This design comes from an exercise in tuning for small area on the open sky130 flow, not from production work. Function was checked by simulation only, so behaviour that the tests miss may differ from the original. Some runs may be left out. An edit can pass the tests and still lose a function that they never use. Power is estimated from default activity; no workload was simulated.

<file path="design.v">
package noc;
  parameter int unsigned PortQueueDepth = 4;
  parameter int unsigned xMax = 8;
  parameter int unsigned yMax = 8;
  parameter int unsigned messageTypeWidth = 5;
  parameter bit [4:0] AllPorts               = 5'b11111;
  parameter bit [4:0] TopLeftRouterPorts     = 5'b11010;
  parameter bit [4:0] TopRightRouterPorts    = 5'b10110;
  parameter bit [4:0] BottomLeftRouterPorts  = 5'b11001;
  parameter bit [4:0] BottomRightRouterPorts = 5'b10101;
  typedef enum logic [2:0] {
    kNorthPort = 3'd0,
    kSouthPort = 3'd1,
    kWestPort  = 3'd2,
    kEastPort  = 3'd3,
    kLocalPort = 3'd4
  } noc_port_t;
  typedef struct packed {
    logic        go_local;
    logic        go_east;
    logic        go_west;
    logic        go_south;
    logic        go_north;
  } direction_t;
  parameter direction_t goNorth = 5'b00001;
  parameter direction_t goSouth = 5'b00010;
  parameter direction_t goWest  = 5'b00100;
  parameter direction_t goEast  = 5'b01000;
  parameter direction_t goLocal = 5'b10000;
  parameter int unsigned xWidth = $clog2(xMax);
  parameter int unsigned yWidth = $clog2(xMax);
  typedef struct packed {
    logic [yWidth-1:0] y;
    logic [xWidth-1:0] x;
  } xy_t;
  typedef enum logic {
    kFlowControlAckNack = 1'b0,
    kFlowControlCreditBased = 1'b1
  } noc_flow_control_t;
  parameter int unsigned CreditsWidth = $clog2(PortQueueDepth + 1);
  typedef logic [4:0][CreditsWidth-1:0] credits_t;
  typedef logic [messageTypeWidth-1:0] message_t;
  typedef struct packed {
    logic head;
    logic tail;
  } preamble_t;
  typedef struct packed {
    xy_t source;
    xy_t destination;
    message_t message;
  } packet_info_t;
endpackage
module lookahead_router_wrapper
  #(
    parameter bit FlowControl = noc::kFlowControlAckNack,
    parameter int unsigned Width = 66,
    parameter bit [4:0] Ports = noc::AllPorts
    )
  (
   input  logic clk,
   input  logic rst,
   input  logic[2:0] CONST_localx,
   input  logic[2:0] CONST_localy,
   input  logic [Width-1:0] data_n_in,
   input  logic [Width-1:0] data_s_in,
   input  logic [Width-1:0] data_w_in,
   input  logic [Width-1:0] data_e_in,
   input  logic [Width-1:0] data_p_in,
   input  logic [4:0] data_void_in,
   output logic [4:0] stop_out,
   output logic [Width-1:0] data_n_out,
   output logic [Width-1:0] data_s_out,
   output logic [Width-1:0] data_w_out,
   output logic [Width-1:0] data_e_out,
   output logic [Width-1:0] data_p_out,
   output logic [4:0] data_void_out,
   input  logic [4:0] stop_in
   );
  localparam int W = Width;
  localparam int HEAD = W - 1;
  localparam int TAIL = W - 2;
  logic reset;
  assign reset = ~rst;
  logic [W-1:0] din [5];
  assign din[0] = data_n_in;
  assign din[1] = data_s_in;
  assign din[2] = data_w_in;
  assign din[3] = data_e_in;
  assign din[4] = data_p_in;
  logic [W-1:0] dout [5];
  assign data_n_out = dout[0];
  assign data_s_out = dout[1];
  assign data_w_out = dout[2];
  assign data_e_out = dout[3];
  assign data_p_out = dout[4];
  logic [W-1:0] fh [5];           
  logic [4:0] in_unvalid;
  logic [4:0] rd_or;
  logic [4:0] final_req [5];      
  logic [4:0] empty, full;
  logic [4:0] sel [5];            
  for (genvar j = 0; j < 5; j++) begin : g_in
    logic [W-1:0] mem [4];
    logic [1:0] hp, tp;
    logic e, f;
    logic wr, vr, vw;
    logic [4:0] saved_req;
    logic valid_head;
    assign wr = ~data_void_in[j];
    assign vr = rd_or[j] & ~e;
    assign vw = e ? wr & ~rd_or[j] : wr & ~f;
    always_ff @(posedge clk) begin
      if (reset) begin
        hp <= '0;
        tp <= '0;
        e <= 1'b1;
        f <= 1'b0;
      end else begin
        if (vr) hp <= hp + 2'd1;
        if (vw) tp <= tp + 2'd1;
        if (vw & ~vr) begin
          e <= 1'b0;
          f <= (tp + 2'd1) == hp;
        end else if (vr & ~vw) begin
          f <= 1'b0;
          e <= (hp + 2'd1) == tp;
        end
      end
    end
    for (genvar k = 0; k < 4; k++) begin : g_mem
      always_ff @(posedge clk) begin
        if (~f && tp == k) mem[k] <= din[j];
      end
    end
    logic [3:0] hsel;
    for (genvar k = 0; k < 4; k++) begin : g_hsel
      assign hsel[k] = ~e & (hp == k);
    end
    always_comb begin
      fh[j] = {W{e}} & din[j];
      for (int k = 0; k < 4; k++) fh[j] = fh[j] | ({W{hsel[k]}} & mem[k]);
    end
    assign empty[j] = e;
    assign full[j] = f;
    assign stop_out[j] = f;
    assign in_unvalid[j] = e & data_void_in[j];
    assign valid_head = fh[j][HEAD] & ~in_unvalid[j];
    always_ff @(posedge clk) begin
      if (reset) begin
        saved_req <= '0;
      end else if (fh[j][TAIL]) begin
        saved_req <= '0;
      end else if (valid_head) begin
        saved_req <= fh[j][4:0];
      end
    end
    assign final_req[j] = valid_head ? fh[j][4:0] : saved_req;
    always_comb begin
      rd_or[j] = 1'b0;
      for (int g = 0; g < 5; g++) rd_or[j] = rd_or[j] | (sel[g][j] & ~stop_in[g]);
    end
  end
  logic [2:0] npx [4];
  logic [2:0] npy [4];
  assign npx[0] = CONST_localx;         assign npy[0] = CONST_localy - 3'd1;
  assign npx[1] = CONST_localx;         assign npy[1] = CONST_localy + 3'd1;
  assign npx[2] = CONST_localx - 3'd1;  assign npy[2] = CONST_localy;
  assign npx[3] = CONST_localx + 3'd1;  assign npy[3] = CONST_localy;
  for (genvar g = 0; g < 5; g++) begin : g_out
    logic nbp;
    logic [3:0] req, grant, saved_cfg;
    logic state, fip, unvalid, load, ftail;
    logic [5:0] pri;    
    logic [W-1:0] xbar;
    logic [W-1:0] last;
    logic vout;
    logic [4:0] nh;
    assign nbp = ~stop_in[g];
    for (genvar j = 0; j < 5; j++) begin : g_req
      if (j < g) begin : g_lt
        assign req[j] = final_req[j][g];
      end else if (j > g) begin : g_gt
        assign req[j-1] = final_req[j][g];
      end
    end
    logic [15:0] pm;
    assign pm = {1'b0, ~pri[5], ~pri[4], ~pri[2],      
                 pri[5], 1'b0, ~pri[3], ~pri[1],       
                 pri[4], pri[3], 1'b0, ~pri[0],        
                 pri[2], pri[1], pri[0], 1'b0};        
    always_comb begin
      for (int i = 0; i < 4; i++) begin
        logic blk;
        blk = 1'b0;
        for (int k = 0; k < 4; k++) blk = blk | (req[k] & pm[4*k+i]);
        grant[i] = req[i] & ~blk;
      end
    end
    assign fip = state | (|req & nbp);
    logic [3:0] cfg;
    assign cfg = state ? saved_cfg : nbp ? grant : 4'b0;
    for (genvar j = 0; j < 5; j++) begin : g_sel
      if (j < g) begin : g_lt
        assign sel[g][j] = cfg[j];
      end else if (j > g) begin : g_gt
        assign sel[g][j] = cfg[j-1];
      end else begin : g_eq
        assign sel[g][j] = 1'b0;
      end
    end
    always_comb begin
      xbar = '0;
      unvalid = ~|cfg;
      for (int j = 0; j < 5; j++) begin
        xbar = xbar | ({W{sel[g][j]}} & fh[j]);
        unvalid = unvalid | (sel[g][j] & in_unvalid[j]);
      end
    end
    if (g < 4) begin : g_la
      logic [2:0] dx, dy;
      logic [4:0] west, east, north, south;
      assign dx = xbar[54:52];
      assign dy = xbar[57:55];
      assign west  = npx[g] > dx ? 5'b00100 : 5'b11011;
      assign east  = npx[g] < dx ? 5'b01000 : 5'b10111;
      assign north = npy[g] > dy ? 5'b01101 : 5'b11110;
      assign south = npy[g] < dy ? 5'b01110 : 5'b11101;
      assign nh = ~state ? (west & east & north & south) : xbar[4:0];
    end else begin : g_local
      assign nh = xbar[4:0];
    end
    assign load = nbp & fip & ~unvalid;
    assign ftail = xbar[TAIL] & ~unvalid & nbp;
    always_ff @(posedge clk) begin
      if (nbp) last <= {xbar[W-1:5], nh};
    end
    always_ff @(posedge clk) begin
      if (reset) begin
        vout <= 1'b1;
      end else if (nbp) begin
        vout <= ~(fip & ~unvalid);
      end
    end
    always_ff @(posedge clk) begin
      if (reset) begin
        state <= 1'b0;
      end else if (state) begin
        if (ftail) state <= 1'b0;
      end else if (|req & nbp & ~xbar[TAIL]) begin
        state <= 1'b1;
      end
    end
    always_ff @(posedge clk) begin
      if (~state & nbp) saved_cfg <= grant;
    end
    always_ff @(posedge clk) begin
      if (reset) begin
        pri <= 6'b111111;
      end else if (ftail) begin
        if (grant[0]) begin pri[0] <= 1'b0; pri[1] <= 1'b0; pri[2] <= 1'b0; end
        if (grant[1]) begin pri[0] <= 1'b1; pri[3] <= 1'b0; pri[4] <= 1'b0; end
        if (grant[2]) begin pri[1] <= 1'b1; pri[3] <= 1'b1; pri[5] <= 1'b0; end
        if (grant[3]) begin pri[2] <= 1'b1; pri[4] <= 1'b1; pri[5] <= 1'b1; end
      end
    end
    assign dout[g] = last;
    assign data_void_out[g] = vout;
  end
endmodule
</file>
<file path="run.sh">
#!/bin/bash
# synth_recipe.tcl (not shown) runs the flow's synth.tcl, then flattens the netlist and writes it again
# the make line also repeats each setting of config.mk as NAME=value (left out here)
make -C /OpenROAD-flow-scripts/flow DESIGN_CONFIG=/design/flow/config.mk WORK_HOME=/design/flow/orfs CLKGATE_MAP_FILE= SYNTH_SCRIPT=/design/flow/synth_recipe.tcl finish
</file>
<file path="config.mk">
export PLATFORM = sky130hd
export DESIGN_NAME = lookahead_router_wrapper
export DESIGN_NICKNAME = lookahead_router_wrapper
export VERILOG_FILES = /design/flow/design.v
export SDC_FILE = /design/flow/constraint.sdc
export NUM_CORES = 4
export LEC_CHECK = 0
export CAP_MARGIN = 30
export CORE_MARGIN = 2
export CORE_UTILIZATION = 65
export CTS_BUF_LIST = sky130_fd_sc_hd__clkbuf_8
export CTS_CLUSTER_DIAMETER = 50
export CTS_CLUSTER_SIZE = 14
export SLEW_MARGIN = 20
</file>
<file path="constraint.sdc">
create_clock -name core_clock -period 5.5 [get_ports {clk}]
set_input_delay 1.1000 -clock core_clock [delete_from_list [all_inputs] [get_ports {clk}]]
set_output_delay 1.1000 -clock core_clock [all_outputs]
set_load 0.01 [all_outputs]
</file>
### PDN straps and rails, run 1

Scale: 1.5 px per um. Pins as bars on the die edge.
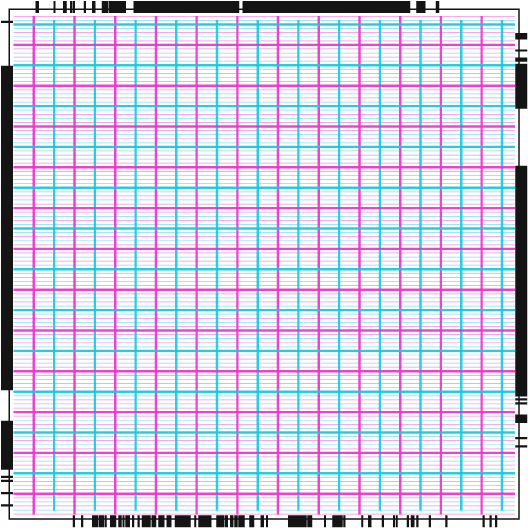
| net | colour |
|---|---|
| VSS | magenta |
| VDD | cyan |
rows: 122
met1 rails: 123
met4 straps: 24
DIE WIDTH: 339 um
DIE HEIGHT: 339 um
core region area: 0.111 mm^2
Peak supply drop: 0.352 mV

### Cells coloured by class, run 1

Scale: 1.5 px per um. Fill, decap, tap and diode cells in grey.
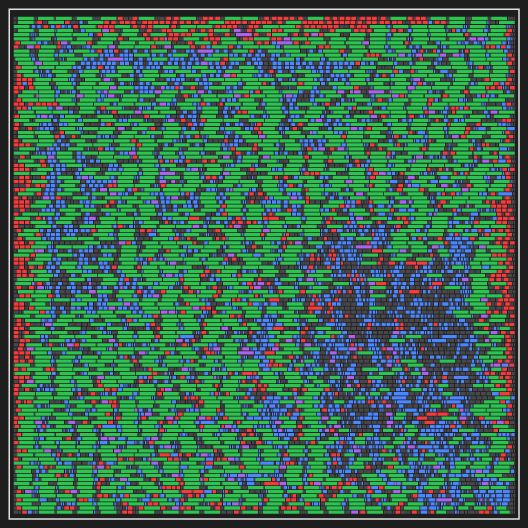
| class | colour | cells |
|---|---|---|
| other buffers and delay cells | red | 991 |
| clock drivers and dummy loads | purple | 236 |
| all other logic | blue | 2827 |
| flops | green | 1760 |
fin util: 78.1%
register share of the cell area: 60.0%
std cell rows: 122
Post-Layout Inst Area: 0.0867 mm^2

### Clock distribution, run 1

Scale: 1 px per um.
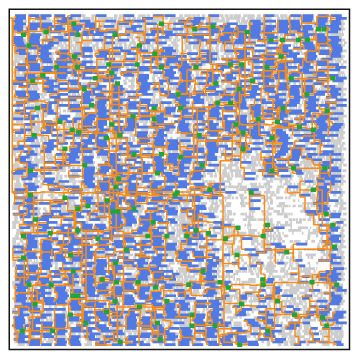
[cells driving clock nets] green | count: 157
[clock wires] orange | length: 17900 um
[flip-flops] blue | count: 1760
routed clock nets: 158
flops lie: widely spread
clock share of power: 15.3%
Clock Skew: 55.8 ps
Clk power: 7.69 mW
worst skew pair latency: 920 ps

### Signal wires by layer, run 1

Scale: 1.5 px per um. Two of the layers only.
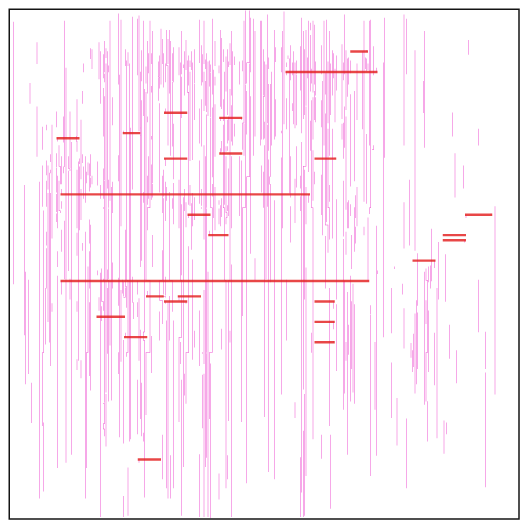
| layer | colour | wire length |
|---|---|---|
| met4 | magenta | 24.8 mm |
| met5 | red | 733 um |
GRT Overall Usage: 47.9%
total number of vias: 55400
WL/cell: 38.1 um
Total Wirelength: 281000 um

[run 1: cells by family (layout without fill, tap and decap cells)]
logic type | Yosys count | after routing | share of synthesized area (%)
other cells | 0 | 64 | 0
xor+xnor | 26 | 26 | 0.313
buf+inv | 453 | 1326 | 2.39
mux | 55 | 55 | 0.805
fa+ha+maj | 73 | 73 | 1.25
simple gates | 943 | 943 | 5.47
compound gates | 1631 | 1631 | 18.5
flops | 1760 | 1760 | 71.3
[run 1: worst max-delay path, delay by kind of cell (launching register included)]
family / cells / cell delay, ps
DFF: 1 / 410
buffers and inverters: 3 / 490
adders and majority gates: 2 / 610
and+or+nand+nor: 3 / 330
muxes: 1 / 270
AOI/OAI and AO/OA: 9 / 2560
[run 1: worst max-delay path by stage]
stage          slack (ps)               end
2_1_floorplan         630  g_out[0].last[0]
3_3_place_gp          390  g_out[0].last[0]
3_5_place_dp          290  g_out[0].last[0]
4_1_cts               720  g_out[0].last[0]
5_1_grt               390  g_out[0].last[0]
6_report              590  g_out[0].last[0]
[run 1: stage by stage]
step	power [mW]	hold slack, ps	setup WS [ps]	cell area (um^2)
floorplan	30.7	441	634	72900
global placement	40.9	460	386	83100
detailed placement	41.3	468	293	83200
CTS	48.9	489	715	86200
global route	51.1	513	392	86600
finish	50.3	485	588	86700
[run 1: power by group through the flow]
stage	logic, mW	clock network [mW]	registers (mW)
after floorplan	9.24	0	21.5
after global placement	19.3	0	21.6
after detailed placement	19.7	0	21.7
after CTS	19.8	7.63	21.4
after global routing	21.2	8.11	21.8
final	21.0	7.69	21.7
[run 1: flip-flops by register name, summed over array words and instances, names as in the netlist]
signal and count:
g_out.saved_cfg 20, g_out.state 5, g_in.f 5, g_in.tp 10
g_out.vout 5, g_out.pri 30, g_out.last 330, g_in.hp 10
g_in.saved_req 20, g_in.e 5, g_in.mem 1320
[run 1: per-layer routing]
| metal | share of wire (%) | up-vias | GRT usage [%] |
|---|---|---|---|
| met3 | 17 | 1167 | 19.1 |
| met2 | 42 | 5555 | 68.5 |
| met5 | 0.26 | - | 1.25 |
| li1 | - | 21900 | - |
| met4 | 8.8 | 52 | 33.4 |
| met1 | 32 | 26700 | 60.0 |
[run 1: final cells by class]
type	count	area, um^2
fillers	6458	24300
clock inverters	70	643
inverters	99	378
repair buffers	991	9450
clock buffers	166	2280
diodes	64	160
well taps	1488	1860
multi-input cells	2728	19900
flip-flops and latches	1760	52000
==> run_results.csv, run 1 <==
group,metric,value,unit
run_status,status,"no timing/DRC/antenna violations",
setup_path,r2r_start,"g_in[3].hp[0]",
min_path,hold_class,"flip-flop to flip-flop",
timing,min_period,4910,ps
setup_path,crit_path_cell_trace,"inv_1, ha_1, a222oi_1, a22oi_2, buf_4, buf_4, mux2i_1, o21ai_1, a221oi_2, a21boi_4, o22ai_1, nor2_1, ha_1, nor2b_1, o21a_1, o21ai_0, nor2_1, a32o_1",
job,maxCapViolations,0,
setup_path,r2r_slack,590,ps
clock_tree,clock_tree.buffer_depth,3,
routing,drc_errors,0,
placed_design,gp_congestion,1.04,
min_path,hp-start,"g_out[2].vout",
finish,final_cell_mix,"edfxtp_1, clkdlybuf4s50_1, nand2_1",
setup_path,r2r_end,"g_out[0].last[0]",
clock_tree,cts-resized-gates,0,
power,power.density,581,mW/mm^2
power,seqPwrFrac,43.1,%
clock_tree,ctsHoldBuffers,0,
setup_path,worstSetupEndpointType,"flip-flop",
floorplanning,start_util,65.7,%
clock_tree,root_buffer,"clkbuf_8",
finish,area_growth,19.0,%
floorplanning,pin_count,688,
power,p_sw_share,40.0,%
routing,first_pass_iters,8,
timing,slew_viol_final,0,
yosys,yosysMostFrequentCell,"edfxtp_1",
placed_design,dp_hpwl,191000,um
global_routing,grt_overflow_total,0,
yosys,yosysTopAreaCell,"edfxtp_1",
min_path,min_to,"g_out[2].vout",
setup_path,critPathRequiredTime,6140,ps
timing,fin_crit_sh,89.3,%
routing,drt-vias-per-instance,7.52,
timing,hold_viol_final,0,
finish,drive_gt1_share,11.6,%
setup_path,cp-start-kind,"flip-flop",
setup_path,critical_path_arrival,5550,ps
timing,finalSetupViolations,0,
power,power_switching,20.1,mW
global_routing,grt_pass1_vias,51700,
clock_tree,cts_tree,"built",
power,p_int,30.2,mW
clock_tree,cts.reportedPaths.clkPinSlew,80,ps
yosys,syn_nets,5362,
clock_tree,postCtsSetupRepairBufs,0,
setup_path,crit_type,"flip-flop to flip-flop",
timing,rsz0062_at_grt,"no",
timing,tightest_slew,1380,ps
power,leakage,29.8,nW
global_routing,grt_max_degree,70,
yosys,synthTopCellsByArea,"edfxtp_1, a22oi_1, a221oi_1",
yosys,syn-cell-area,0.0729,mm^2
min_path,hold_depth,2,
yosys,ys_types,87,
clock_tree,cts_made_buffers,157,
finish,final_cells,7366,
yosys,synth_edf_count,1670,
power,p_comb_share,41.7,%
yosys,syn_inst,4941,
placed_design,dp.cells,7044,
yosys,synth_ff_type,"edfxtp_1",
yosys,synth_common_cells,"edfxtp_1, nand2_1, a22oi_1",
setup_path,cp_slowest_stage_delay,630,ps
routing,ant_nets,0,
yosys,syn_area_per_cell,14.7,um^2
timing,fmax,204,MHz
yosys,synthDominantCellAreaShare,68.8,%
yosys,synth-async-reset-ratio,0,%
setup_path,crit_start,"g_in[3].hp[0]",
routing,drt_iter0_markers,11000,
global_routing,grt_pass1_wl,388000,um
clock_tree,htree_levels,4,
clock_tree,cts_sinks,1760,
setup_path,cp_slowest_cell,"a221oi_2",
floorplanning,die_area,0.115,mm^2
yosys,ys_ff_latch,1760,
finish,layout_commonest_cell,"edfxtp_1",
finish,final_nets,6158,
setup_path,critical_path.max_fanout,8,
placed_design,port_buffers,687,
timing,slew_headroom,7.93,%
yosys,ys_seq_area_share,71.3,%
global_routing,antenna_found_initial,91,
yosys,synth_warnings,13,
timing,tns,0,ps
setup_path,r2r_cells,18,
### Worst path highlighted, run 1

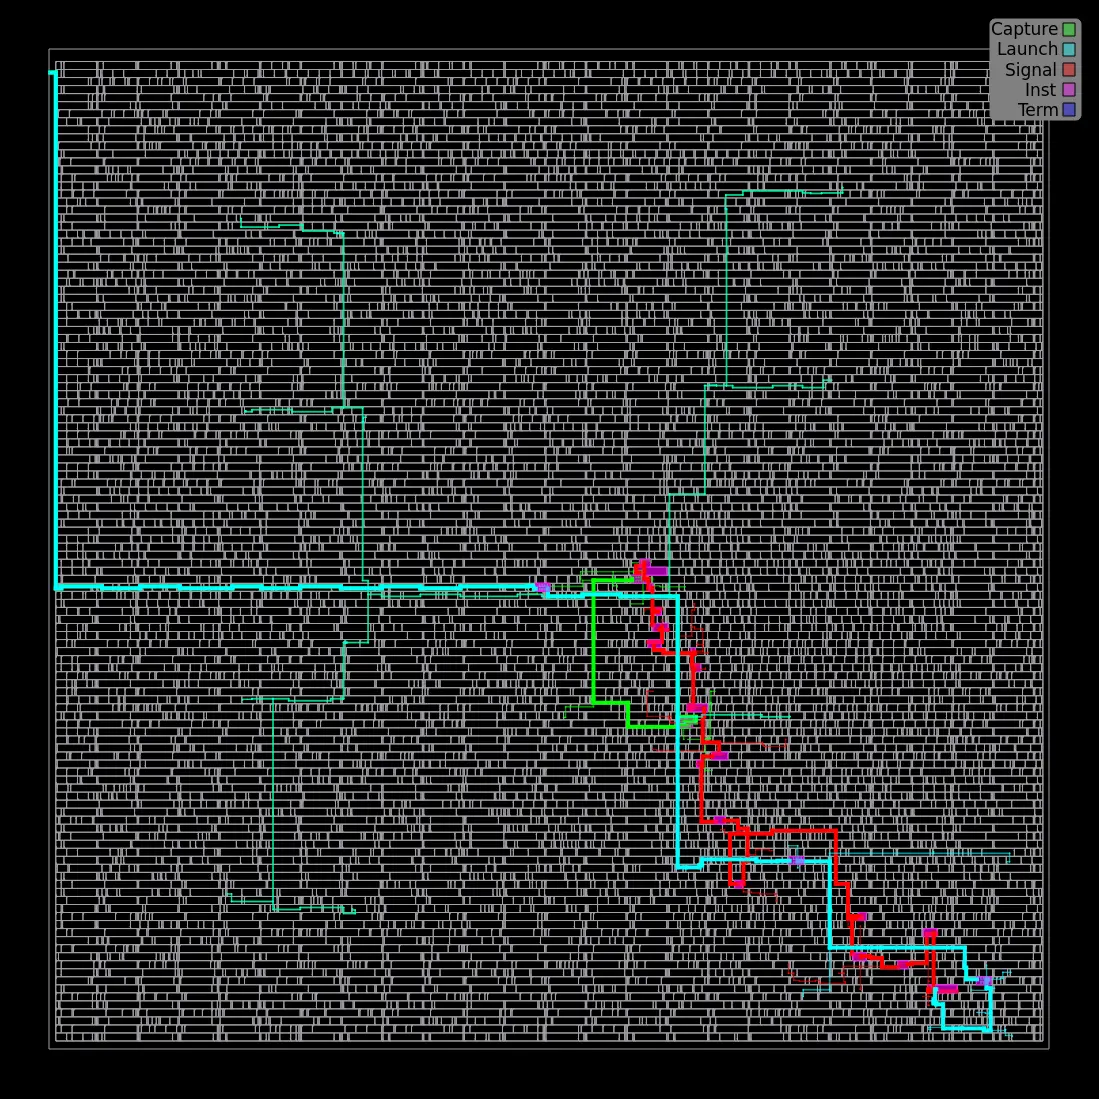

==> inputs of run 2 (changes only) <==
==> flow/run.sh (new file) <==
#!/bin/bash
# Standard ORFS layout (standard.sh, unchanged synthesis, floorplan, tap cells and power
# grid), with two knobs ORFS reads from the environment:
#  - port buffers use the smallest buffer cell instead of a clock delay buffer;
#  - CTS uses clkbuf_8 only, clusters up to 20 sinks, and adds no dummy loads.
set -euo pipefail
export BUFFER_PORTS_ARGS="-buffer_cell sky130_fd_sc_hd__buf_1"
export CTS_ARGS="-sink_clustering_enable -repair_clock_nets -dont_use_dummy_load -buf_list sky130_fd_sc_hd__clkbuf_8 -sink_clustering_size 20 -sink_clustering_max_diameter 60"
bash standard.sh > standard.log 2>&1
==> standard.sh (new file) <==
#!/bin/bash
# synth_recipe.tcl (not shown) runs the flow's synth.tcl, then flattens the netlist and writes it again
# the make line also repeats each setting of config.mk as NAME=value (left out here)
make -C /OpenROAD-flow-scripts/flow DESIGN_CONFIG=/design/flow/config.mk WORK_HOME=/design/flow/orfs CLKGATE_MAP_FILE= SYNTH_SCRIPT=/design/flow/synth_recipe.tcl "${@:-finish}"
--- a/config.mk
+++ b/config.mk
@@ -9,6 +9,6 @@
 export CORE_MARGIN = 2
 export CORE_UTILIZATION = 65
 export CTS_BUF_LIST = sky130_fd_sc_hd__clkbuf_8
-export CTS_CLUSTER_DIAMETER = 50
-export CTS_CLUSTER_SIZE = 14
+export CTS_CLUSTER_DIAMETER = 60
+export CTS_CLUSTER_SIZE = 20
 export SLEW_MARGIN = 20
removed: run.sh
### Worst path highlighted, run 2

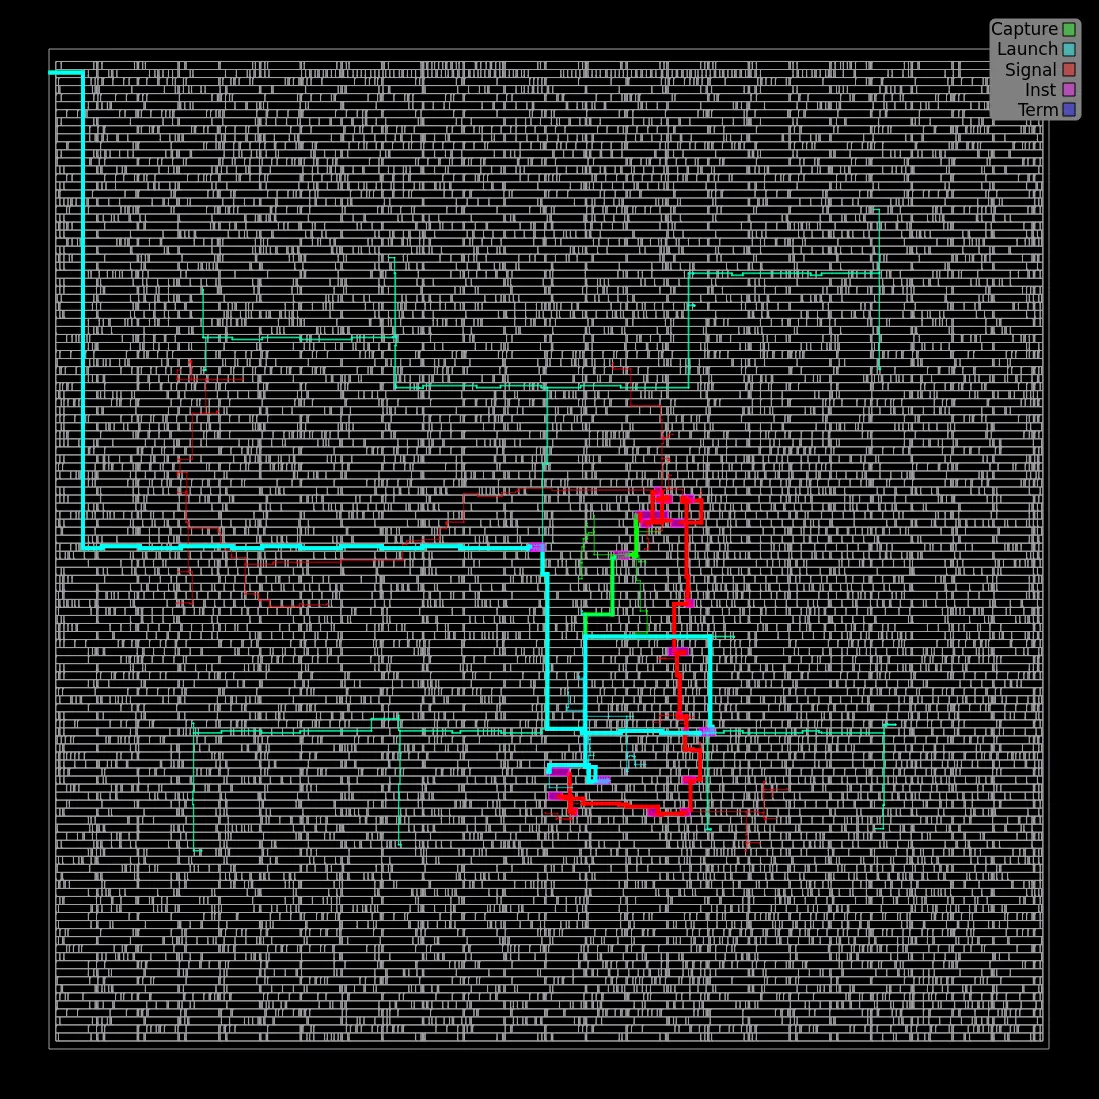
setup TNS: 0 ps
final worst slack: 539 ps
Period minus WS final: 4960 ps

### Clock distribution, run 2

Scale: 1 px per um.
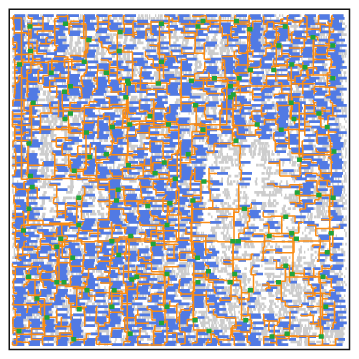
[cells driving clock nets] green | count: 131
[flip-flops] blue | count: 1760
[clock wires] orange | length: 17100 um
routed clock nets: 132
flops lie: widely spread
Clk power: 6.09 mW
clock share of power: 13.0%
Clock Skew: 97.9 ps

### Cells coloured by class, run 2

Scale: 1.5 px per um. Fill, decap, tap and diode cells in grey.
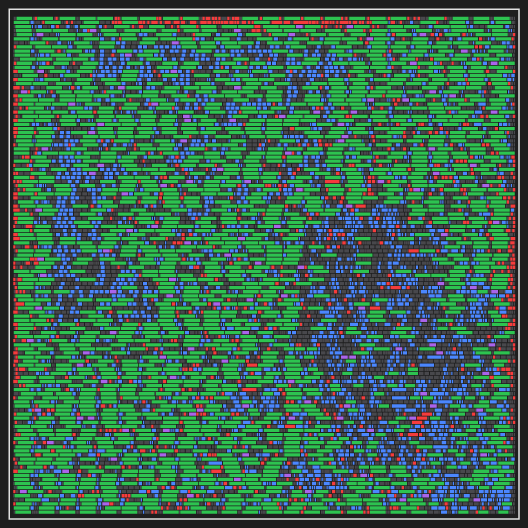
| class | colour | cells |
|---|---|---|
| all other logic | blue | 2827 |
| cells driving clock nets | purple | 131 |
| other buffers and delay cells | red | 997 |
| flops | green | 1760 |
register share of the cell area: 64.2%
fin util: 73.0%
Post-Layout Inst Area: 0.0810 mm^2

==> run_results.csv, run 2 <==
group,metric,value,unit
run_status,status,"no timing/DRC/antenna violations",
floorplanning,pin_count,688,
setup_path,crit_path_cell_trace,"inv_1, ha_1, a222oi_1, a22o_1, mux2_2, o21ai_0, nor2_1, a21boi_4, buf_4, o22ai_1, nor2_1, ha_1, nor2b_1, o21ai_0, nand2b_1, a32o_1",
yosys,syn_inst,4941,
placed_design,place_area,0.0789,mm^2
yosys,syn_nets,5362,
yosys,synthDominantCellAreaShare,68.8,%
power,power,46.7,mW
job,maxCapViolations,0,
clock_tree,cts_tree,"built",
clock_tree,cts_made_buffers,131,
timing,rsz0062_at_grt,"no",
floorplanning,chipWidth,339,um
yosys,yosysMostFrequentCell,"edfxtp_1",
yosys,muxShareOfSynthArea,0.805,%
setup_path,cp_slowest_cell,"a22o_1",
timing,finalSetupViolations,0,
finish,largest_reg_flops,1320,
routing,vias,54300,
yosys,syn-cell-area,0.0729,mm^2
yosys,ys_ff_latch,1760,
yosys,synth_top_family_by_area,"compound AO/OA/AOI/OAI gates",
yosys,synthXorXnorAreaFrac,0.313,%
clock_tree,root_buffer,"clkbuf_8",
floorplanning,core-area,0.111,mm^2
routing,finalWirelength,271000,um
global_routing,grt_max_degree,66,
clock_tree,postCtsSetupRepairBufs,0,
yosys,synth_edf_count,1670,
global_routing,grt_pass1_vias,50300,
yosys,syn_area_per_cell,14.7,um^2
global_routing,grt_overflow_total,0,
setup_path,critical_path.max_fanout,29,
setup_path,r2r_cells,16,
placed_design,gp_congestion,1.02,
setup_path,r2r_slack,540,ps
finish,largest_register,"g_in.mem",
clock_tree,insertion_delay,890,ps
yosys,synth_warnings,13,
clock_tree,ctsHoldBuffers,0,
floorplanning,die_y,339,um
setup_path,crit_start,"g_in[4].hp[0]",
finish,drive_gt1_share,10.3,%
setup_path,cp_slowest_stage_delay,580,ps
setup_path,r2r_end,"g_out[0].last[0]",
power,power.density,577,mW/mm^2
timing,slew_viol_final,0,
yosys,synth-async-reset-ratio,0,%
routing,drt-vias-per-instance,7.47,
timing,slew_headroom,7.41,%
timing,tightest_slew,1390,ps
finish,layout_commonest_cell,"edfxtp_1",
setup_path,cp-endpoint,"g_out[0].last[0]",
clock_tree,clock_tree.buffer_depth,3,
finish,reg_top3,"g_in.mem (1320), g_out.last (330), g_out.pri (30)",
finish,final_cell_mix,"edfxtp_1, buf_1, nand2_1",
placed_design,dp_hpwl,188000,um
clock_tree,cts-resized-gates,0,
yosys,synth_compound_area_share,18.5,%
timing,fin_crit_sh,90.2,%
setup_path,critical_path_arrival,5550,ps
floorplanning,die_area,0.115,mm^2
global_routing,antenna_found_initial,93,
yosys,synth_fa_ha_area_share,1.25,%
routing,drc_errors,0,
placed_design,pre_cts_slack,553,ps
clock_tree,htree_levels,4,
yosys,ys_seq_area_share,71.3,%
floorplanning,rows,122,
routing,drt_iter0_markers,9913,
timing,fmax,202,MHz
power,ir_worst_vdd,0.385,mV
floorplanning,start_util,65.7,%
clock_tree,cts.reportedPaths.clkPinSlew,110,ps
setup_path,r2r_start,"g_in[4].hp[0]",
yosys,synthSimpleGateAreaFrac,5.47,%
power,leakage,27.3,nW
routing,routedWlPerCell,37.3,um
clock_tree,cts_sinks,1760,
setup_path,critPathRequiredTime,6090,ps
min_path,hold_class,"flip-flop to flip-flop",
global_routing,grt_pass1_wl,376000,um
==> run 2: cell counts after synthesis <==
No cell type changed its count.
==> run 2: kinds of logic (layout without fill, tap and decap cells) <==
group	Yosys count	after routing
simple gates	943	943
fa+ha+maj	73	73
mux	55	55
buf+inv	453	1227
flops	1760	1760
xor+xnor	26	26
other cells	0	62
compound gates	1631	1631
==> run 2: stage by stage <==
step	hold WS, ps	instances	util [%]
global route	489	7247	72.9
global placement	464	7043	71.0
floorplan	441	4941	-
CTS	457	7190	72.7
finish	487	7265	73.0
detailed placement	470	7059	71.1
==> run 2: power breakdown <==
part	internal [mW]	leakage (nW)	total (mW)	switching, mW
clock	2.14	0.942	6.09	3.95
sequential	19.5	16.7	21.5	1.98
combinational	5.72	9.68	19.2	13.4
==> run 2: routing by layer <==
layer | track usage (%) | up-vias | part of all wire (%)
met1 | 60.0 | 26400 | 33
met2 | 65.9 | 5002 | 42
met4 | 31.2 | 42 | 8.4
li1 | - | 21700 | -
met3 | 17.8 | 1026 | 16
met5 | 0 | - | 0.13
==> run 2: how the worst min path moves through the flow <==
| stage | endpoint | slack (ps) | cells after the start |
|---|---|---|---|
| detailed placement | g_out[3].vout | 470 | 2 |
| finish | g_out[3].vout | 490 | 2 |
| global route | g_in[1].mem[2][45] | 490 | 1 |
| floorplan | g_out[3].pri[2] | 440 | 1 |
| CTS | g_in[4].mem[1][10] | 460 | 1 |
| global placement | g_out[3].vout | 460 | 2 |
==> run 2: layout make-up <==
cell class                      count  area [um^2]
Sequential cell                  1760        52000
Antenna cell                       62          155
Clock buffer                      131         1800
Timing Repair Buffer              997         5060
Multi-Input combinational cell   2728        19800
Inverter                           99          379
Fill cell                        7315        30000
Tap cell                         1488         1860
==> run 2: worst max-delay path: cells and delay by family, from the launching register on <==
family,cells,cell delay [ps]
flops,1,430
mux,1,460
simple gates,4,660
buf+inv,2,560
compound gates,7,2060
fa+ha+maj,2,530
### Cell outlines without signal wires, run 2

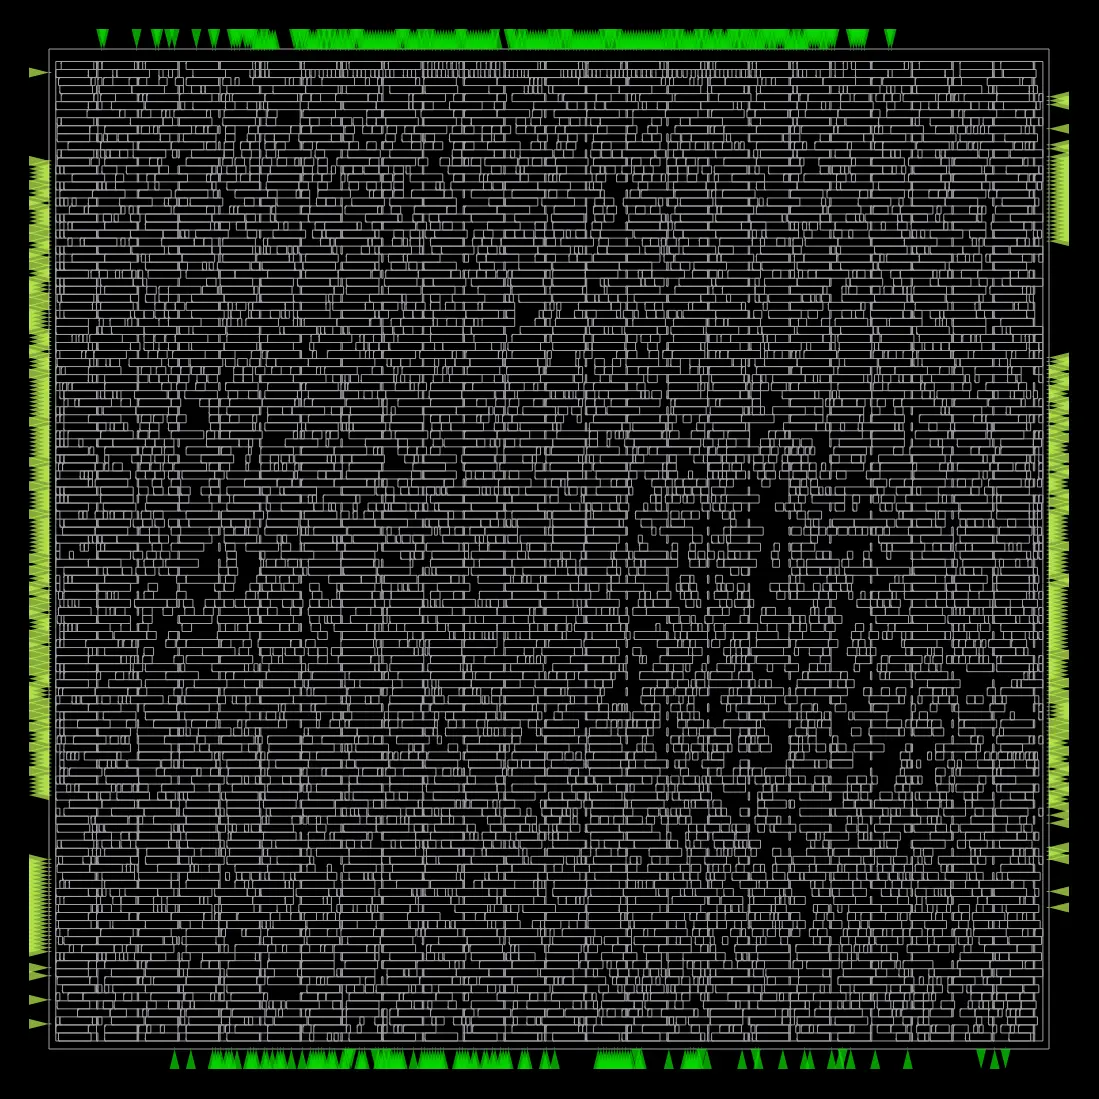

==> inputs of run 3 (changes only) <==
==> flow/run.sh (replaced) <==
#!/bin/bash
# Standard ORFS layout (standard.sh, unchanged synthesis, floorplan, tap cells and power
# grid), with two knobs ORFS reads from the environment:
#  - port buffers use the smallest buffer cell instead of a clock delay buffer;
#  - CTS uses clkbuf_8 only, clusters up to 14 sinks, and adds no dummy loads.
set -euo pipefail
export BUFFER_PORTS_ARGS="-buffer_cell sky130_fd_sc_hd__buf_1"
export CTS_ARGS="-sink_clustering_enable -repair_clock_nets -dont_use_dummy_load -buf_list sky130_fd_sc_hd__clkbuf_8 -sink_clustering_size 14 -sink_clustering_max_diameter 50"
bash standard.sh > standard.log 2>&1
==> config.mk (replaced) <==
export PLATFORM = sky130hd
export DESIGN_NAME = lookahead_router_wrapper
export DESIGN_NICKNAME = lookahead_router_wrapper
export VERILOG_FILES = /design/flow/design.v
export SDC_FILE = /design/flow/constraint.sdc
export NUM_CORES = 4
export LEC_CHECK = 0
export CAP_MARGIN = 40
export CORE_MARGIN = 2
export CORE_UTILIZATION = 65
export CTS_BUF_LIST = sky130_fd_sc_hd__clkbuf_8
export CTS_CLUSTER_DIAMETER = 50
export CTS_CLUSTER_SIZE = 14
export SLEW_MARGIN = 40
### Cell outlines without signal wires, run 3

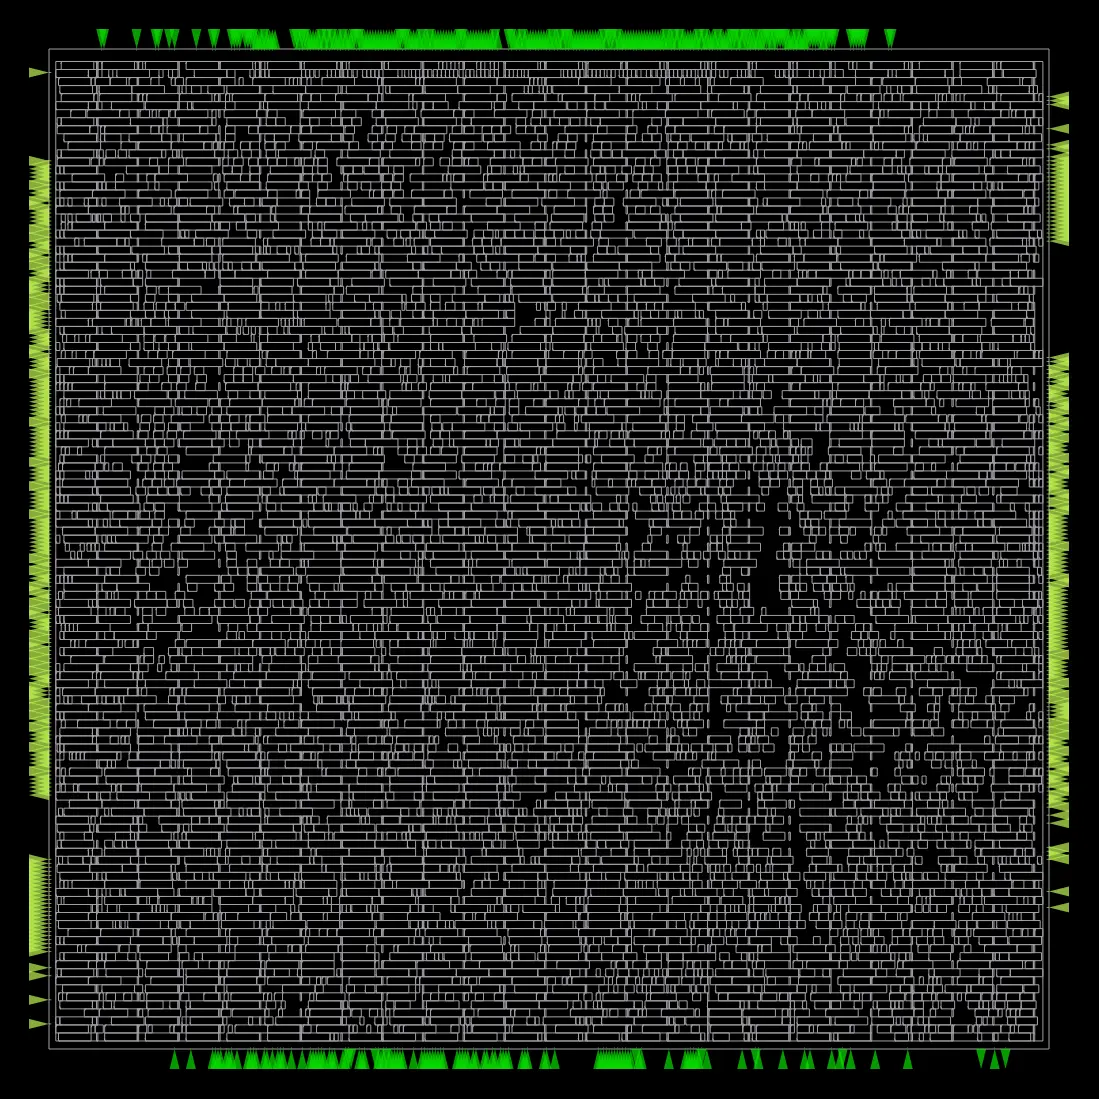
Final Non-Filler Cells: 7325
TAP cells: 1488
Fill cells: 7123

### Cells coloured by class, run 3

Scale: 1.5 px per um. Fill, decap, tap and diode cells in grey.
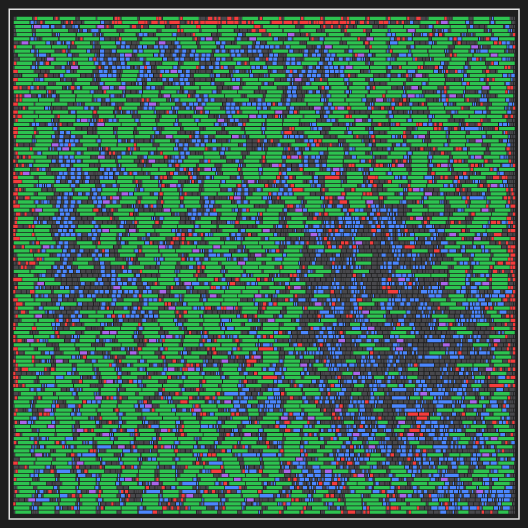
| class | colour | cells |
|---|---|---|
| cells driving clock nets | purple | 166 |
| flops | green | 1760 |
| all other logic | blue | 2827 |
| other buffers and delay cells | red | 1017 |
fin util: 73.9%
register share of the cell area: 63.3%
Post-Layout Inst Area: 0.0821 mm^2

### Clock distribution, run 3

Scale: 1 px per um.
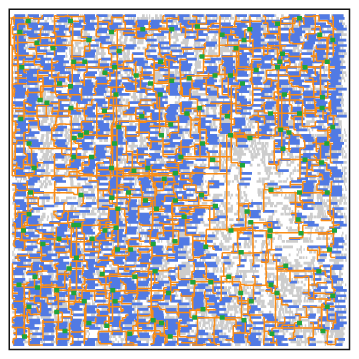
[flip-flops] blue | count: 1760
[cells driving clock nets] green | count: 166
[clock wires] orange | length: 18100 um
flops lie: widely spread
Clk power: 6.83 mW
clock share of power: 14.3%
worst skew pair latency: 880 ps

==> run_results.csv, run 3 <==
group,metric,value,unit
yosys,ys_seq_area_share,71.3,%
setup_path,critPathRequiredTime,6100,ps
global_routing,grt_use_met1,59.9,%
global_routing,grt_util_all_layers,46.6,%
clock_tree,root_buffer,"clkbuf_8",
clock_tree,cts_made_buffers,166,
power,power,47.8,mW
yosys,synth_edf_count,1670,
setup_path,worstSetupEndpointType,"flip-flop",
timing,finalSetupViolations,0,
clock_tree,cts_tree,"built",
clock_tree,htree_levels,4,
global_routing,use_met3,18.0,%
power,power_switching,19.7,mW
placed_design,gp_congestion,1.02,
setup_path,cp_top_family,"compound AO/OA/AOI/OAI gates",
floorplanning,core-area,0.111,mm^2
finish,largest_register,"g_in.mem",
timing,tns,0,ps
timing,fin_crit_sh,90.5,%
placed_design,dp_hpwl,188000,um
timing,skew,93.5,ps
setup_path,crit_buf_inv,2,
timing,layout_setup_ws,523,ps
placed_design,port_buffers,687,
global_routing,grt_pass1_vias,50900,
timing,fmax,201,MHz
yosys,synthDominantCellAreaShare,68.8,%
global_routing,grt_max_degree,67,
routing,finalWirelength,273000,um
global_routing,busiest_layer,"met2",
setup_path,critical_path.max_fanout,29,
yosys,synth_common_cells,"edfxtp_1, nand2_1, a22oi_1",
global_routing,antenna_found_initial,95,
timing,hold_viol_final,0,
finish,largest_reg_flops,1320,
yosys,ys_types,87,
routing,drt-vias-per-instance,7.48,
timing,min_period,4980,ps
run_status,status,"no timing/DRC/antenna violations",
setup_path,crit_type,"flip-flop to flip-flop",
finish,final_cell_mix,"edfxtp_1, buf_1, nand2_1",
job,maxCapViolations,0,
placed_design,dp.cells,7079,
floorplanning,pin_count,688,
routing,drt_iter0_markers,9916,
floorplanning,die_area,0.115,mm^2
placed_design,pre_cts_slack,536,ps
floorplanning,chipWidth,339,um
yosys,syn_nets,5362,
timing,slew_headroom,30.9,%
power,p_comb_share,40.6,%
clock_tree,clock_tree.buffer_depth,3,
finish,area_growth,12.6,%
setup_path,cp-start-kind,"flip-flop",
timing,tightest_slew,1040,ps
routing,vias,54800,
global_routing,grt_pass1_wl,377000,um
clock_tree,cts.reportedPaths.clkPinSlew,70,ps
yosys,yosysTopAreaCell,"edfxtp_1",
floorplanning,start_util,65.7,%
setup_path,crit_path_cell_trace,"inv_1, ha_1, a222oi_1, a22o_1, mux2_2, o21ai_0, nor2_1, a21boi_4, buf_4, o22ai_1, nor2_1, ha_1, nor2b_1, o21ai_0, nand2b_1, a32o_1",
yosys,yosysMostFrequentCell,"edfxtp_1",
clock_tree,ctsHoldBuffers,0,
power,leakage,27.7,nW
power,ir_worst_vdd,0.376,mV
finish,final_nets,6193,
[run 3: metrics by stage]
stage | utilization (%) | hold slack, ps | cell area, um^2
6_report | 73.9 | 493 | 82100
2_1_floorplan | - | 441 | 72900
4_1_cts | 73.7 | 434 | 81800
3_5_place_dp | 71.6 | 474 | 79500
3_3_place_gp | 71.0 | 464 | 78700
5_1_grt | 73.9 | 487 | 82000
[run 3: worst paths after layout]
path,slack [ps],end,cells after the start,start
worst max-delay path,520,g_out[0].last[0],16,g_in[4].hp[1]
worst min-delay path,490,g_out[3].vout,2,g_out[3].vout
worst max register to register,520,g_out[0].last[0],16,g_in[4].hp[1]
worst min register to register,490,g_out[3].vout,2,g_out[3].vout
[run 3: cell families after synthesis]
family	after synthesis	synth area share [%]
AO/OA/AOI/OAI	1631	18.5
XOR/XNOR	26	0.313
adder cells (fa/ha/maj)	73	1.25
buffers and inverters	453	2.39
flip-flops	1760	71.3
multiplexers	55	0.805
AND/OR/NAND/NOR	943	5.47
[run 3: worst reg2reg max path, delay by kind of cell (launching register included)]
kind	cells	cell delay (ps)
AO/OA/AOI/OAI	7	2110
AND/OR/NAND/NOR	4	650
adder cells (fa/ha/maj)	2	570
buffers and inverters	2	510
multiplexers	1	460
flip-flops	1	420
[run 3: routing by layer]
layer  up-vias  share of wire [%]
li1      21900                  -
met1     26500                 32
met2      5266                 42
met3      1068                 17
met4        56                8.9
met5         -               0.14
[run 3: final cells by class]
class | count | area (um^2)
timing repair buffer | 1017 | 5260
multi-input combinational | 2728 | 20100
sequential | 1760 | 52000
fill | 7123 | 28900
clock buffer | 166 | 2280
tap | 1488 | 1860
antenna | 67 | 168
inverter | 99 | 383
[run 3: power by group through the flow]
stage / sequential (mW) / combinational [mW] / clock [mW]
floorplan: 21.5 / 9.24 / 0
detailed placement: 21.6 / 18.3 / 0
CTS: 21.3 / 18.4 / 6.78
global route: 21.7 / 19.8 / 7.26
finish: 21.5 / 19.4 / 6.83
global placement: 21.5 / 17.8 / 0
### Signal wires by layer, run 3

Scale: 1.5 px per um. Two of the layers only.
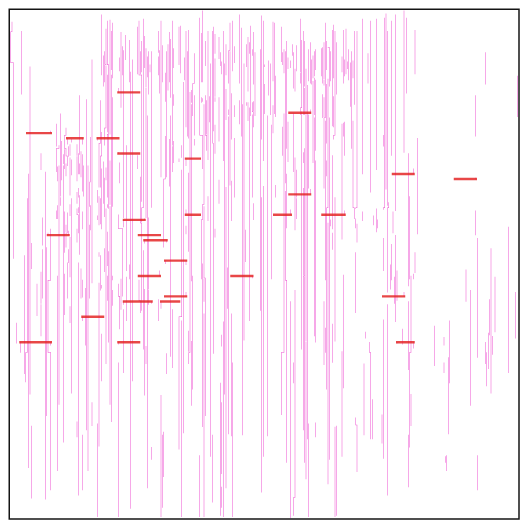

==> inputs of run 4 (changes only) <==
--- a/design.v
+++ b/design.v
@@ -231,9 +231,13 @@
     end
     assign load = nbp & fip & ~unvalid;
     assign ftail = xbar[TAIL] & ~unvalid & nbp;
-    always_ff @(posedge clk) begin
-      if (nbp) last <= {xbar[W-1:5], nh};
-    end
+    logic [W-1:0] last_d;
+    always_comb begin
+      last_d = {W{~nbp}} & last;
+      for (int j = 0; j < 5; j++) last_d = last_d | ({W{sel[g][j] & nbp}} & fh[j]);
+      last_d[4:0] = nbp ? nh : last[4:0];
+    end
+    always_ff @(posedge clk) last <= last_d;
     always_ff @(posedge clk) begin
       if (reset) begin
         vout <= 1'b1;
### Signal wires by layer, run 4

Scale: 1.5 px per um. Two of the layers only.
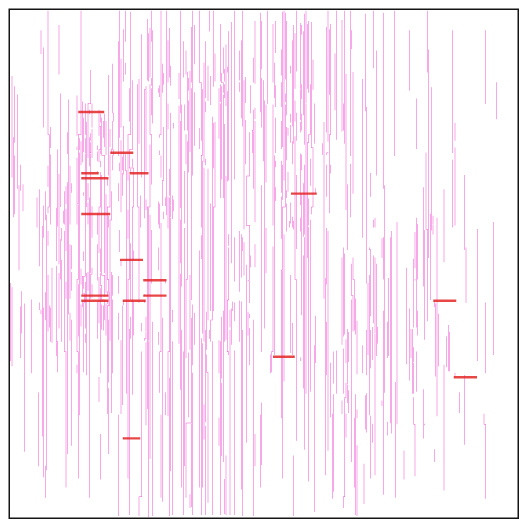
| layer | colour | wire length |
|---|---|---|
| met5 | red | 240 um |
| met4 | magenta | 29.4 mm |
GRT Overall Usage: 50.5%
Total Wirelength: 298000 um
total number of vias: 60300

### PDN straps and rails, run 4

Scale: 1.5 px per um. Pins as bars on the die edge.
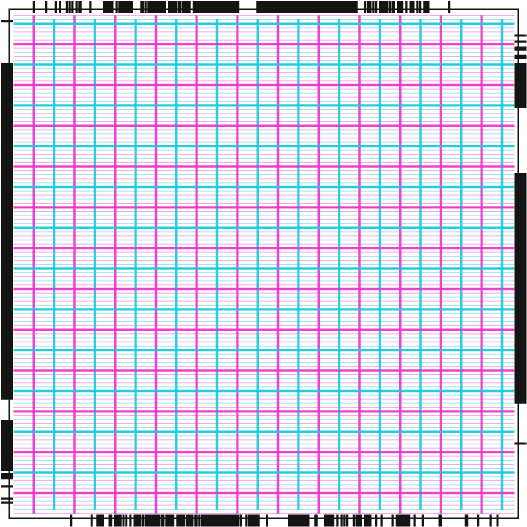
| net | colour |
|---|---|
| VSS | magenta |
| VDD | cyan |
met5 straps: 24
met1 rails: 123
signal pins: 688
core region area: 0.111 mm^2
DIE WIDTH: 338 um
Peak supply drop: 0.380 mV
DIE HEIGHT: 338 um

==> run_results.csv, run 4 <==
group,metric,value,unit
yosys,synth_edf_count,1365,
floorplanning,die_area,0.114,mm^2
setup_path,cp_slowest_stage_delay,560,ps
yosys,syn_inst,5776,
floorplanning,start_util,65.5,%
yosys,synth_common_cells,"edfxtp_1, nand2_1, dfxtp_1",
setup_path,r2r_end,"g_out[0].last[4]",
global_routing,grt_max_degree,67,
finish,final_cells,8141,
clock_tree,cts_sinks,1760,
setup_path,r2r_cells,16,
setup_path,crit_type,"flip-flop to flip-flop",
finish,drive_gt1_share,11.3,%
routing,first_pass_iters,9,
yosys,synth_ff_type,"edfxtp_1",
yosys,synth_top_family_by_area,"compound AO/OA/AOI/OAI gates",
finish,reg_top3,"g_in.mem (1320), g_out.last (330), g_out.pri (30)",
timing,finalSetupViolations,0,
routing,routedWlPerCell,36.6,um
timing,min_period,5180,ps
yosys,muxShareOfSynthArea,0.820,%
setup_path,crit_path_cell_trace,"inv_1, ha_1, a222oi_1, a22o_1, mux2_2, o21bai_1, nor2_1, a21boi_0, buf_4, o22ai_1, nor3_1, ha_1, a21oi_1, nor2_1, nand3_1, o21ai_0",
clock_tree,htree_levels,4,
timing,fin_crit_sh,94.1,%
routing,drc_errors,0,
clock_tree,insertion_delay,920,ps
setup_path,cp_top_family,"compound AO/OA/AOI/OAI gates",
finish,multiInputGateArea,0.0229,mm^2
finish,layout_commonest_cell,"edfxtp_1",
min_path,hold_class,"flip-flop to flip-flop",
min_path,min_to,"g_out[0].last[64]",
finish,final_nets,7005,
yosys,synthSimpleGateAreaFrac,9.58,%
clock_tree,cts.reportedPaths.clkPinSlew,80,ps
routing,ant_nets,0,
placed_design,dp.cells,7883,
finish,largest_reg_flops,1320,
min_path,hp-start,"g_out[0].last[64]",
timing,rsz0062_at_grt,"no",
timing,fmax,193,MHz
run_status,status,"no timing/DRC/antenna violations",
yosys,yosysTopAreaCell,"edfxtp_1",
setup_path,r2r_slack,320,ps
timing,slew_headroom,34.3,%
setup_path,crit_buf_inv,2,
timing,hold_viol_final,0,
yosys,ys_types,91,
setup_path,cp_slowest_cell,"a21boi_0",
floorplanning,pin_count,688,
finish,area_growth,12.8,%
timing,slew_viol_final,0,
yosys,syn_area_per_cell,12.6,um^2
placed_design,port_buffers,687,
finish,final_cell_mix,"edfxtp_1, nand2_1, buf_1",
global_routing,grt_pass1_vias,54700,
global_routing,antenna_found_initial,86,
yosys,synth_warnings,13,
yosys,synthXorXnorAreaFrac,0.338,%
yosys,ys_seq_area_share,67.3,%
clock_tree,cts_tree,"built",
routing,drt-vias-per-instance,7.40,
yosys,synthDominantCellAreaShare,56.4,%
setup_path,worstSetupEndpointType,"flip-flop",
yosys,synth_compound_area_share,18.1,%
yosys,synth_fa_ha_area_share,1.26,%
power,leakage,28.7,nW
finish,largest_register,"g_in.mem",
clock_tree,clock_tree.buffer_depth,3,
timing,tightest_slew,986,ps
finish,seqCellArea,0.0489,mm^2
setup_path,r2r_start,"g_in[4].hp[0]",
clock_tree,ctsHoldBuffers,0,
placed_design,dp_hpwl,206000,um
yosys,syn_nets,6197,
yosys,syn-cell-area,0.0726,mm^2
power,power.density,586,mW/mm^2
routing,drt_iter0_markers,11700,
timing,skew,122,ps
timing,tns,0,ps
min_path,hold_depth,2,
setup_path,critical_path_arrival,5730,ps
yosys,synth-async-reset-ratio,0,%
global_routing,grt_pass1_wl,409000,um
setup_path,critical_path.max_fanout,9,
yosys,yosysMostFrequentCell,"edfxtp_1",
clock_tree,postCtsSetupRepairBufs,0,
floorplanning,rows,122,
clock_tree,cts_made_buffers,165,
placed_design,gp_congestion,1.05,
setup_path,critPathRequiredTime,6050,ps
setup_path,cp-start-kind,"flip-flop",
### Cell outlines without signal wires, run 4

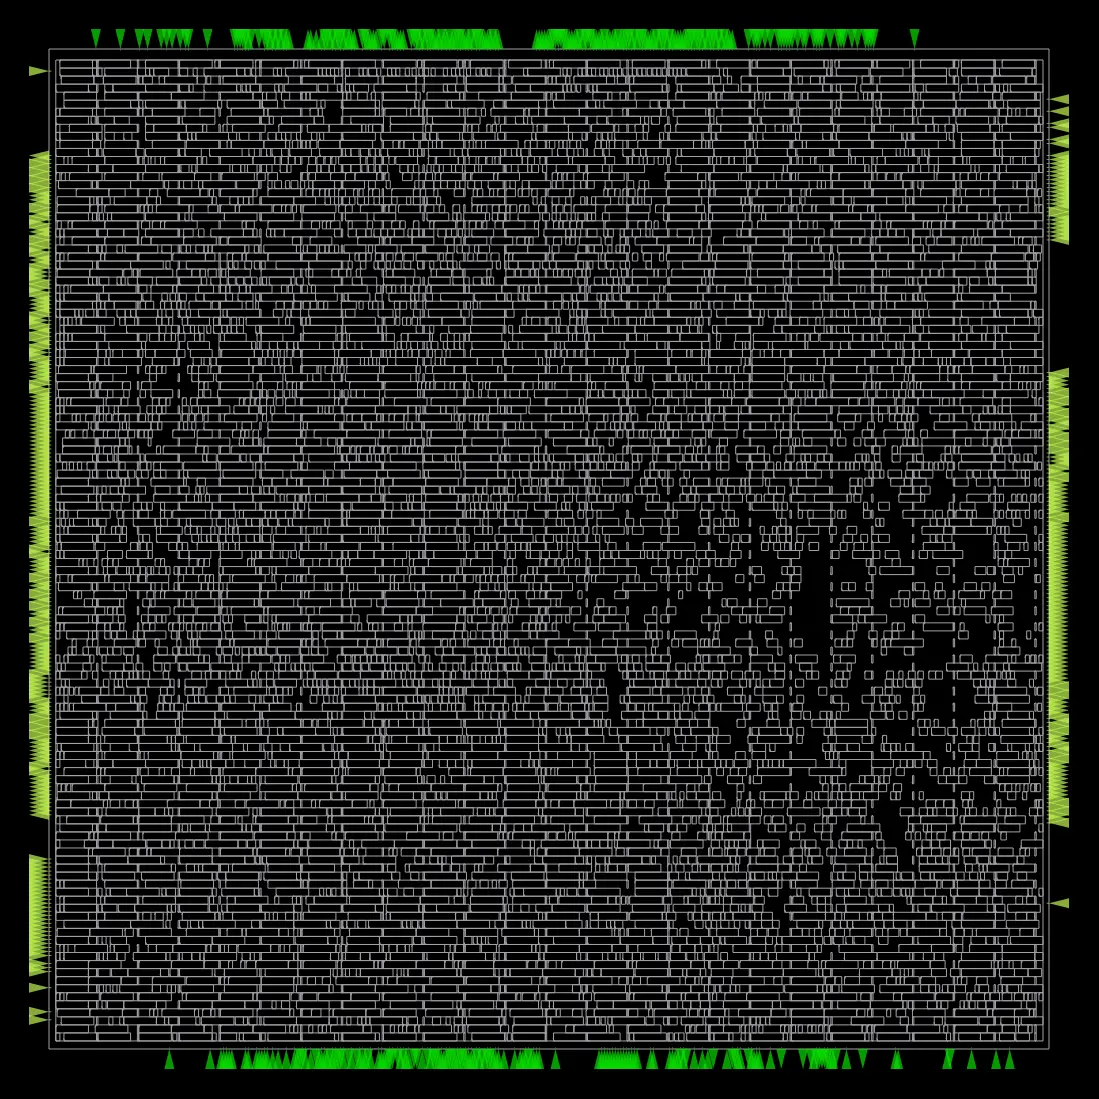
number of sequential cells: 1760
Fill cells: 7321

-- run 4: changes by cell type after synthesis, sizes merged, moves of 197 or more --
| cell | delta |
|---|---|
| edfxtp | -305 |
| nor2 | +197 |
| o221ai | -271 |
| dfxtp | +305 |
| o21ai | +225 |
-- run 4: logic make-up after synthesis --
family          Yosys count
compound gates         1797
flops                  1760
buf+inv                 476
simple gates           1587
xor+xnor                 28
mux                      55
fa+ha+maj                73
-- run 4: worst min-delay path, delay by kind of cell, from the launching register on --
family | cells | cell delay, ps
flip-flops | 1 | 310
AND/OR/NAND/NOR | 1 | 80
AO/OA/AOI/OAI | 1 | 40
-- run 4: final cells by class --
type	count	share of cell area (%)
Timing Repair Buffer	1042	6.68
Antenna cell	71	0.217
Inverter	75	0.344
Multi-Input combinational cell	3540	28.0
Clock buffer	165	2.77
Sequential cell	1760	59.7
Tap cell	1488	2.27
-- run 4: worst max path at each step --
stage | from | endpoint | cells after the start
4_1_cts | g_in[4].hp[0] | g_out[0].last[4] | 16
2_1_floorplan | data_void_in[1] | g_out[2].last[0] | 14
6_report | g_in[4].hp[0] | g_out[0].last[4] | 16
5_1_grt | g_in[4].hp[0] | g_out[0].last[4] | 16
3_3_place_gp | data_void_in[4] | g_out[2].last[0] | 15
3_5_place_dp | data_void_in[4] | g_out[0].last[4] | 15
-- run 4: where the power goes --
| part | leakage, nW | switching (mW) | internal [mW] | total [mW] |
|---|---|---|---|---|
| combinational | 11.4 | 14.2 | 5.82 | 20.0 |
| clock | 1.19 | 4.21 | 2.67 | 6.87 |
| sequential | 16.1 | 2.29 | 18.9 | 21.2 |
-- run 4: per-stage QoR --
stage               hold WS [ps]  setup WS [ps]  util, %  instance area, um^2  power, mW
floorplan                    444           1180        -                72600       30.1
global placement             462            489     70.7                78300       39.0
detailed placement           468            391     71.5                79200       39.9
CTS                          432            472     73.5                81500       46.4
global route                 473           24.5     73.8                81800       48.7
finish                       479            323     73.9                81900       48.0
-- run 4: layer usage --
layer / track usage, % / vias up / part of all wire, % / wire [um]
met3: 20.9 / 1339 / 17 / 50100
met2: 70.3 / 5914 / 41 / 122000
met5: 0 / - / 0.080 / 239
met4: 37.6 / 34 / 9.9 / 29400
li1: - / 24000 / - / -
met1: 63.3 / 28900 / 32 / 95800
==> inputs of run 5 (changes only) <==
--- a/config.mk
+++ b/config.mk
@@ -7,7 +7,7 @@
 export LEC_CHECK = 0
 export CAP_MARGIN = 40
 export CORE_MARGIN = 2
-export CORE_UTILIZATION = 65
+export CORE_UTILIZATION = 75
 export CTS_BUF_LIST = sky130_fd_sc_hd__clkbuf_8
 export CTS_CLUSTER_DIAMETER = 50
 export CTS_CLUSTER_SIZE = 14
==> run_results.csv, run 5 <==
group,metric,value,unit
run_status,status,"did not finish",
run_status,haltStage,"global routing (5_1_grt)",
run_status,tool.error,"[ERROR GRT-0232] Routing congestion too high. Check the congestion heatmap in the GUI.",
clock_tree,ctsHoldBuffers,0,
clock_tree,root_buffer,"clkbuf_8",
clock_tree,clock_tree.buffer_depth,3,
placed_design,port_buffers,687,
yosys,syn_nets,6197,
placed_design,pre_cts_slack,561,ps
clock_tree,postCtsSetupRepairBufs,0,
global_routing,grt_util_all_layers,76.7,%
clock_tree,htree_levels,4,
yosys,syn_inst,5776,
yosys,ys_seq_area_share,67.3,%
yosys,ys_types,91,
placed_design,gp_congestion,1.04,
yosys,synth-async-reset-ratio,0,%
yosys,synth_warnings,13,
clock_tree,cts-resized-gates,0,
global_routing,grt_overflow_total,38,
global_routing,grt_max_degree,67,
floorplanning,rows,114,
placed_design,place_area,0.0789,mm^2
floorplanning,pin_count,688,
floorplanning,chipWidth,315,um
placed_design,dp.cells,7653,
floorplanning,die_y,315,um
yosys,synth_ff_type,"edfxtp_1",
floorplanning,start_util,75.4,%
yosys,ys_ff_latch,1760,
yosys,synthDominantCellAreaShare,56.4,%
yosys,syn-cell-area,0.0726,mm^2
yosys,yosysMostFrequentCell,"edfxtp_1",
yosys,yosysTopAreaCell,"edfxtp_1",
yosys,synthTopCellsByArea,"edfxtp_1, dfxtp_1, nand2_1",
clock_tree,cts_made_buffers,160,
yosys,synth_edf_count,1365,
clock_tree,cts_sinks,1760,
yosys,syn_area_per_cell,12.6,um^2
yosys,synth_common_cells,"edfxtp_1, nand2_1, dfxtp_1",
placed_design,dp_hpwl,220000,um
==> run 5: cell counts after synthesis <==
Identical to the previous run, type by type.
==> run 5: worst min-delay path by stage <==
stage,cells past startpoint,endpoint,slack [ps],startpoint
2_1_floorplan,1,g_out[0].pri[1],440,g_out[0].pri[1]
3_3_place_gp,2,g_out[2].last[50],450,g_out[2].last[50]
3_5_place_dp,2,g_out[2].last[50],460,g_out[2].last[50]
4_1_cts,1,g_in[2].mem[0][18],450,data_w_in[18]
==> run 5: metal layers <==
| metal | GRT overflow | track usage [%] |
|---|---|---|
| met1 | 0 | 77.5 |
| met2 | 20 | 90.9 |
| met3 | 2 | 64.1 |
| met4 | 16 | 73.3 |
| met5 | 0 | 38.4 |
==> run 5: power groups by stage <==
stage	Sequential (mW)	Combinational [mW]	Clock (mW)
CTS	21.2	18.9	6.72
detailed placement	21.3	18.6	0
global placement	21.0	17.7	0
floorplan	20.9	9.15	0
==> run 5: cells by family after synthesis <==
group / share of synthesized area (%)
flip-flops: 67.3
adder cells (fa/ha/maj): 1.26
AND/OR/NAND/NOR: 9.58
XOR/XNOR: 0.338
buffers and inverters: 2.61
multiplexers: 0.820
AO/OA/AOI/OAI: 18.1
==> inputs of run 6 (changes only) <==
--- a/design.v
+++ b/design.v
@@ -77,6 +77,10 @@
    input  logic [4:0] stop_in
    );
   localparam int W = Width;
+  function automatic logic gt3(input logic [2:0] a, input logic [2:0] b);
+    gt3 = (a[2] & ~b[2]) |
+          ((a[2] | ~b[2]) & ((a[1] & ~b[1]) | ((a[1] | ~b[1]) & a[0] & ~b[0])));
+  endfunction
   localparam int HEAD = W - 1;
   localparam int TAIL = W - 2;
   logic reset;
@@ -218,14 +222,15 @@
     end
     if (g < 4) begin : g_la
       logic [2:0] dx, dy;
-      logic [4:0] west, east, north, south;
+      logic gtx, ltx, gty, lty, eqx;
       assign dx = xbar[54:52];
       assign dy = xbar[57:55];
-      assign west  = npx[g] > dx ? 5'b00100 : 5'b11011;
-      assign east  = npx[g] < dx ? 5'b01000 : 5'b10111;
-      assign north = npy[g] > dy ? 5'b01101 : 5'b11110;
-      assign south = npy[g] < dy ? 5'b01110 : 5'b11101;
-      assign nh = ~state ? (west & east & north & south) : xbar[4:0];
+      assign gtx = gt3(npx[g], dx);
+      assign ltx = gt3(dx, npx[g]);
+      assign gty = gt3(npy[g], dy);
+      assign lty = gt3(dy, npy[g]);
+      assign eqx = ~gtx & ~ltx;
+      assign nh = ~state ? {eqx & ~gty & ~lty, ltx, gtx, eqx & lty, eqx & gty} : xbar[4:0];
     end else begin : g_local
       assign nh = xbar[4:0];
     end
==> flow/run.sh (replaced) <==
#!/bin/bash
# Standard ORFS layout (standard.sh, unchanged synthesis, floorplan, tap cells and power
# grid), with two knobs ORFS reads from the environment:
#  - port buffers use the smallest buffer cell instead of a clock delay buffer;
#  - CTS uses clkbuf_8 only, clusters up to 16 sinks, and adds no dummy loads.
set -euo pipefail
export BUFFER_PORTS_ARGS="-buffer_cell sky130_fd_sc_hd__buf_1"
export CTS_ARGS="-sink_clustering_enable -repair_clock_nets -dont_use_dummy_load -buf_list sky130_fd_sc_hd__clkbuf_8 -sink_clustering_size 16 -sink_clustering_max_diameter 50"
bash standard.sh > standard.log 2>&1
--- a/config.mk
+++ b/config.mk
@@ -7,8 +7,8 @@
 export LEC_CHECK = 0
 export CAP_MARGIN = 40
 export CORE_MARGIN = 2
-export CORE_UTILIZATION = 75
+export CORE_UTILIZATION = 65
 export CTS_BUF_LIST = sky130_fd_sc_hd__clkbuf_8
 export CTS_CLUSTER_DIAMETER = 50
-export CTS_CLUSTER_SIZE = 14
+export CTS_CLUSTER_SIZE = 16
 export SLEW_MARGIN = 40
### Cell outlines without signal wires, run 6

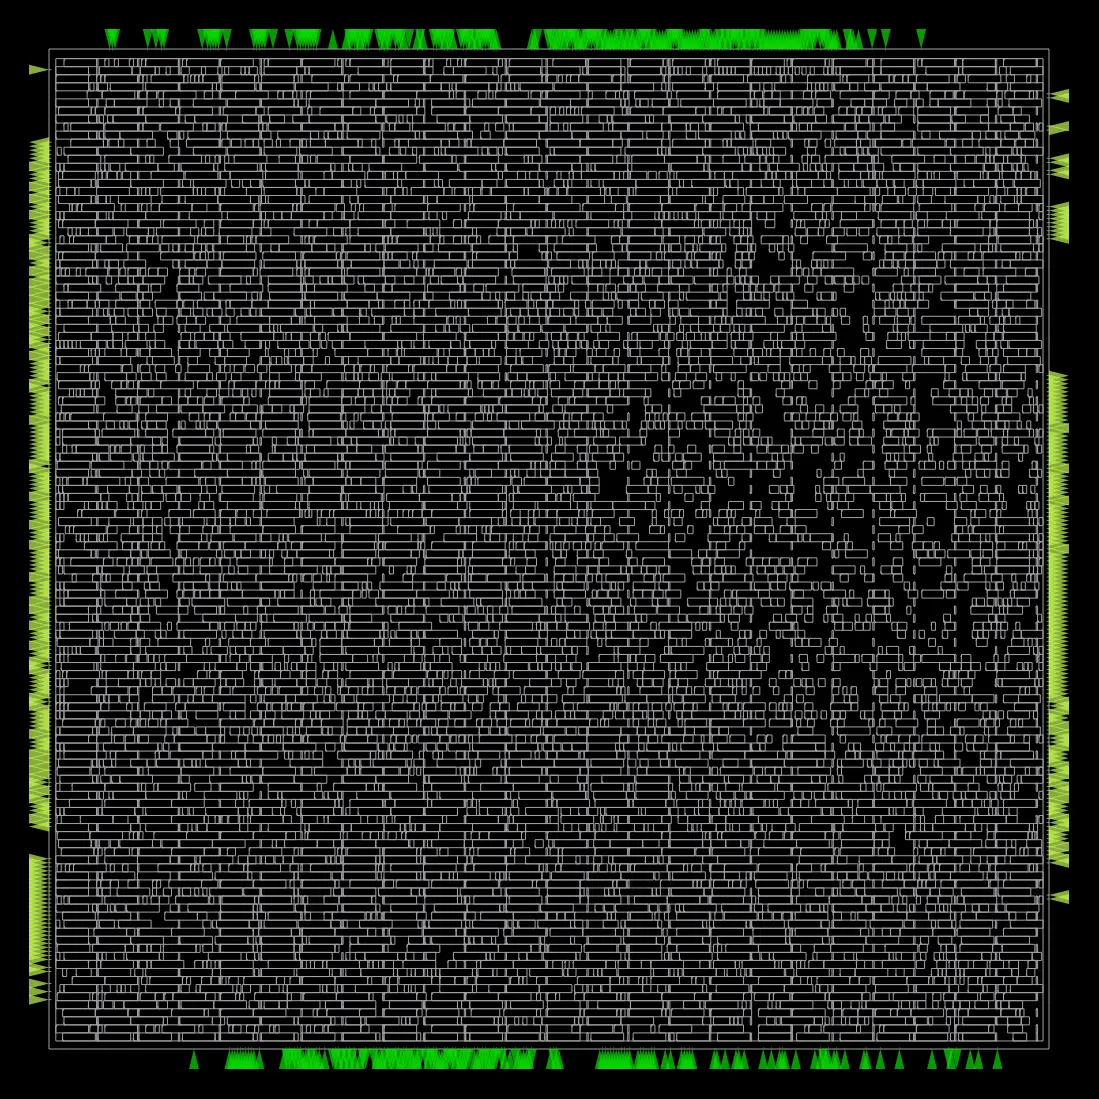
register share of the cell area: 60.4%
fin util: 73.1%
Final Non-Filler Cells: 7771
core region area: 0.111 mm^2
Fill cells: 7393

### Worst path highlighted, run 6

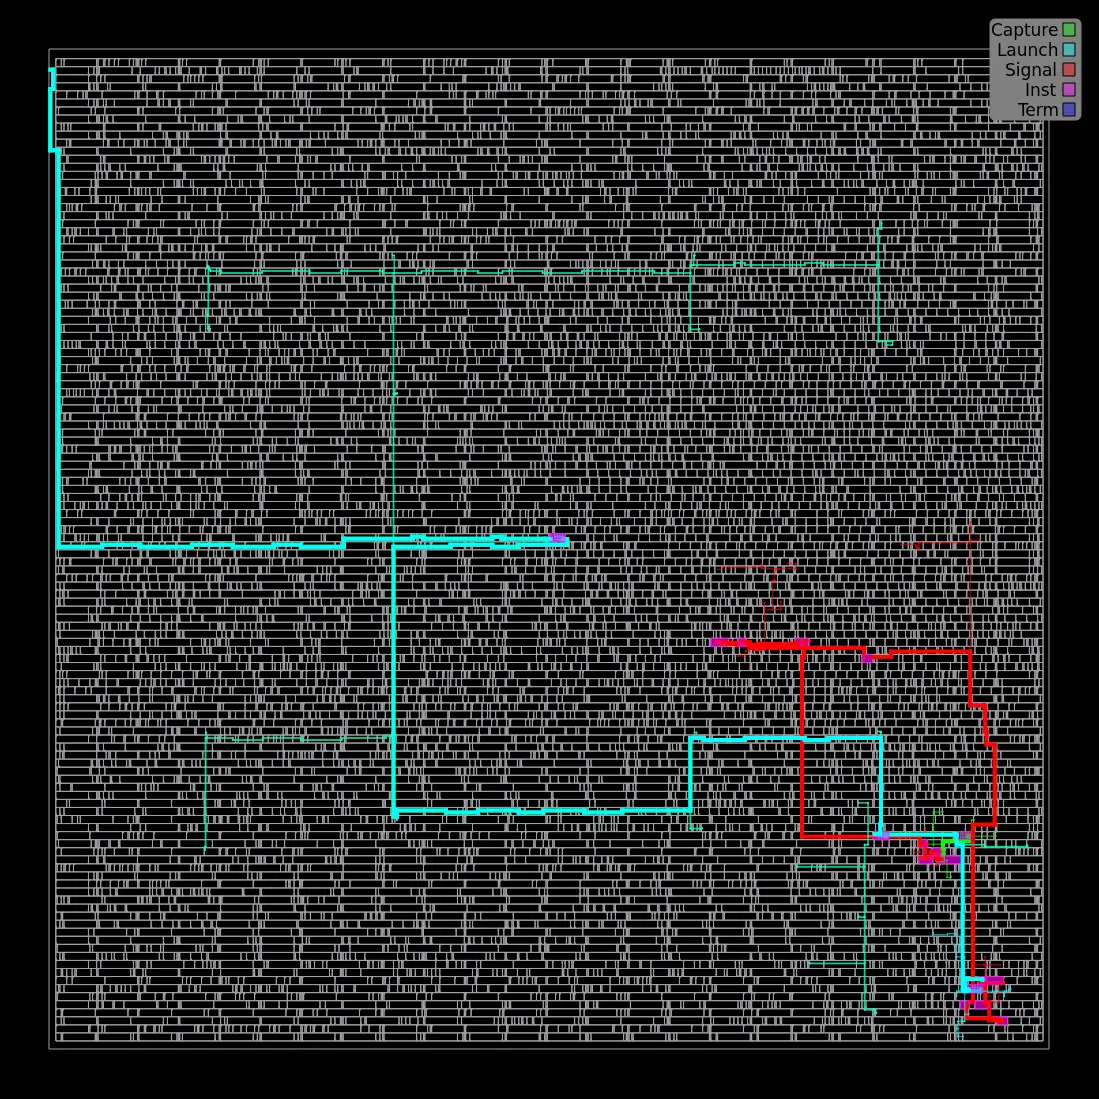
final worst slack: 574 ps
Period minus WS final: 4930 ps

==> run_results.csv, run 6 <==
group,metric,value,unit
routing,ant_nets,0,
yosys,synth_warnings,13,
floorplanning,rows,122,
setup_path,crit_start,"g_in[1].hp[0]",
finish,reg_top3,"g_in.mem (1320), g_out.last (330), g_out.pri (30)",
routing,finalWirelength,297000,um
finish,drive_gt1_share,11.4,%
global_routing,busiest_layer,"met2",
finish,largest_register,"g_in.mem",
global_routing,met2_usage,71.9,%
global_routing,grt_pass1_vias,54000,
finish,multiInputGateArea,0.0223,mm^2
routing,drt-vias-per-instance,7.60,
clock_tree,htree_levels,4,
floorplanning,chipWidth,338,um
setup_path,crit_type,"flip-flop to flip-flop",
routing,drc_errors,0,
clock_tree,clock_tree.buffer_depth,3,
clock_tree,insertion_delay,920,ps
setup_path,r2r_start,"g_in[1].hp[0]",
timing,tightest_slew,1070,ps
global_routing,grt_pass1_wl,407000,um
setup_path,critical_path.max_fanout,9,
timing,skew,105,ps
finish,largest_reg_flops,1320,
timing,slew_viol_final,0,
placed_design,dp.cells,7546,
setup_path,cp-start-kind,"flip-flop",
setup_path,r2r_end,"g_in[3].e",
setup_path,critical_path_depth,12,
placed_design,dp_hpwl,206000,um
yosys,yosysTopAreaCell,"edfxtp_1",
routing,routedWlPerCell,38.3,um
global_routing,use_met3,20.2,%
finish,final_nets,6638,
timing,fmax,203,MHz
routing,vias,59100,
yosys,synth_edf_count,1365,
global_routing,grt_overflow_total,0,
floorplanning,die_area,0.114,mm^2
timing,rsz0062_at_grt,"no",
timing,tns,0,ps
floorplanning,start_util,65.4,%
finish,final_area,0.0809,mm^2
yosys,synthTopCellsByArea,"edfxtp_1, dfxtp_1, o221ai_1",
clock_tree,cts_made_buffers,156,
global_routing,grt_max_degree,96,
setup_path,crit_buf_inv,1,
finish,area_growth,11.8,%
setup_path,cp_top_family,"compound AO/OA/AOI/OAI gates",
global_routing,grt_util_all_layers,51.2,%
power,power,48.2,mW
global_routing,antenna_found_initial,64,
run_status,status,"no timing/DRC/antenna violations",
placed_design,gp_congestion,1.17,
clock_tree,cts_sinks,1760,
clock_tree,cts-resized-gates,0,
yosys,syn_nets,5885,
setup_path,cp_slowest_cell,"a22o_1",
setup_path,critical_path_arrival,5680,ps
setup_path,cp_slowest_stage_delay,700,ps
finish,final_cell_mix,"edfxtp_1, buf_1, nand2_1",
setup_path,cp-endpoint,"g_in[3].e",
yosys,ys_types,95,
setup_path,critPathRequiredTime,6250,ps
clock_tree,root_buffer,"clkbuf_8",
finish,seqCellArea,0.0489,mm^2
yosys,syn-cell-area,0.0724,mm^2
clock_tree,postCtsSetupRepairBufs,0,
yosys,syn_area_per_cell,13.2,um^2
global_routing,grt_use_met1,62.0,%
power,power.density,595,mW/mm^2
floorplanning,pin_count,688,
yosys,ys_seq_area_share,67.5,%
timing,fin_crit_sh,89.6,%
timing,hold_viol_final,0,
yosys,ys_ff_latch,1760,
### PDN straps and rails, run 6

Scale: 1.5 px per um. Pins as bars on the die edge.
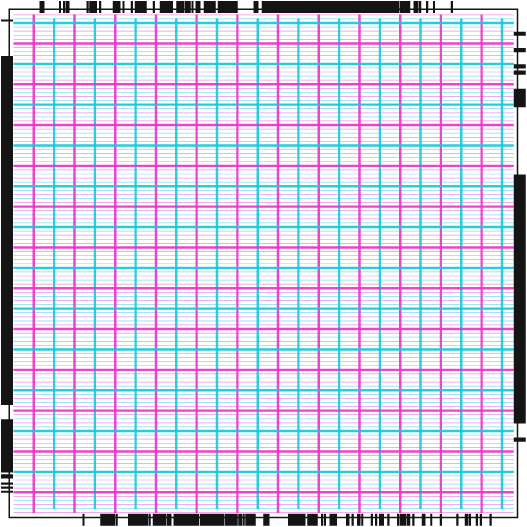
| net | colour |
|---|---|
| VDD | cyan |
| VSS | magenta |
rows: 122
met5 straps: 24
DIE HEIGHT: 338 um
Peak supply drop: 0.354 mV

## run 6: cell families (layout without fill, tap and decap cells)
family / after synthesis / after routing / synth area share (%)
adders and majority gates: 62 / 62 / 1.03
AOI/OAI and AO/OA: 1963 / 1963 / 20.6
DFF: 1760 / 1760 / 67.5
muxes: 64 / 64 / 0.935
other: 0 / 44 / 0
buffers and inverters: 522 / 1273 / 2.82
xor gates and xnor gates: 44 / 44 / 0.532
and+or+nand+nor: 1073 / 1073 / 6.53
## run 6: how the worst min path moves through the flow
stage          cells past startpoint               from                 end  slack, ps
6_report                           1  g_out[0].last[55]   g_out[0].last[55]        470
5_1_grt                            1      data_e_in[25]  g_in[3].mem[2][25]        470
4_1_cts                            1      data_n_in[39]  g_in[0].mem[2][39]        460
3_5_place_dp                       1  g_out[0].last[55]   g_out[0].last[55]        450
3_3_place_gp                       1  g_out[0].last[55]   g_out[0].last[55]        450
2_1_floorplan                      2      g_out[4].vout       g_out[4].vout        440
## run 6: power by group
part           total, mW  switching, mW  leakage (nW)  internal, mW
Clock               6.65           4.12          1.12          2.53
Sequential          21.6           2.58          16.1          19.0
Combinational       19.9           14.4          10.2          5.48
Total               48.2           21.1          27.4          27.1
## run 6: layout make-up
| cell class | count | share of cell area (%) |
|---|---|---|
| inverters | 91 | 0.436 |
| multi-input cells | 3206 | 27.6 |
| flip-flops and latches | 1760 | 60.4 |
| diodes | 44 | 0.136 |
| well taps | 1488 | 2.30 |
| clock buffers | 156 | 2.65 |
| repair buffers | 1026 | 6.44 |
## run 6: worst register-to-register path, cell delays in order (launching register included)
cell and delay, ps:
dfxtp_1 410, inv_1 110, ha_1 230, a222oi_1 410, a22o_1 700, mux2i_1 600, a22oi_1 220, a32oi_2 560
or2_2 230, nand4_1 280, a211oi_1 410, ha_1 330, o311ai_0 310
## run 6: routing by layer
metal / vias up / wire length [um]
li1: 23600 / -
met3: 1388 / 46000
met5: - / 277
met1: 28400 / 95000
met2: 5654 / 124000
met4: 40 / 32600
## run 6: through the flow
| stage | hold WS (ps) | utilization [%] |
|---|---|---|
| 2_1_floorplan | 443 | - |
| 3_3_place_gp | 447 | 70.3 |
| 3_5_place_dp | 454 | 70.9 |
| 4_1_cts | 460 | 72.8 |
| 5_1_grt | 475 | 73.1 |
| 6_report | 468 | 73.1 |
### Clock distribution, run 6

Scale: 1 px per um.
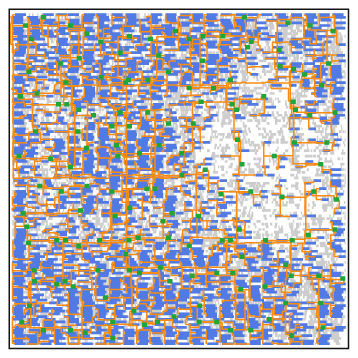

==> inputs of run 7 (changes only) <==
--- a/design.v
+++ b/design.v
@@ -100,7 +100,9 @@
   logic [W-1:0] fh [5];           
   logic [4:0] in_unvalid;
   logic [4:0] rd_or;
-  logic [4:0] final_req [5];      
+  logic [4:0] valid_head;         
+  logic [4:0] alive;              
+  logic [4:0] locked_to [5];      
   logic [4:0] empty, full;
   logic [4:0] sel [5];            
   for (genvar j = 0; j < 5; j++) begin : g_in
@@ -108,8 +110,6 @@
     logic [1:0] hp, tp;
     logic e, f;
     logic wr, vr, vw;
-    logic [4:0] saved_req;
-    logic valid_head;
     assign wr = ~data_void_in[j];
     assign vr = rd_or[j] & ~e;
     assign vw = e ? wr & ~rd_or[j] : wr & ~f;
@@ -148,17 +148,16 @@
     assign full[j] = f;
     assign stop_out[j] = f;
     assign in_unvalid[j] = e & data_void_in[j];
-    assign valid_head = fh[j][HEAD] & ~in_unvalid[j];
-    always_ff @(posedge clk) begin
-      if (reset) begin
-        saved_req <= '0;
+    assign valid_head[j] = fh[j][HEAD] & ~in_unvalid[j];
+    always_ff @(posedge clk) begin
+      if (reset) begin
+        alive[j] <= 1'b0;
       end else if (fh[j][TAIL]) begin
-        saved_req <= '0;
-      end else if (valid_head) begin
-        saved_req <= fh[j][4:0];
-      end
-    end
-    assign final_req[j] = valid_head ? fh[j][4:0] : saved_req;
+        alive[j] <= 1'b0;
+      end else if (valid_head[j]) begin
+        alive[j] <= 1'b1;
+      end
+    end
     always_comb begin
       rd_or[j] = 1'b0;
       for (int g = 0; g < 5; g++) rd_or[j] = rd_or[j] | (sel[g][j] & ~stop_in[g]);
@@ -182,9 +181,9 @@
     assign nbp = ~stop_in[g];
     for (genvar j = 0; j < 5; j++) begin : g_req
       if (j < g) begin : g_lt
-        assign req[j] = final_req[j][g];
+        assign req[j] = valid_head[j] ? fh[j][g] : alive[j] & locked_to[j][g];
       end else if (j > g) begin : g_gt
-        assign req[j-1] = final_req[j][g];
+        assign req[j-1] = valid_head[j] ? fh[j][g] : alive[j] & locked_to[j][g];
       end
     end
     logic [15:0] pm;
@@ -210,6 +209,13 @@
         assign sel[g][j] = cfg[j-1];
       end else begin : g_eq
         assign sel[g][j] = 1'b0;
+      end
+      if (j < g) begin : g_lk_lt
+        assign locked_to[j][g] = state & saved_cfg[j];
+      end else if (j > g) begin : g_lk_gt
+        assign locked_to[j][g] = state & saved_cfg[j-1];
+      end else begin : g_lk_eq
+        assign locked_to[j][g] = 1'b0;
       end
     end
     always_comb begin
### Clock distribution, run 7

Scale: 1 px per um.
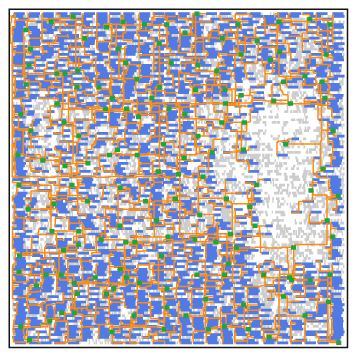
[flip-flops] blue | count: 1745
[clock wires] orange | length: 17400 um
[cells driving clock nets] green | count: 153
flops lie: widely spread
routed clock nets: 154
Clock Skew: 124 ps
clock share of power: 14.0%
worst skew pair latency: 910 ps
Clk power: 6.54 mW

### PDN straps and rails, run 7

Scale: 1.5 px per um. Pins as bars on the die edge.
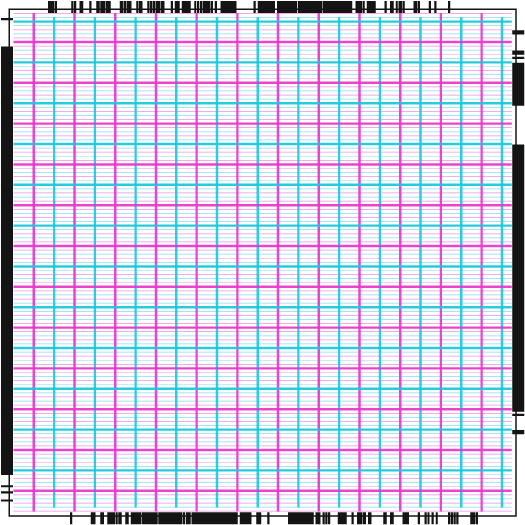
| net | colour |
|---|---|
| VSS | magenta |
| VDD | cyan |
rows: 122
met4 straps: 24
signal pins: 688
met1 rails: 123
DIE HEIGHT: 337 um
core region area: 0.110 mm^2
Peak supply drop: 0.340 mV

==> run_results.csv, run 7 <==
group,metric,value,unit
finish,largest_register,"g_in.mem",
routing,routed-wl-met2,120000,um
global_routing,grt_pass1_wl,394000,um
setup_path,cp-start-kind,"flip-flop",
placed_design,pre_cts_slack,541,ps
yosys,ys_seq_area_share,67.5,%
finish,clockBufferCount,153,
global_routing,grt_pass1_vias,53700,
yosys,ys_types,97,
finish,multi_input_gates,3389,
finish,nonClkBufAreaFrac,6.43,%
setup_path,r2r_end,"g_out[4].pri[4]",
timing,tns,0,ps
finish,buffers,1017,
floorplanning,chipWidth,337,um
global_routing,grt_overflow_total,0,
yosys,synth_ff_type,"edfxtp_1",
setup_path,r2r_cells,12,
finish,largestClassByArea,"registers",
finish,largest_reg_flops,1320,
timing,hold-worst-slack,448,ps
finish,nNonClkInverters,98,
routing,wl_met3,44800,um
yosys,ys_ff_latch,1745,
power,leakage,27.7,nW
yosys,syn_inst,5641,
finish,reg_top3,"g_in.mem (1320), g_out.last (330), g_out.pri (30)",
yosys,synth-async-reset-ratio,0,%
min_path,min_to,"g_out[1].last[55]",
global_routing,grt_util_all_layers,49.4,%
clock_tree,cts_sinks,1745,
yosys,synth_common_cells,"edfxtp_1, nand2_1, dfxtp_1",
global_routing,antenna_found_initial,57,
finish,final_nets,6801,
finish,multiInputGateArea,0.0221,mm^2
finish,drive_gt1_share,10.6,%
routing,drt_iter0_markers,10500,
routing,drc_errors,0,
timing,tightest_slew,1040,ps
clock_tree,htree_levels,4,
finish,layout_commonest_cell,"edfxtp_1",
run_status,status,"no timing/DRC/antenna violations",
routing,met1Wirelength,90400,um
yosys,synth_warnings,13,
global_routing,grt_max_degree,75,
setup_path,critical_path.max_fanout,14,
timing,fin_crit_sh,91.7,%
routing,dr.max_layer_used,"met5",
timing,rsz0062_at_grt,"no",
yosys,synthTopCellsByArea,"edfxtp_1, dfxtp_1, nand2_1",
min_path,hold_class,"flip-flop to flip-flop",
routing,routedWlPerCell,36.0,um
routing,finalWirelength,285000,um
routing,first_pass_iters,8,
setup_path,critPathRequiredTime,6280,ps
### Cells coloured by class, run 7

Scale: 1.5 px per um. Fill, decap, tap and diode cells in grey.
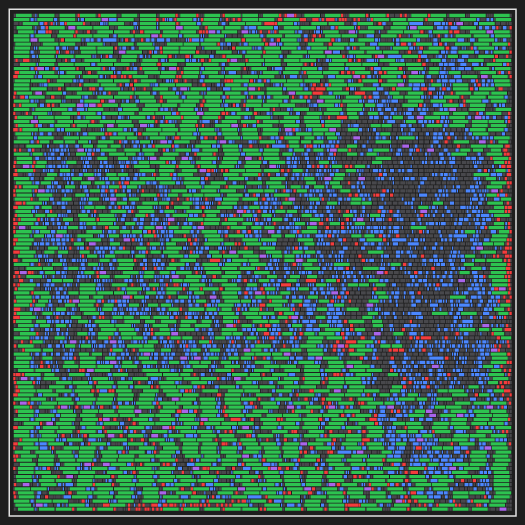
| class | colour | cells |
|---|---|---|
| all other logic | blue | 3487 |
| other buffers and delay cells | red | 1017 |
| flops | green | 1745 |
| cells driving clock nets | purple | 153 |
Post-Layout Inst Area: 0.0804 mm^2
register share of the cell area: 60.5%

## run 7: cell types whose count changed after synthesis, sizes merged, moves of 12 or more
cell | previous run | this run
a221o | 23 | 11
nand2 | 662 | 758
mux2i | 38 | 19
o221ai | 449 | 298
clkbuf | 337 | 316
o21ai | 351 | 268
nor2 | 126 | 306
a21oi | 79 | 107
nor2b | 77 | 64
nor3 | 35 | 86
or3 | 10 | 47
nand3 | 48 | 70
dfxtp | 395 | 380
o22ai | 60 | 125
## run 7: report_power, final
group	internal (mW)	switching, mW	leakage (nW)	total, mW
Sequential	18.8	2.30	16.0	21.1
Clock	2.48	4.07	1.10	6.54
Combinational	5.43	13.7	10.6	19.1
## run 7: metrics by stage
stage                     cell area, um^2  power, mW  utilization (%)  std cells
final                               80400       46.7             72.9       7933
after global routing                80300       47.6             72.9       7913
after CTS                           80100       45.3             72.7       7880
after detailed placement            78000       39.0             70.8       7727
after global placement              77400       38.3             70.2       7679
after floorplan                     72000       29.8                -       5641
## run 7: cells by family after synthesis
logic type / share of synthesized area, %
AOI/OAI and AO/OA: 19.0
and+or+nand+nor: 8.57
buffers and inverters: 2.79
adders and majority gates: 1.03
muxes: 0.613
xor gates and xnor gates: 0.559
DFF: 67.5
## run 7: critical path, stage by stage, from the launching register on
cell	delay [ps]
dfxtp_1	450
inv_1	100
ha_1	360
a222oi_1	610
a22o_1	590
mux2i_1	520
o21ai_0	220
o41a_2	580
and4_1	250
or3_1	350
or3_1	440
or2_1	290
a21bo_1	200
## run 7: routing by layer
layer	global-route usage (%)	vias up
li1	-	23700
met1	59.2	27800
met2	70.4	5336
met3	19.4	1329
met4	41.3	24
met5	0	-
## run 7: worst max path at each step
| stage | cells after the start | end | slack [ps] | start |
|---|---|---|---|---|
| 6_report | 12 | g_out[4].pri[4] | 450 | g_in[0].hp[0] |
| 5_1_grt | 12 | g_out[4].pri[4] | 260 | g_in[0].hp[0] |
| 4_1_cts | 12 | g_out[4].pri[4] | 520 | g_in[0].hp[0] |
| 3_5_place_dp | 12 | g_out[4].pri[4] | 540 | g_in[0].hp[0] |
| 3_3_place_gp | 12 | g_out[4].pri[4] | 770 | g_in[0].hp[0] |
| 2_1_floorplan | 12 | g_in[4].e | 1450 | data_void_in[3] |
### Signal wires by layer, run 7

Scale: 1.5 px per um. Two of the layers only.
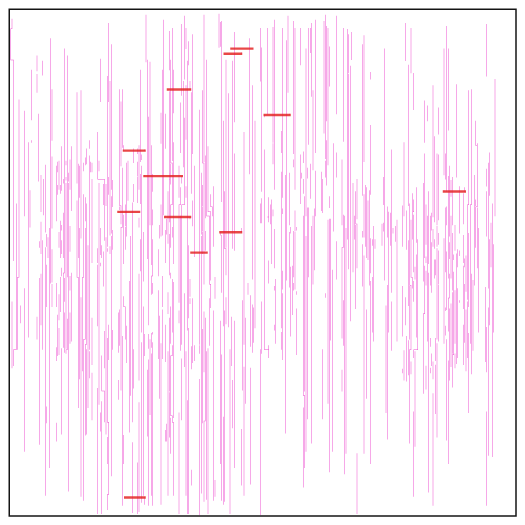

==> inputs of run 8 (changes only) <==
==> flow/run.sh (replaced) <==
#!/bin/bash
# Standard ORFS layout (standard.sh, unchanged synthesis, floorplan, tap cells and power
# grid), with two knobs ORFS reads from the environment:
#  - port buffers use the smallest buffer cell instead of a clock delay buffer;
#  - CTS uses clkbuf_8 only, clusters up to 18 sinks, and adds no dummy loads.
set -euo pipefail
export BUFFER_PORTS_ARGS="-buffer_cell sky130_fd_sc_hd__buf_1"
export CTS_ARGS="-sink_clustering_enable -repair_clock_nets -dont_use_dummy_load -buf_list sky130_fd_sc_hd__clkbuf_8 -sink_clustering_size 18 -sink_clustering_max_diameter 50"
bash standard.sh > standard.log 2>&1
--- a/config.mk
+++ b/config.mk
@@ -10,5 +10,5 @@
 export CORE_UTILIZATION = 65
 export CTS_BUF_LIST = sky130_fd_sc_hd__clkbuf_8
 export CTS_CLUSTER_DIAMETER = 50
-export CTS_CLUSTER_SIZE = 16
+export CTS_CLUSTER_SIZE = 18
 export SLEW_MARGIN = 40
### Signal wires by layer, run 8

Scale: 1.5 px per um. Two of the layers only.
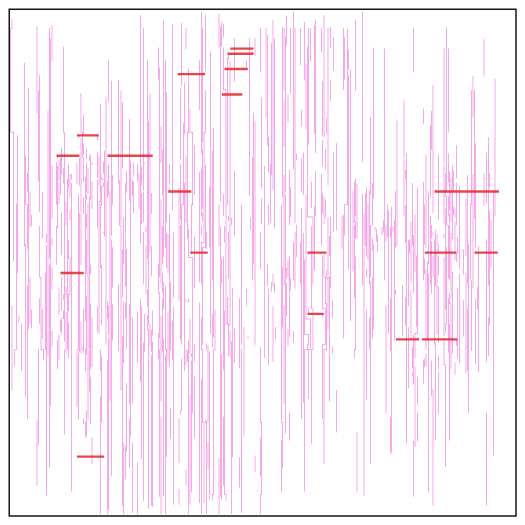
| layer | colour | wire length |
|---|---|---|
| met4 | magenta | 30.2 mm |
| met5 | red | 312 um |
Total Wirelength: 285000 um
GRT Overall Usage: 49.4%

### Worst path highlighted, run 8

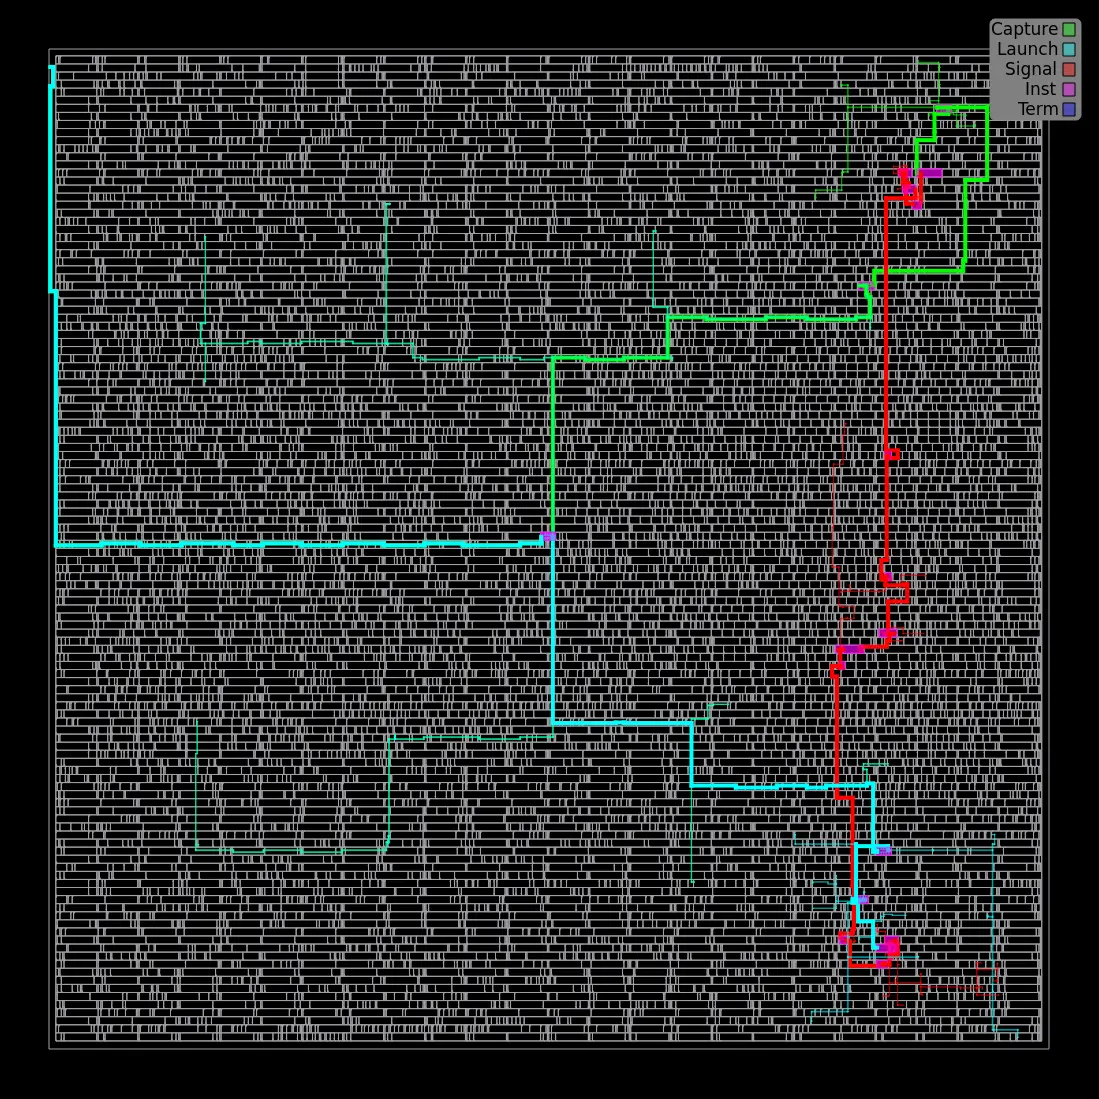
fin util: 72.8%
Final Non-Filler Cells: 7918
Period minus WS final: 5060 ps

==> run_results.csv, run 8 <==
group,metric,value,unit
finish,area_growth,11.4,%
power,power.density,580,mW/mm^2
yosys,syn_nets,6038,
global_routing,grt_overflow_total,0,
clock_tree,postCtsSetupRepairBufs,0,
clock_tree,cts_made_buffers,146,
routing,drt-vias-per-instance,7.32,
floorplanning,chipWidth,337,um
clock_tree,insertion_delay,920,ps
setup_path,crit_type,"flip-flop to flip-flop",
clock_tree,root_buffer,"clkbuf_8",
finish,layout_commonest_cell,"edfxtp_1",
min_path,hold_class,"flip-flop to flip-flop",
yosys,syn_area_per_cell,12.8,um^2
timing,fin_crit_sh,92.0,%
clock_tree,cts_sinks,1745,
setup_path,r2r_start,"g_in[0].hp[0]",
placed_design,dp_hpwl,197000,um
timing,tns,0,ps
yosys,synth_warnings,13,
global_routing,grt_pass1_wl,394000,um
finish,fillers,7580,
power,leakage,27.6,nW
setup_path,r2r_slack,440,ps
routing,routedWlPerCell,36.0,um
timing,rsz0062_at_grt,"no",
routing,ant_nets,0,
finish,reg_top3,"g_in.mem (1320), g_out.last (330), g_out.pri (30)",
run_status,status,"no timing/DRC/antenna violations",
finish,largest_reg_flops,1320,
timing,slew_viol_final,0,
yosys,synthTopCellsByArea,"edfxtp_1, dfxtp_1, nand2_1",
yosys,synth_common_cells,"edfxtp_1, nand2_1, dfxtp_1",
clock_tree,cts.reportedPaths.clkPinSlew,70,ps
global_routing,antenna_found_initial,56,
floorplanning,die_y,337,um
clock_tree,cts_tree,"built",
yosys,synth_ff_type,"edfxtp_1",
yosys,synthDominantCellAreaShare,56.9,%
finish,largest_register,"g_in.mem",
power,ir_worst_vdd,0.359,mV
timing,hold_viol_final,0,
global_routing,grt_max_degree,75,
floorplanning,die_area,0.113,mm^2
floorplanning,rows,122,
floorplanning,pin_count,688,
clock_tree,htree_levels,4,
yosys,ys_seq_area_share,67.5,%
yosys,syn_inst,5641,
global_routing,grt_pass1_vias,53600,
timing,skew,119,ps
yosys,synth-async-reset-ratio,0,%
clock_tree,cts-resized-gates,0,
routing,drt_iter0_markers,10500,
power,power,46.5,mW
timing,fmax,198,MHz
clock_tree,clock_tree.buffer_depth,3,
floorplanning,core-area,0.110,mm^2
setup_path,critPathRequiredTime,6230,ps
timing,finalSetupViolations,0,
setup_path,cp-start-kind,"flip-flop",
yosys,yosysTopAreaCell,"edfxtp_1",
setup_path,cp-endpoint,"g_in[4].e",
### Cells coloured by class, run 8

Scale: 1.5 px per um. Fill, decap, tap and diode cells in grey.
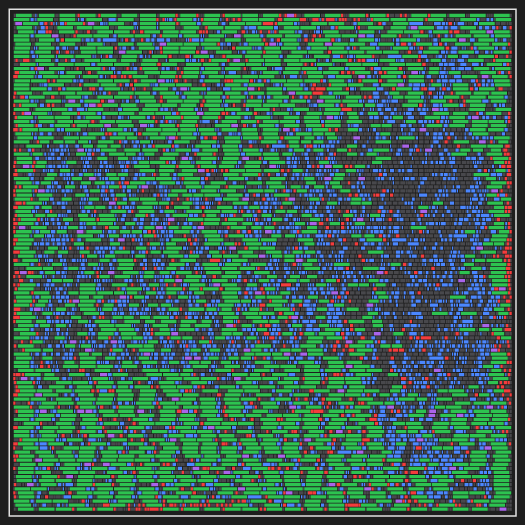
| class | colour | cells |
|---|---|---|
| cells driving clock nets | purple | 146 |
| all other logic | blue | 3487 |
| flops | green | 1745 |
| other buffers and delay cells | red | 1014 |
Post-Layout Inst Area: 0.0802 mm^2
register share of the cell area: 60.6%

[run 8: final cells by class]
class	count	area [um^2]	share of cell area, %
clock buffers	146	2010	2.51
diodes	38	95.1	0.119
flip-flops and latches	1745	48600	60.6
inverters	98	373	0.465
multi-input cells	3389	22100	27.6
repair buffers	1014	5110	6.38
well taps	1488	1860	2.32
[run 8: logic make-up after synthesis]
logic type | Yosys count | share of synthesized area [%]
muxes | 41 | 0.613
DFF | 1745 | 67.5
AOI/OAI and AO/OA | 1810 | 19.0
xor gates and xnor gates | 46 | 0.559
and+or+nand+nor | 1430 | 8.57
buffers and inverters | 507 | 2.79
adders and majority gates | 62 | 1.03
[run 8: critical path, cell delays in order, from the launching register on]
cell and delay (ps):
dfxtp_1 450, inv_1 100, ha_1 360, a222oi_1 620, a22oi_1 380, buf_2 270, or3_1 390, o221a_4 140
a32oi_2 520, or2_2 250, nand4_1 290, a211oi_2 460, ha_1 350, o311ai_0 350
[run 8: report_power, final]
part / internal (mW) / leakage, nW / switching, mW
Sequential: 18.8 / 16.0 / 2.28
Clock: 2.37 / 1.05 / 4.04
Combinational: 5.40 / 10.5 / 13.7
[run 8: per-layer routing]
| layer | share of wire (%) | vias up | GRT usage [%] |
|---|---|---|---|
| met4 | 11 | 38 | 41.4 |
| li1 | - | 23700 | - |
| met2 | 42 | 5248 | 70.4 |
| met5 | 0.11 | - | 0 |
| met3 | 15 | 1342 | 19.4 |
| met1 | 32 | 27600 | 59.1 |
[run 8: metrics by stage]
step | utilization (%) | std cells | hold WS [ps] | setup WS [ps] | area (um^2)
after detailed placement | 70.8 | 7727 | 439 | 541 | 78000
after global placement | 70.2 | 7679 | 437 | 766 | 77400
after floorplan | - | 5641 | 426 | 1450 | 72000
after CTS | 72.6 | 7873 | 427 | 513 | 80000
final | 72.8 | 7918 | 448 | 443 | 80200
after global routing | 72.8 | 7907 | 467 | 253 | 80200
[run 8: worst min-delay path by stage]
stage,from,end,cells after the start,slack (ps)
after floorplan,g_out[3].pri[4],g_out[3].pri[4],1,430
after detailed placement,g_out[1].last[55],g_out[1].last[55],2,440
after global routing,data_p_in[45],g_in[4].mem[1][45],1,470
after CTS,data_n_in[16],g_in[0].mem[3][16],1,430
final,g_out[1].last[55],g_out[1].last[55],2,450
after global placement,g_out[4].last[52],g_out[4].last[52],2,440

-- what the ideal ports hide --
The flow's constraints put no driver on any port. The routed layouts listed below were extracted and timed again, unchanged, in two steps. Step 1 assumes that a clkbuf_16 drives the clock port and a buf_2 every other input. Step 2 times the ports against the registers' clock, not the clock port: input delays grow and output delays shrink by t, the midpoint of the rising clock arrivals with the driver on. Three values: ideal, step 1, step 2; two values: the first two.
| run | shift t [ns] | setup WS [ns] | slew at the worst register clock pin (ns) | worst slew at a driven data input, ns | cell pins on the clock port's net |
|---|---|---|---|---|---|
| run 1 | 0.984 | 0.588 / 0.588 / 0.082 | 0.10 / 0.10 | 0.26 | 1 |
| run 2 | 0.924 | 0.539 / 0.539 / 0.350 | 0.12 / 0.12 | 0.26 | 1 |
| run 3 | 0.917 | 0.523 / 0.523 / 0.360 | 0.10 / 0.10 | 0.24 | 1 |
| run 4 | 0.938 | 0.323 / 0.323 / 0.138 | 0.10 / 0.10 | 0.24 | 1 |
| run 6 | 0.952 | 0.574 / 0.574 / 0.378 | 0.11 / 0.11 | 0.27 | 1 |
| run 7 | 0.933 | 0.454 / 0.454 / 0.414 | 0.11 / 0.11 | 0.26 | 1 |
| run 8 | 0.948 | 0.443 / 0.443 / 0.414 | 0.12 / 0.12 | 0.25 | 1 |
After both steps setup and hold are still met in every run listed. For run 1, which loses most, drivers alone change the setup slack by 0.000 ns; drivers and shift together by -0.506 ns.
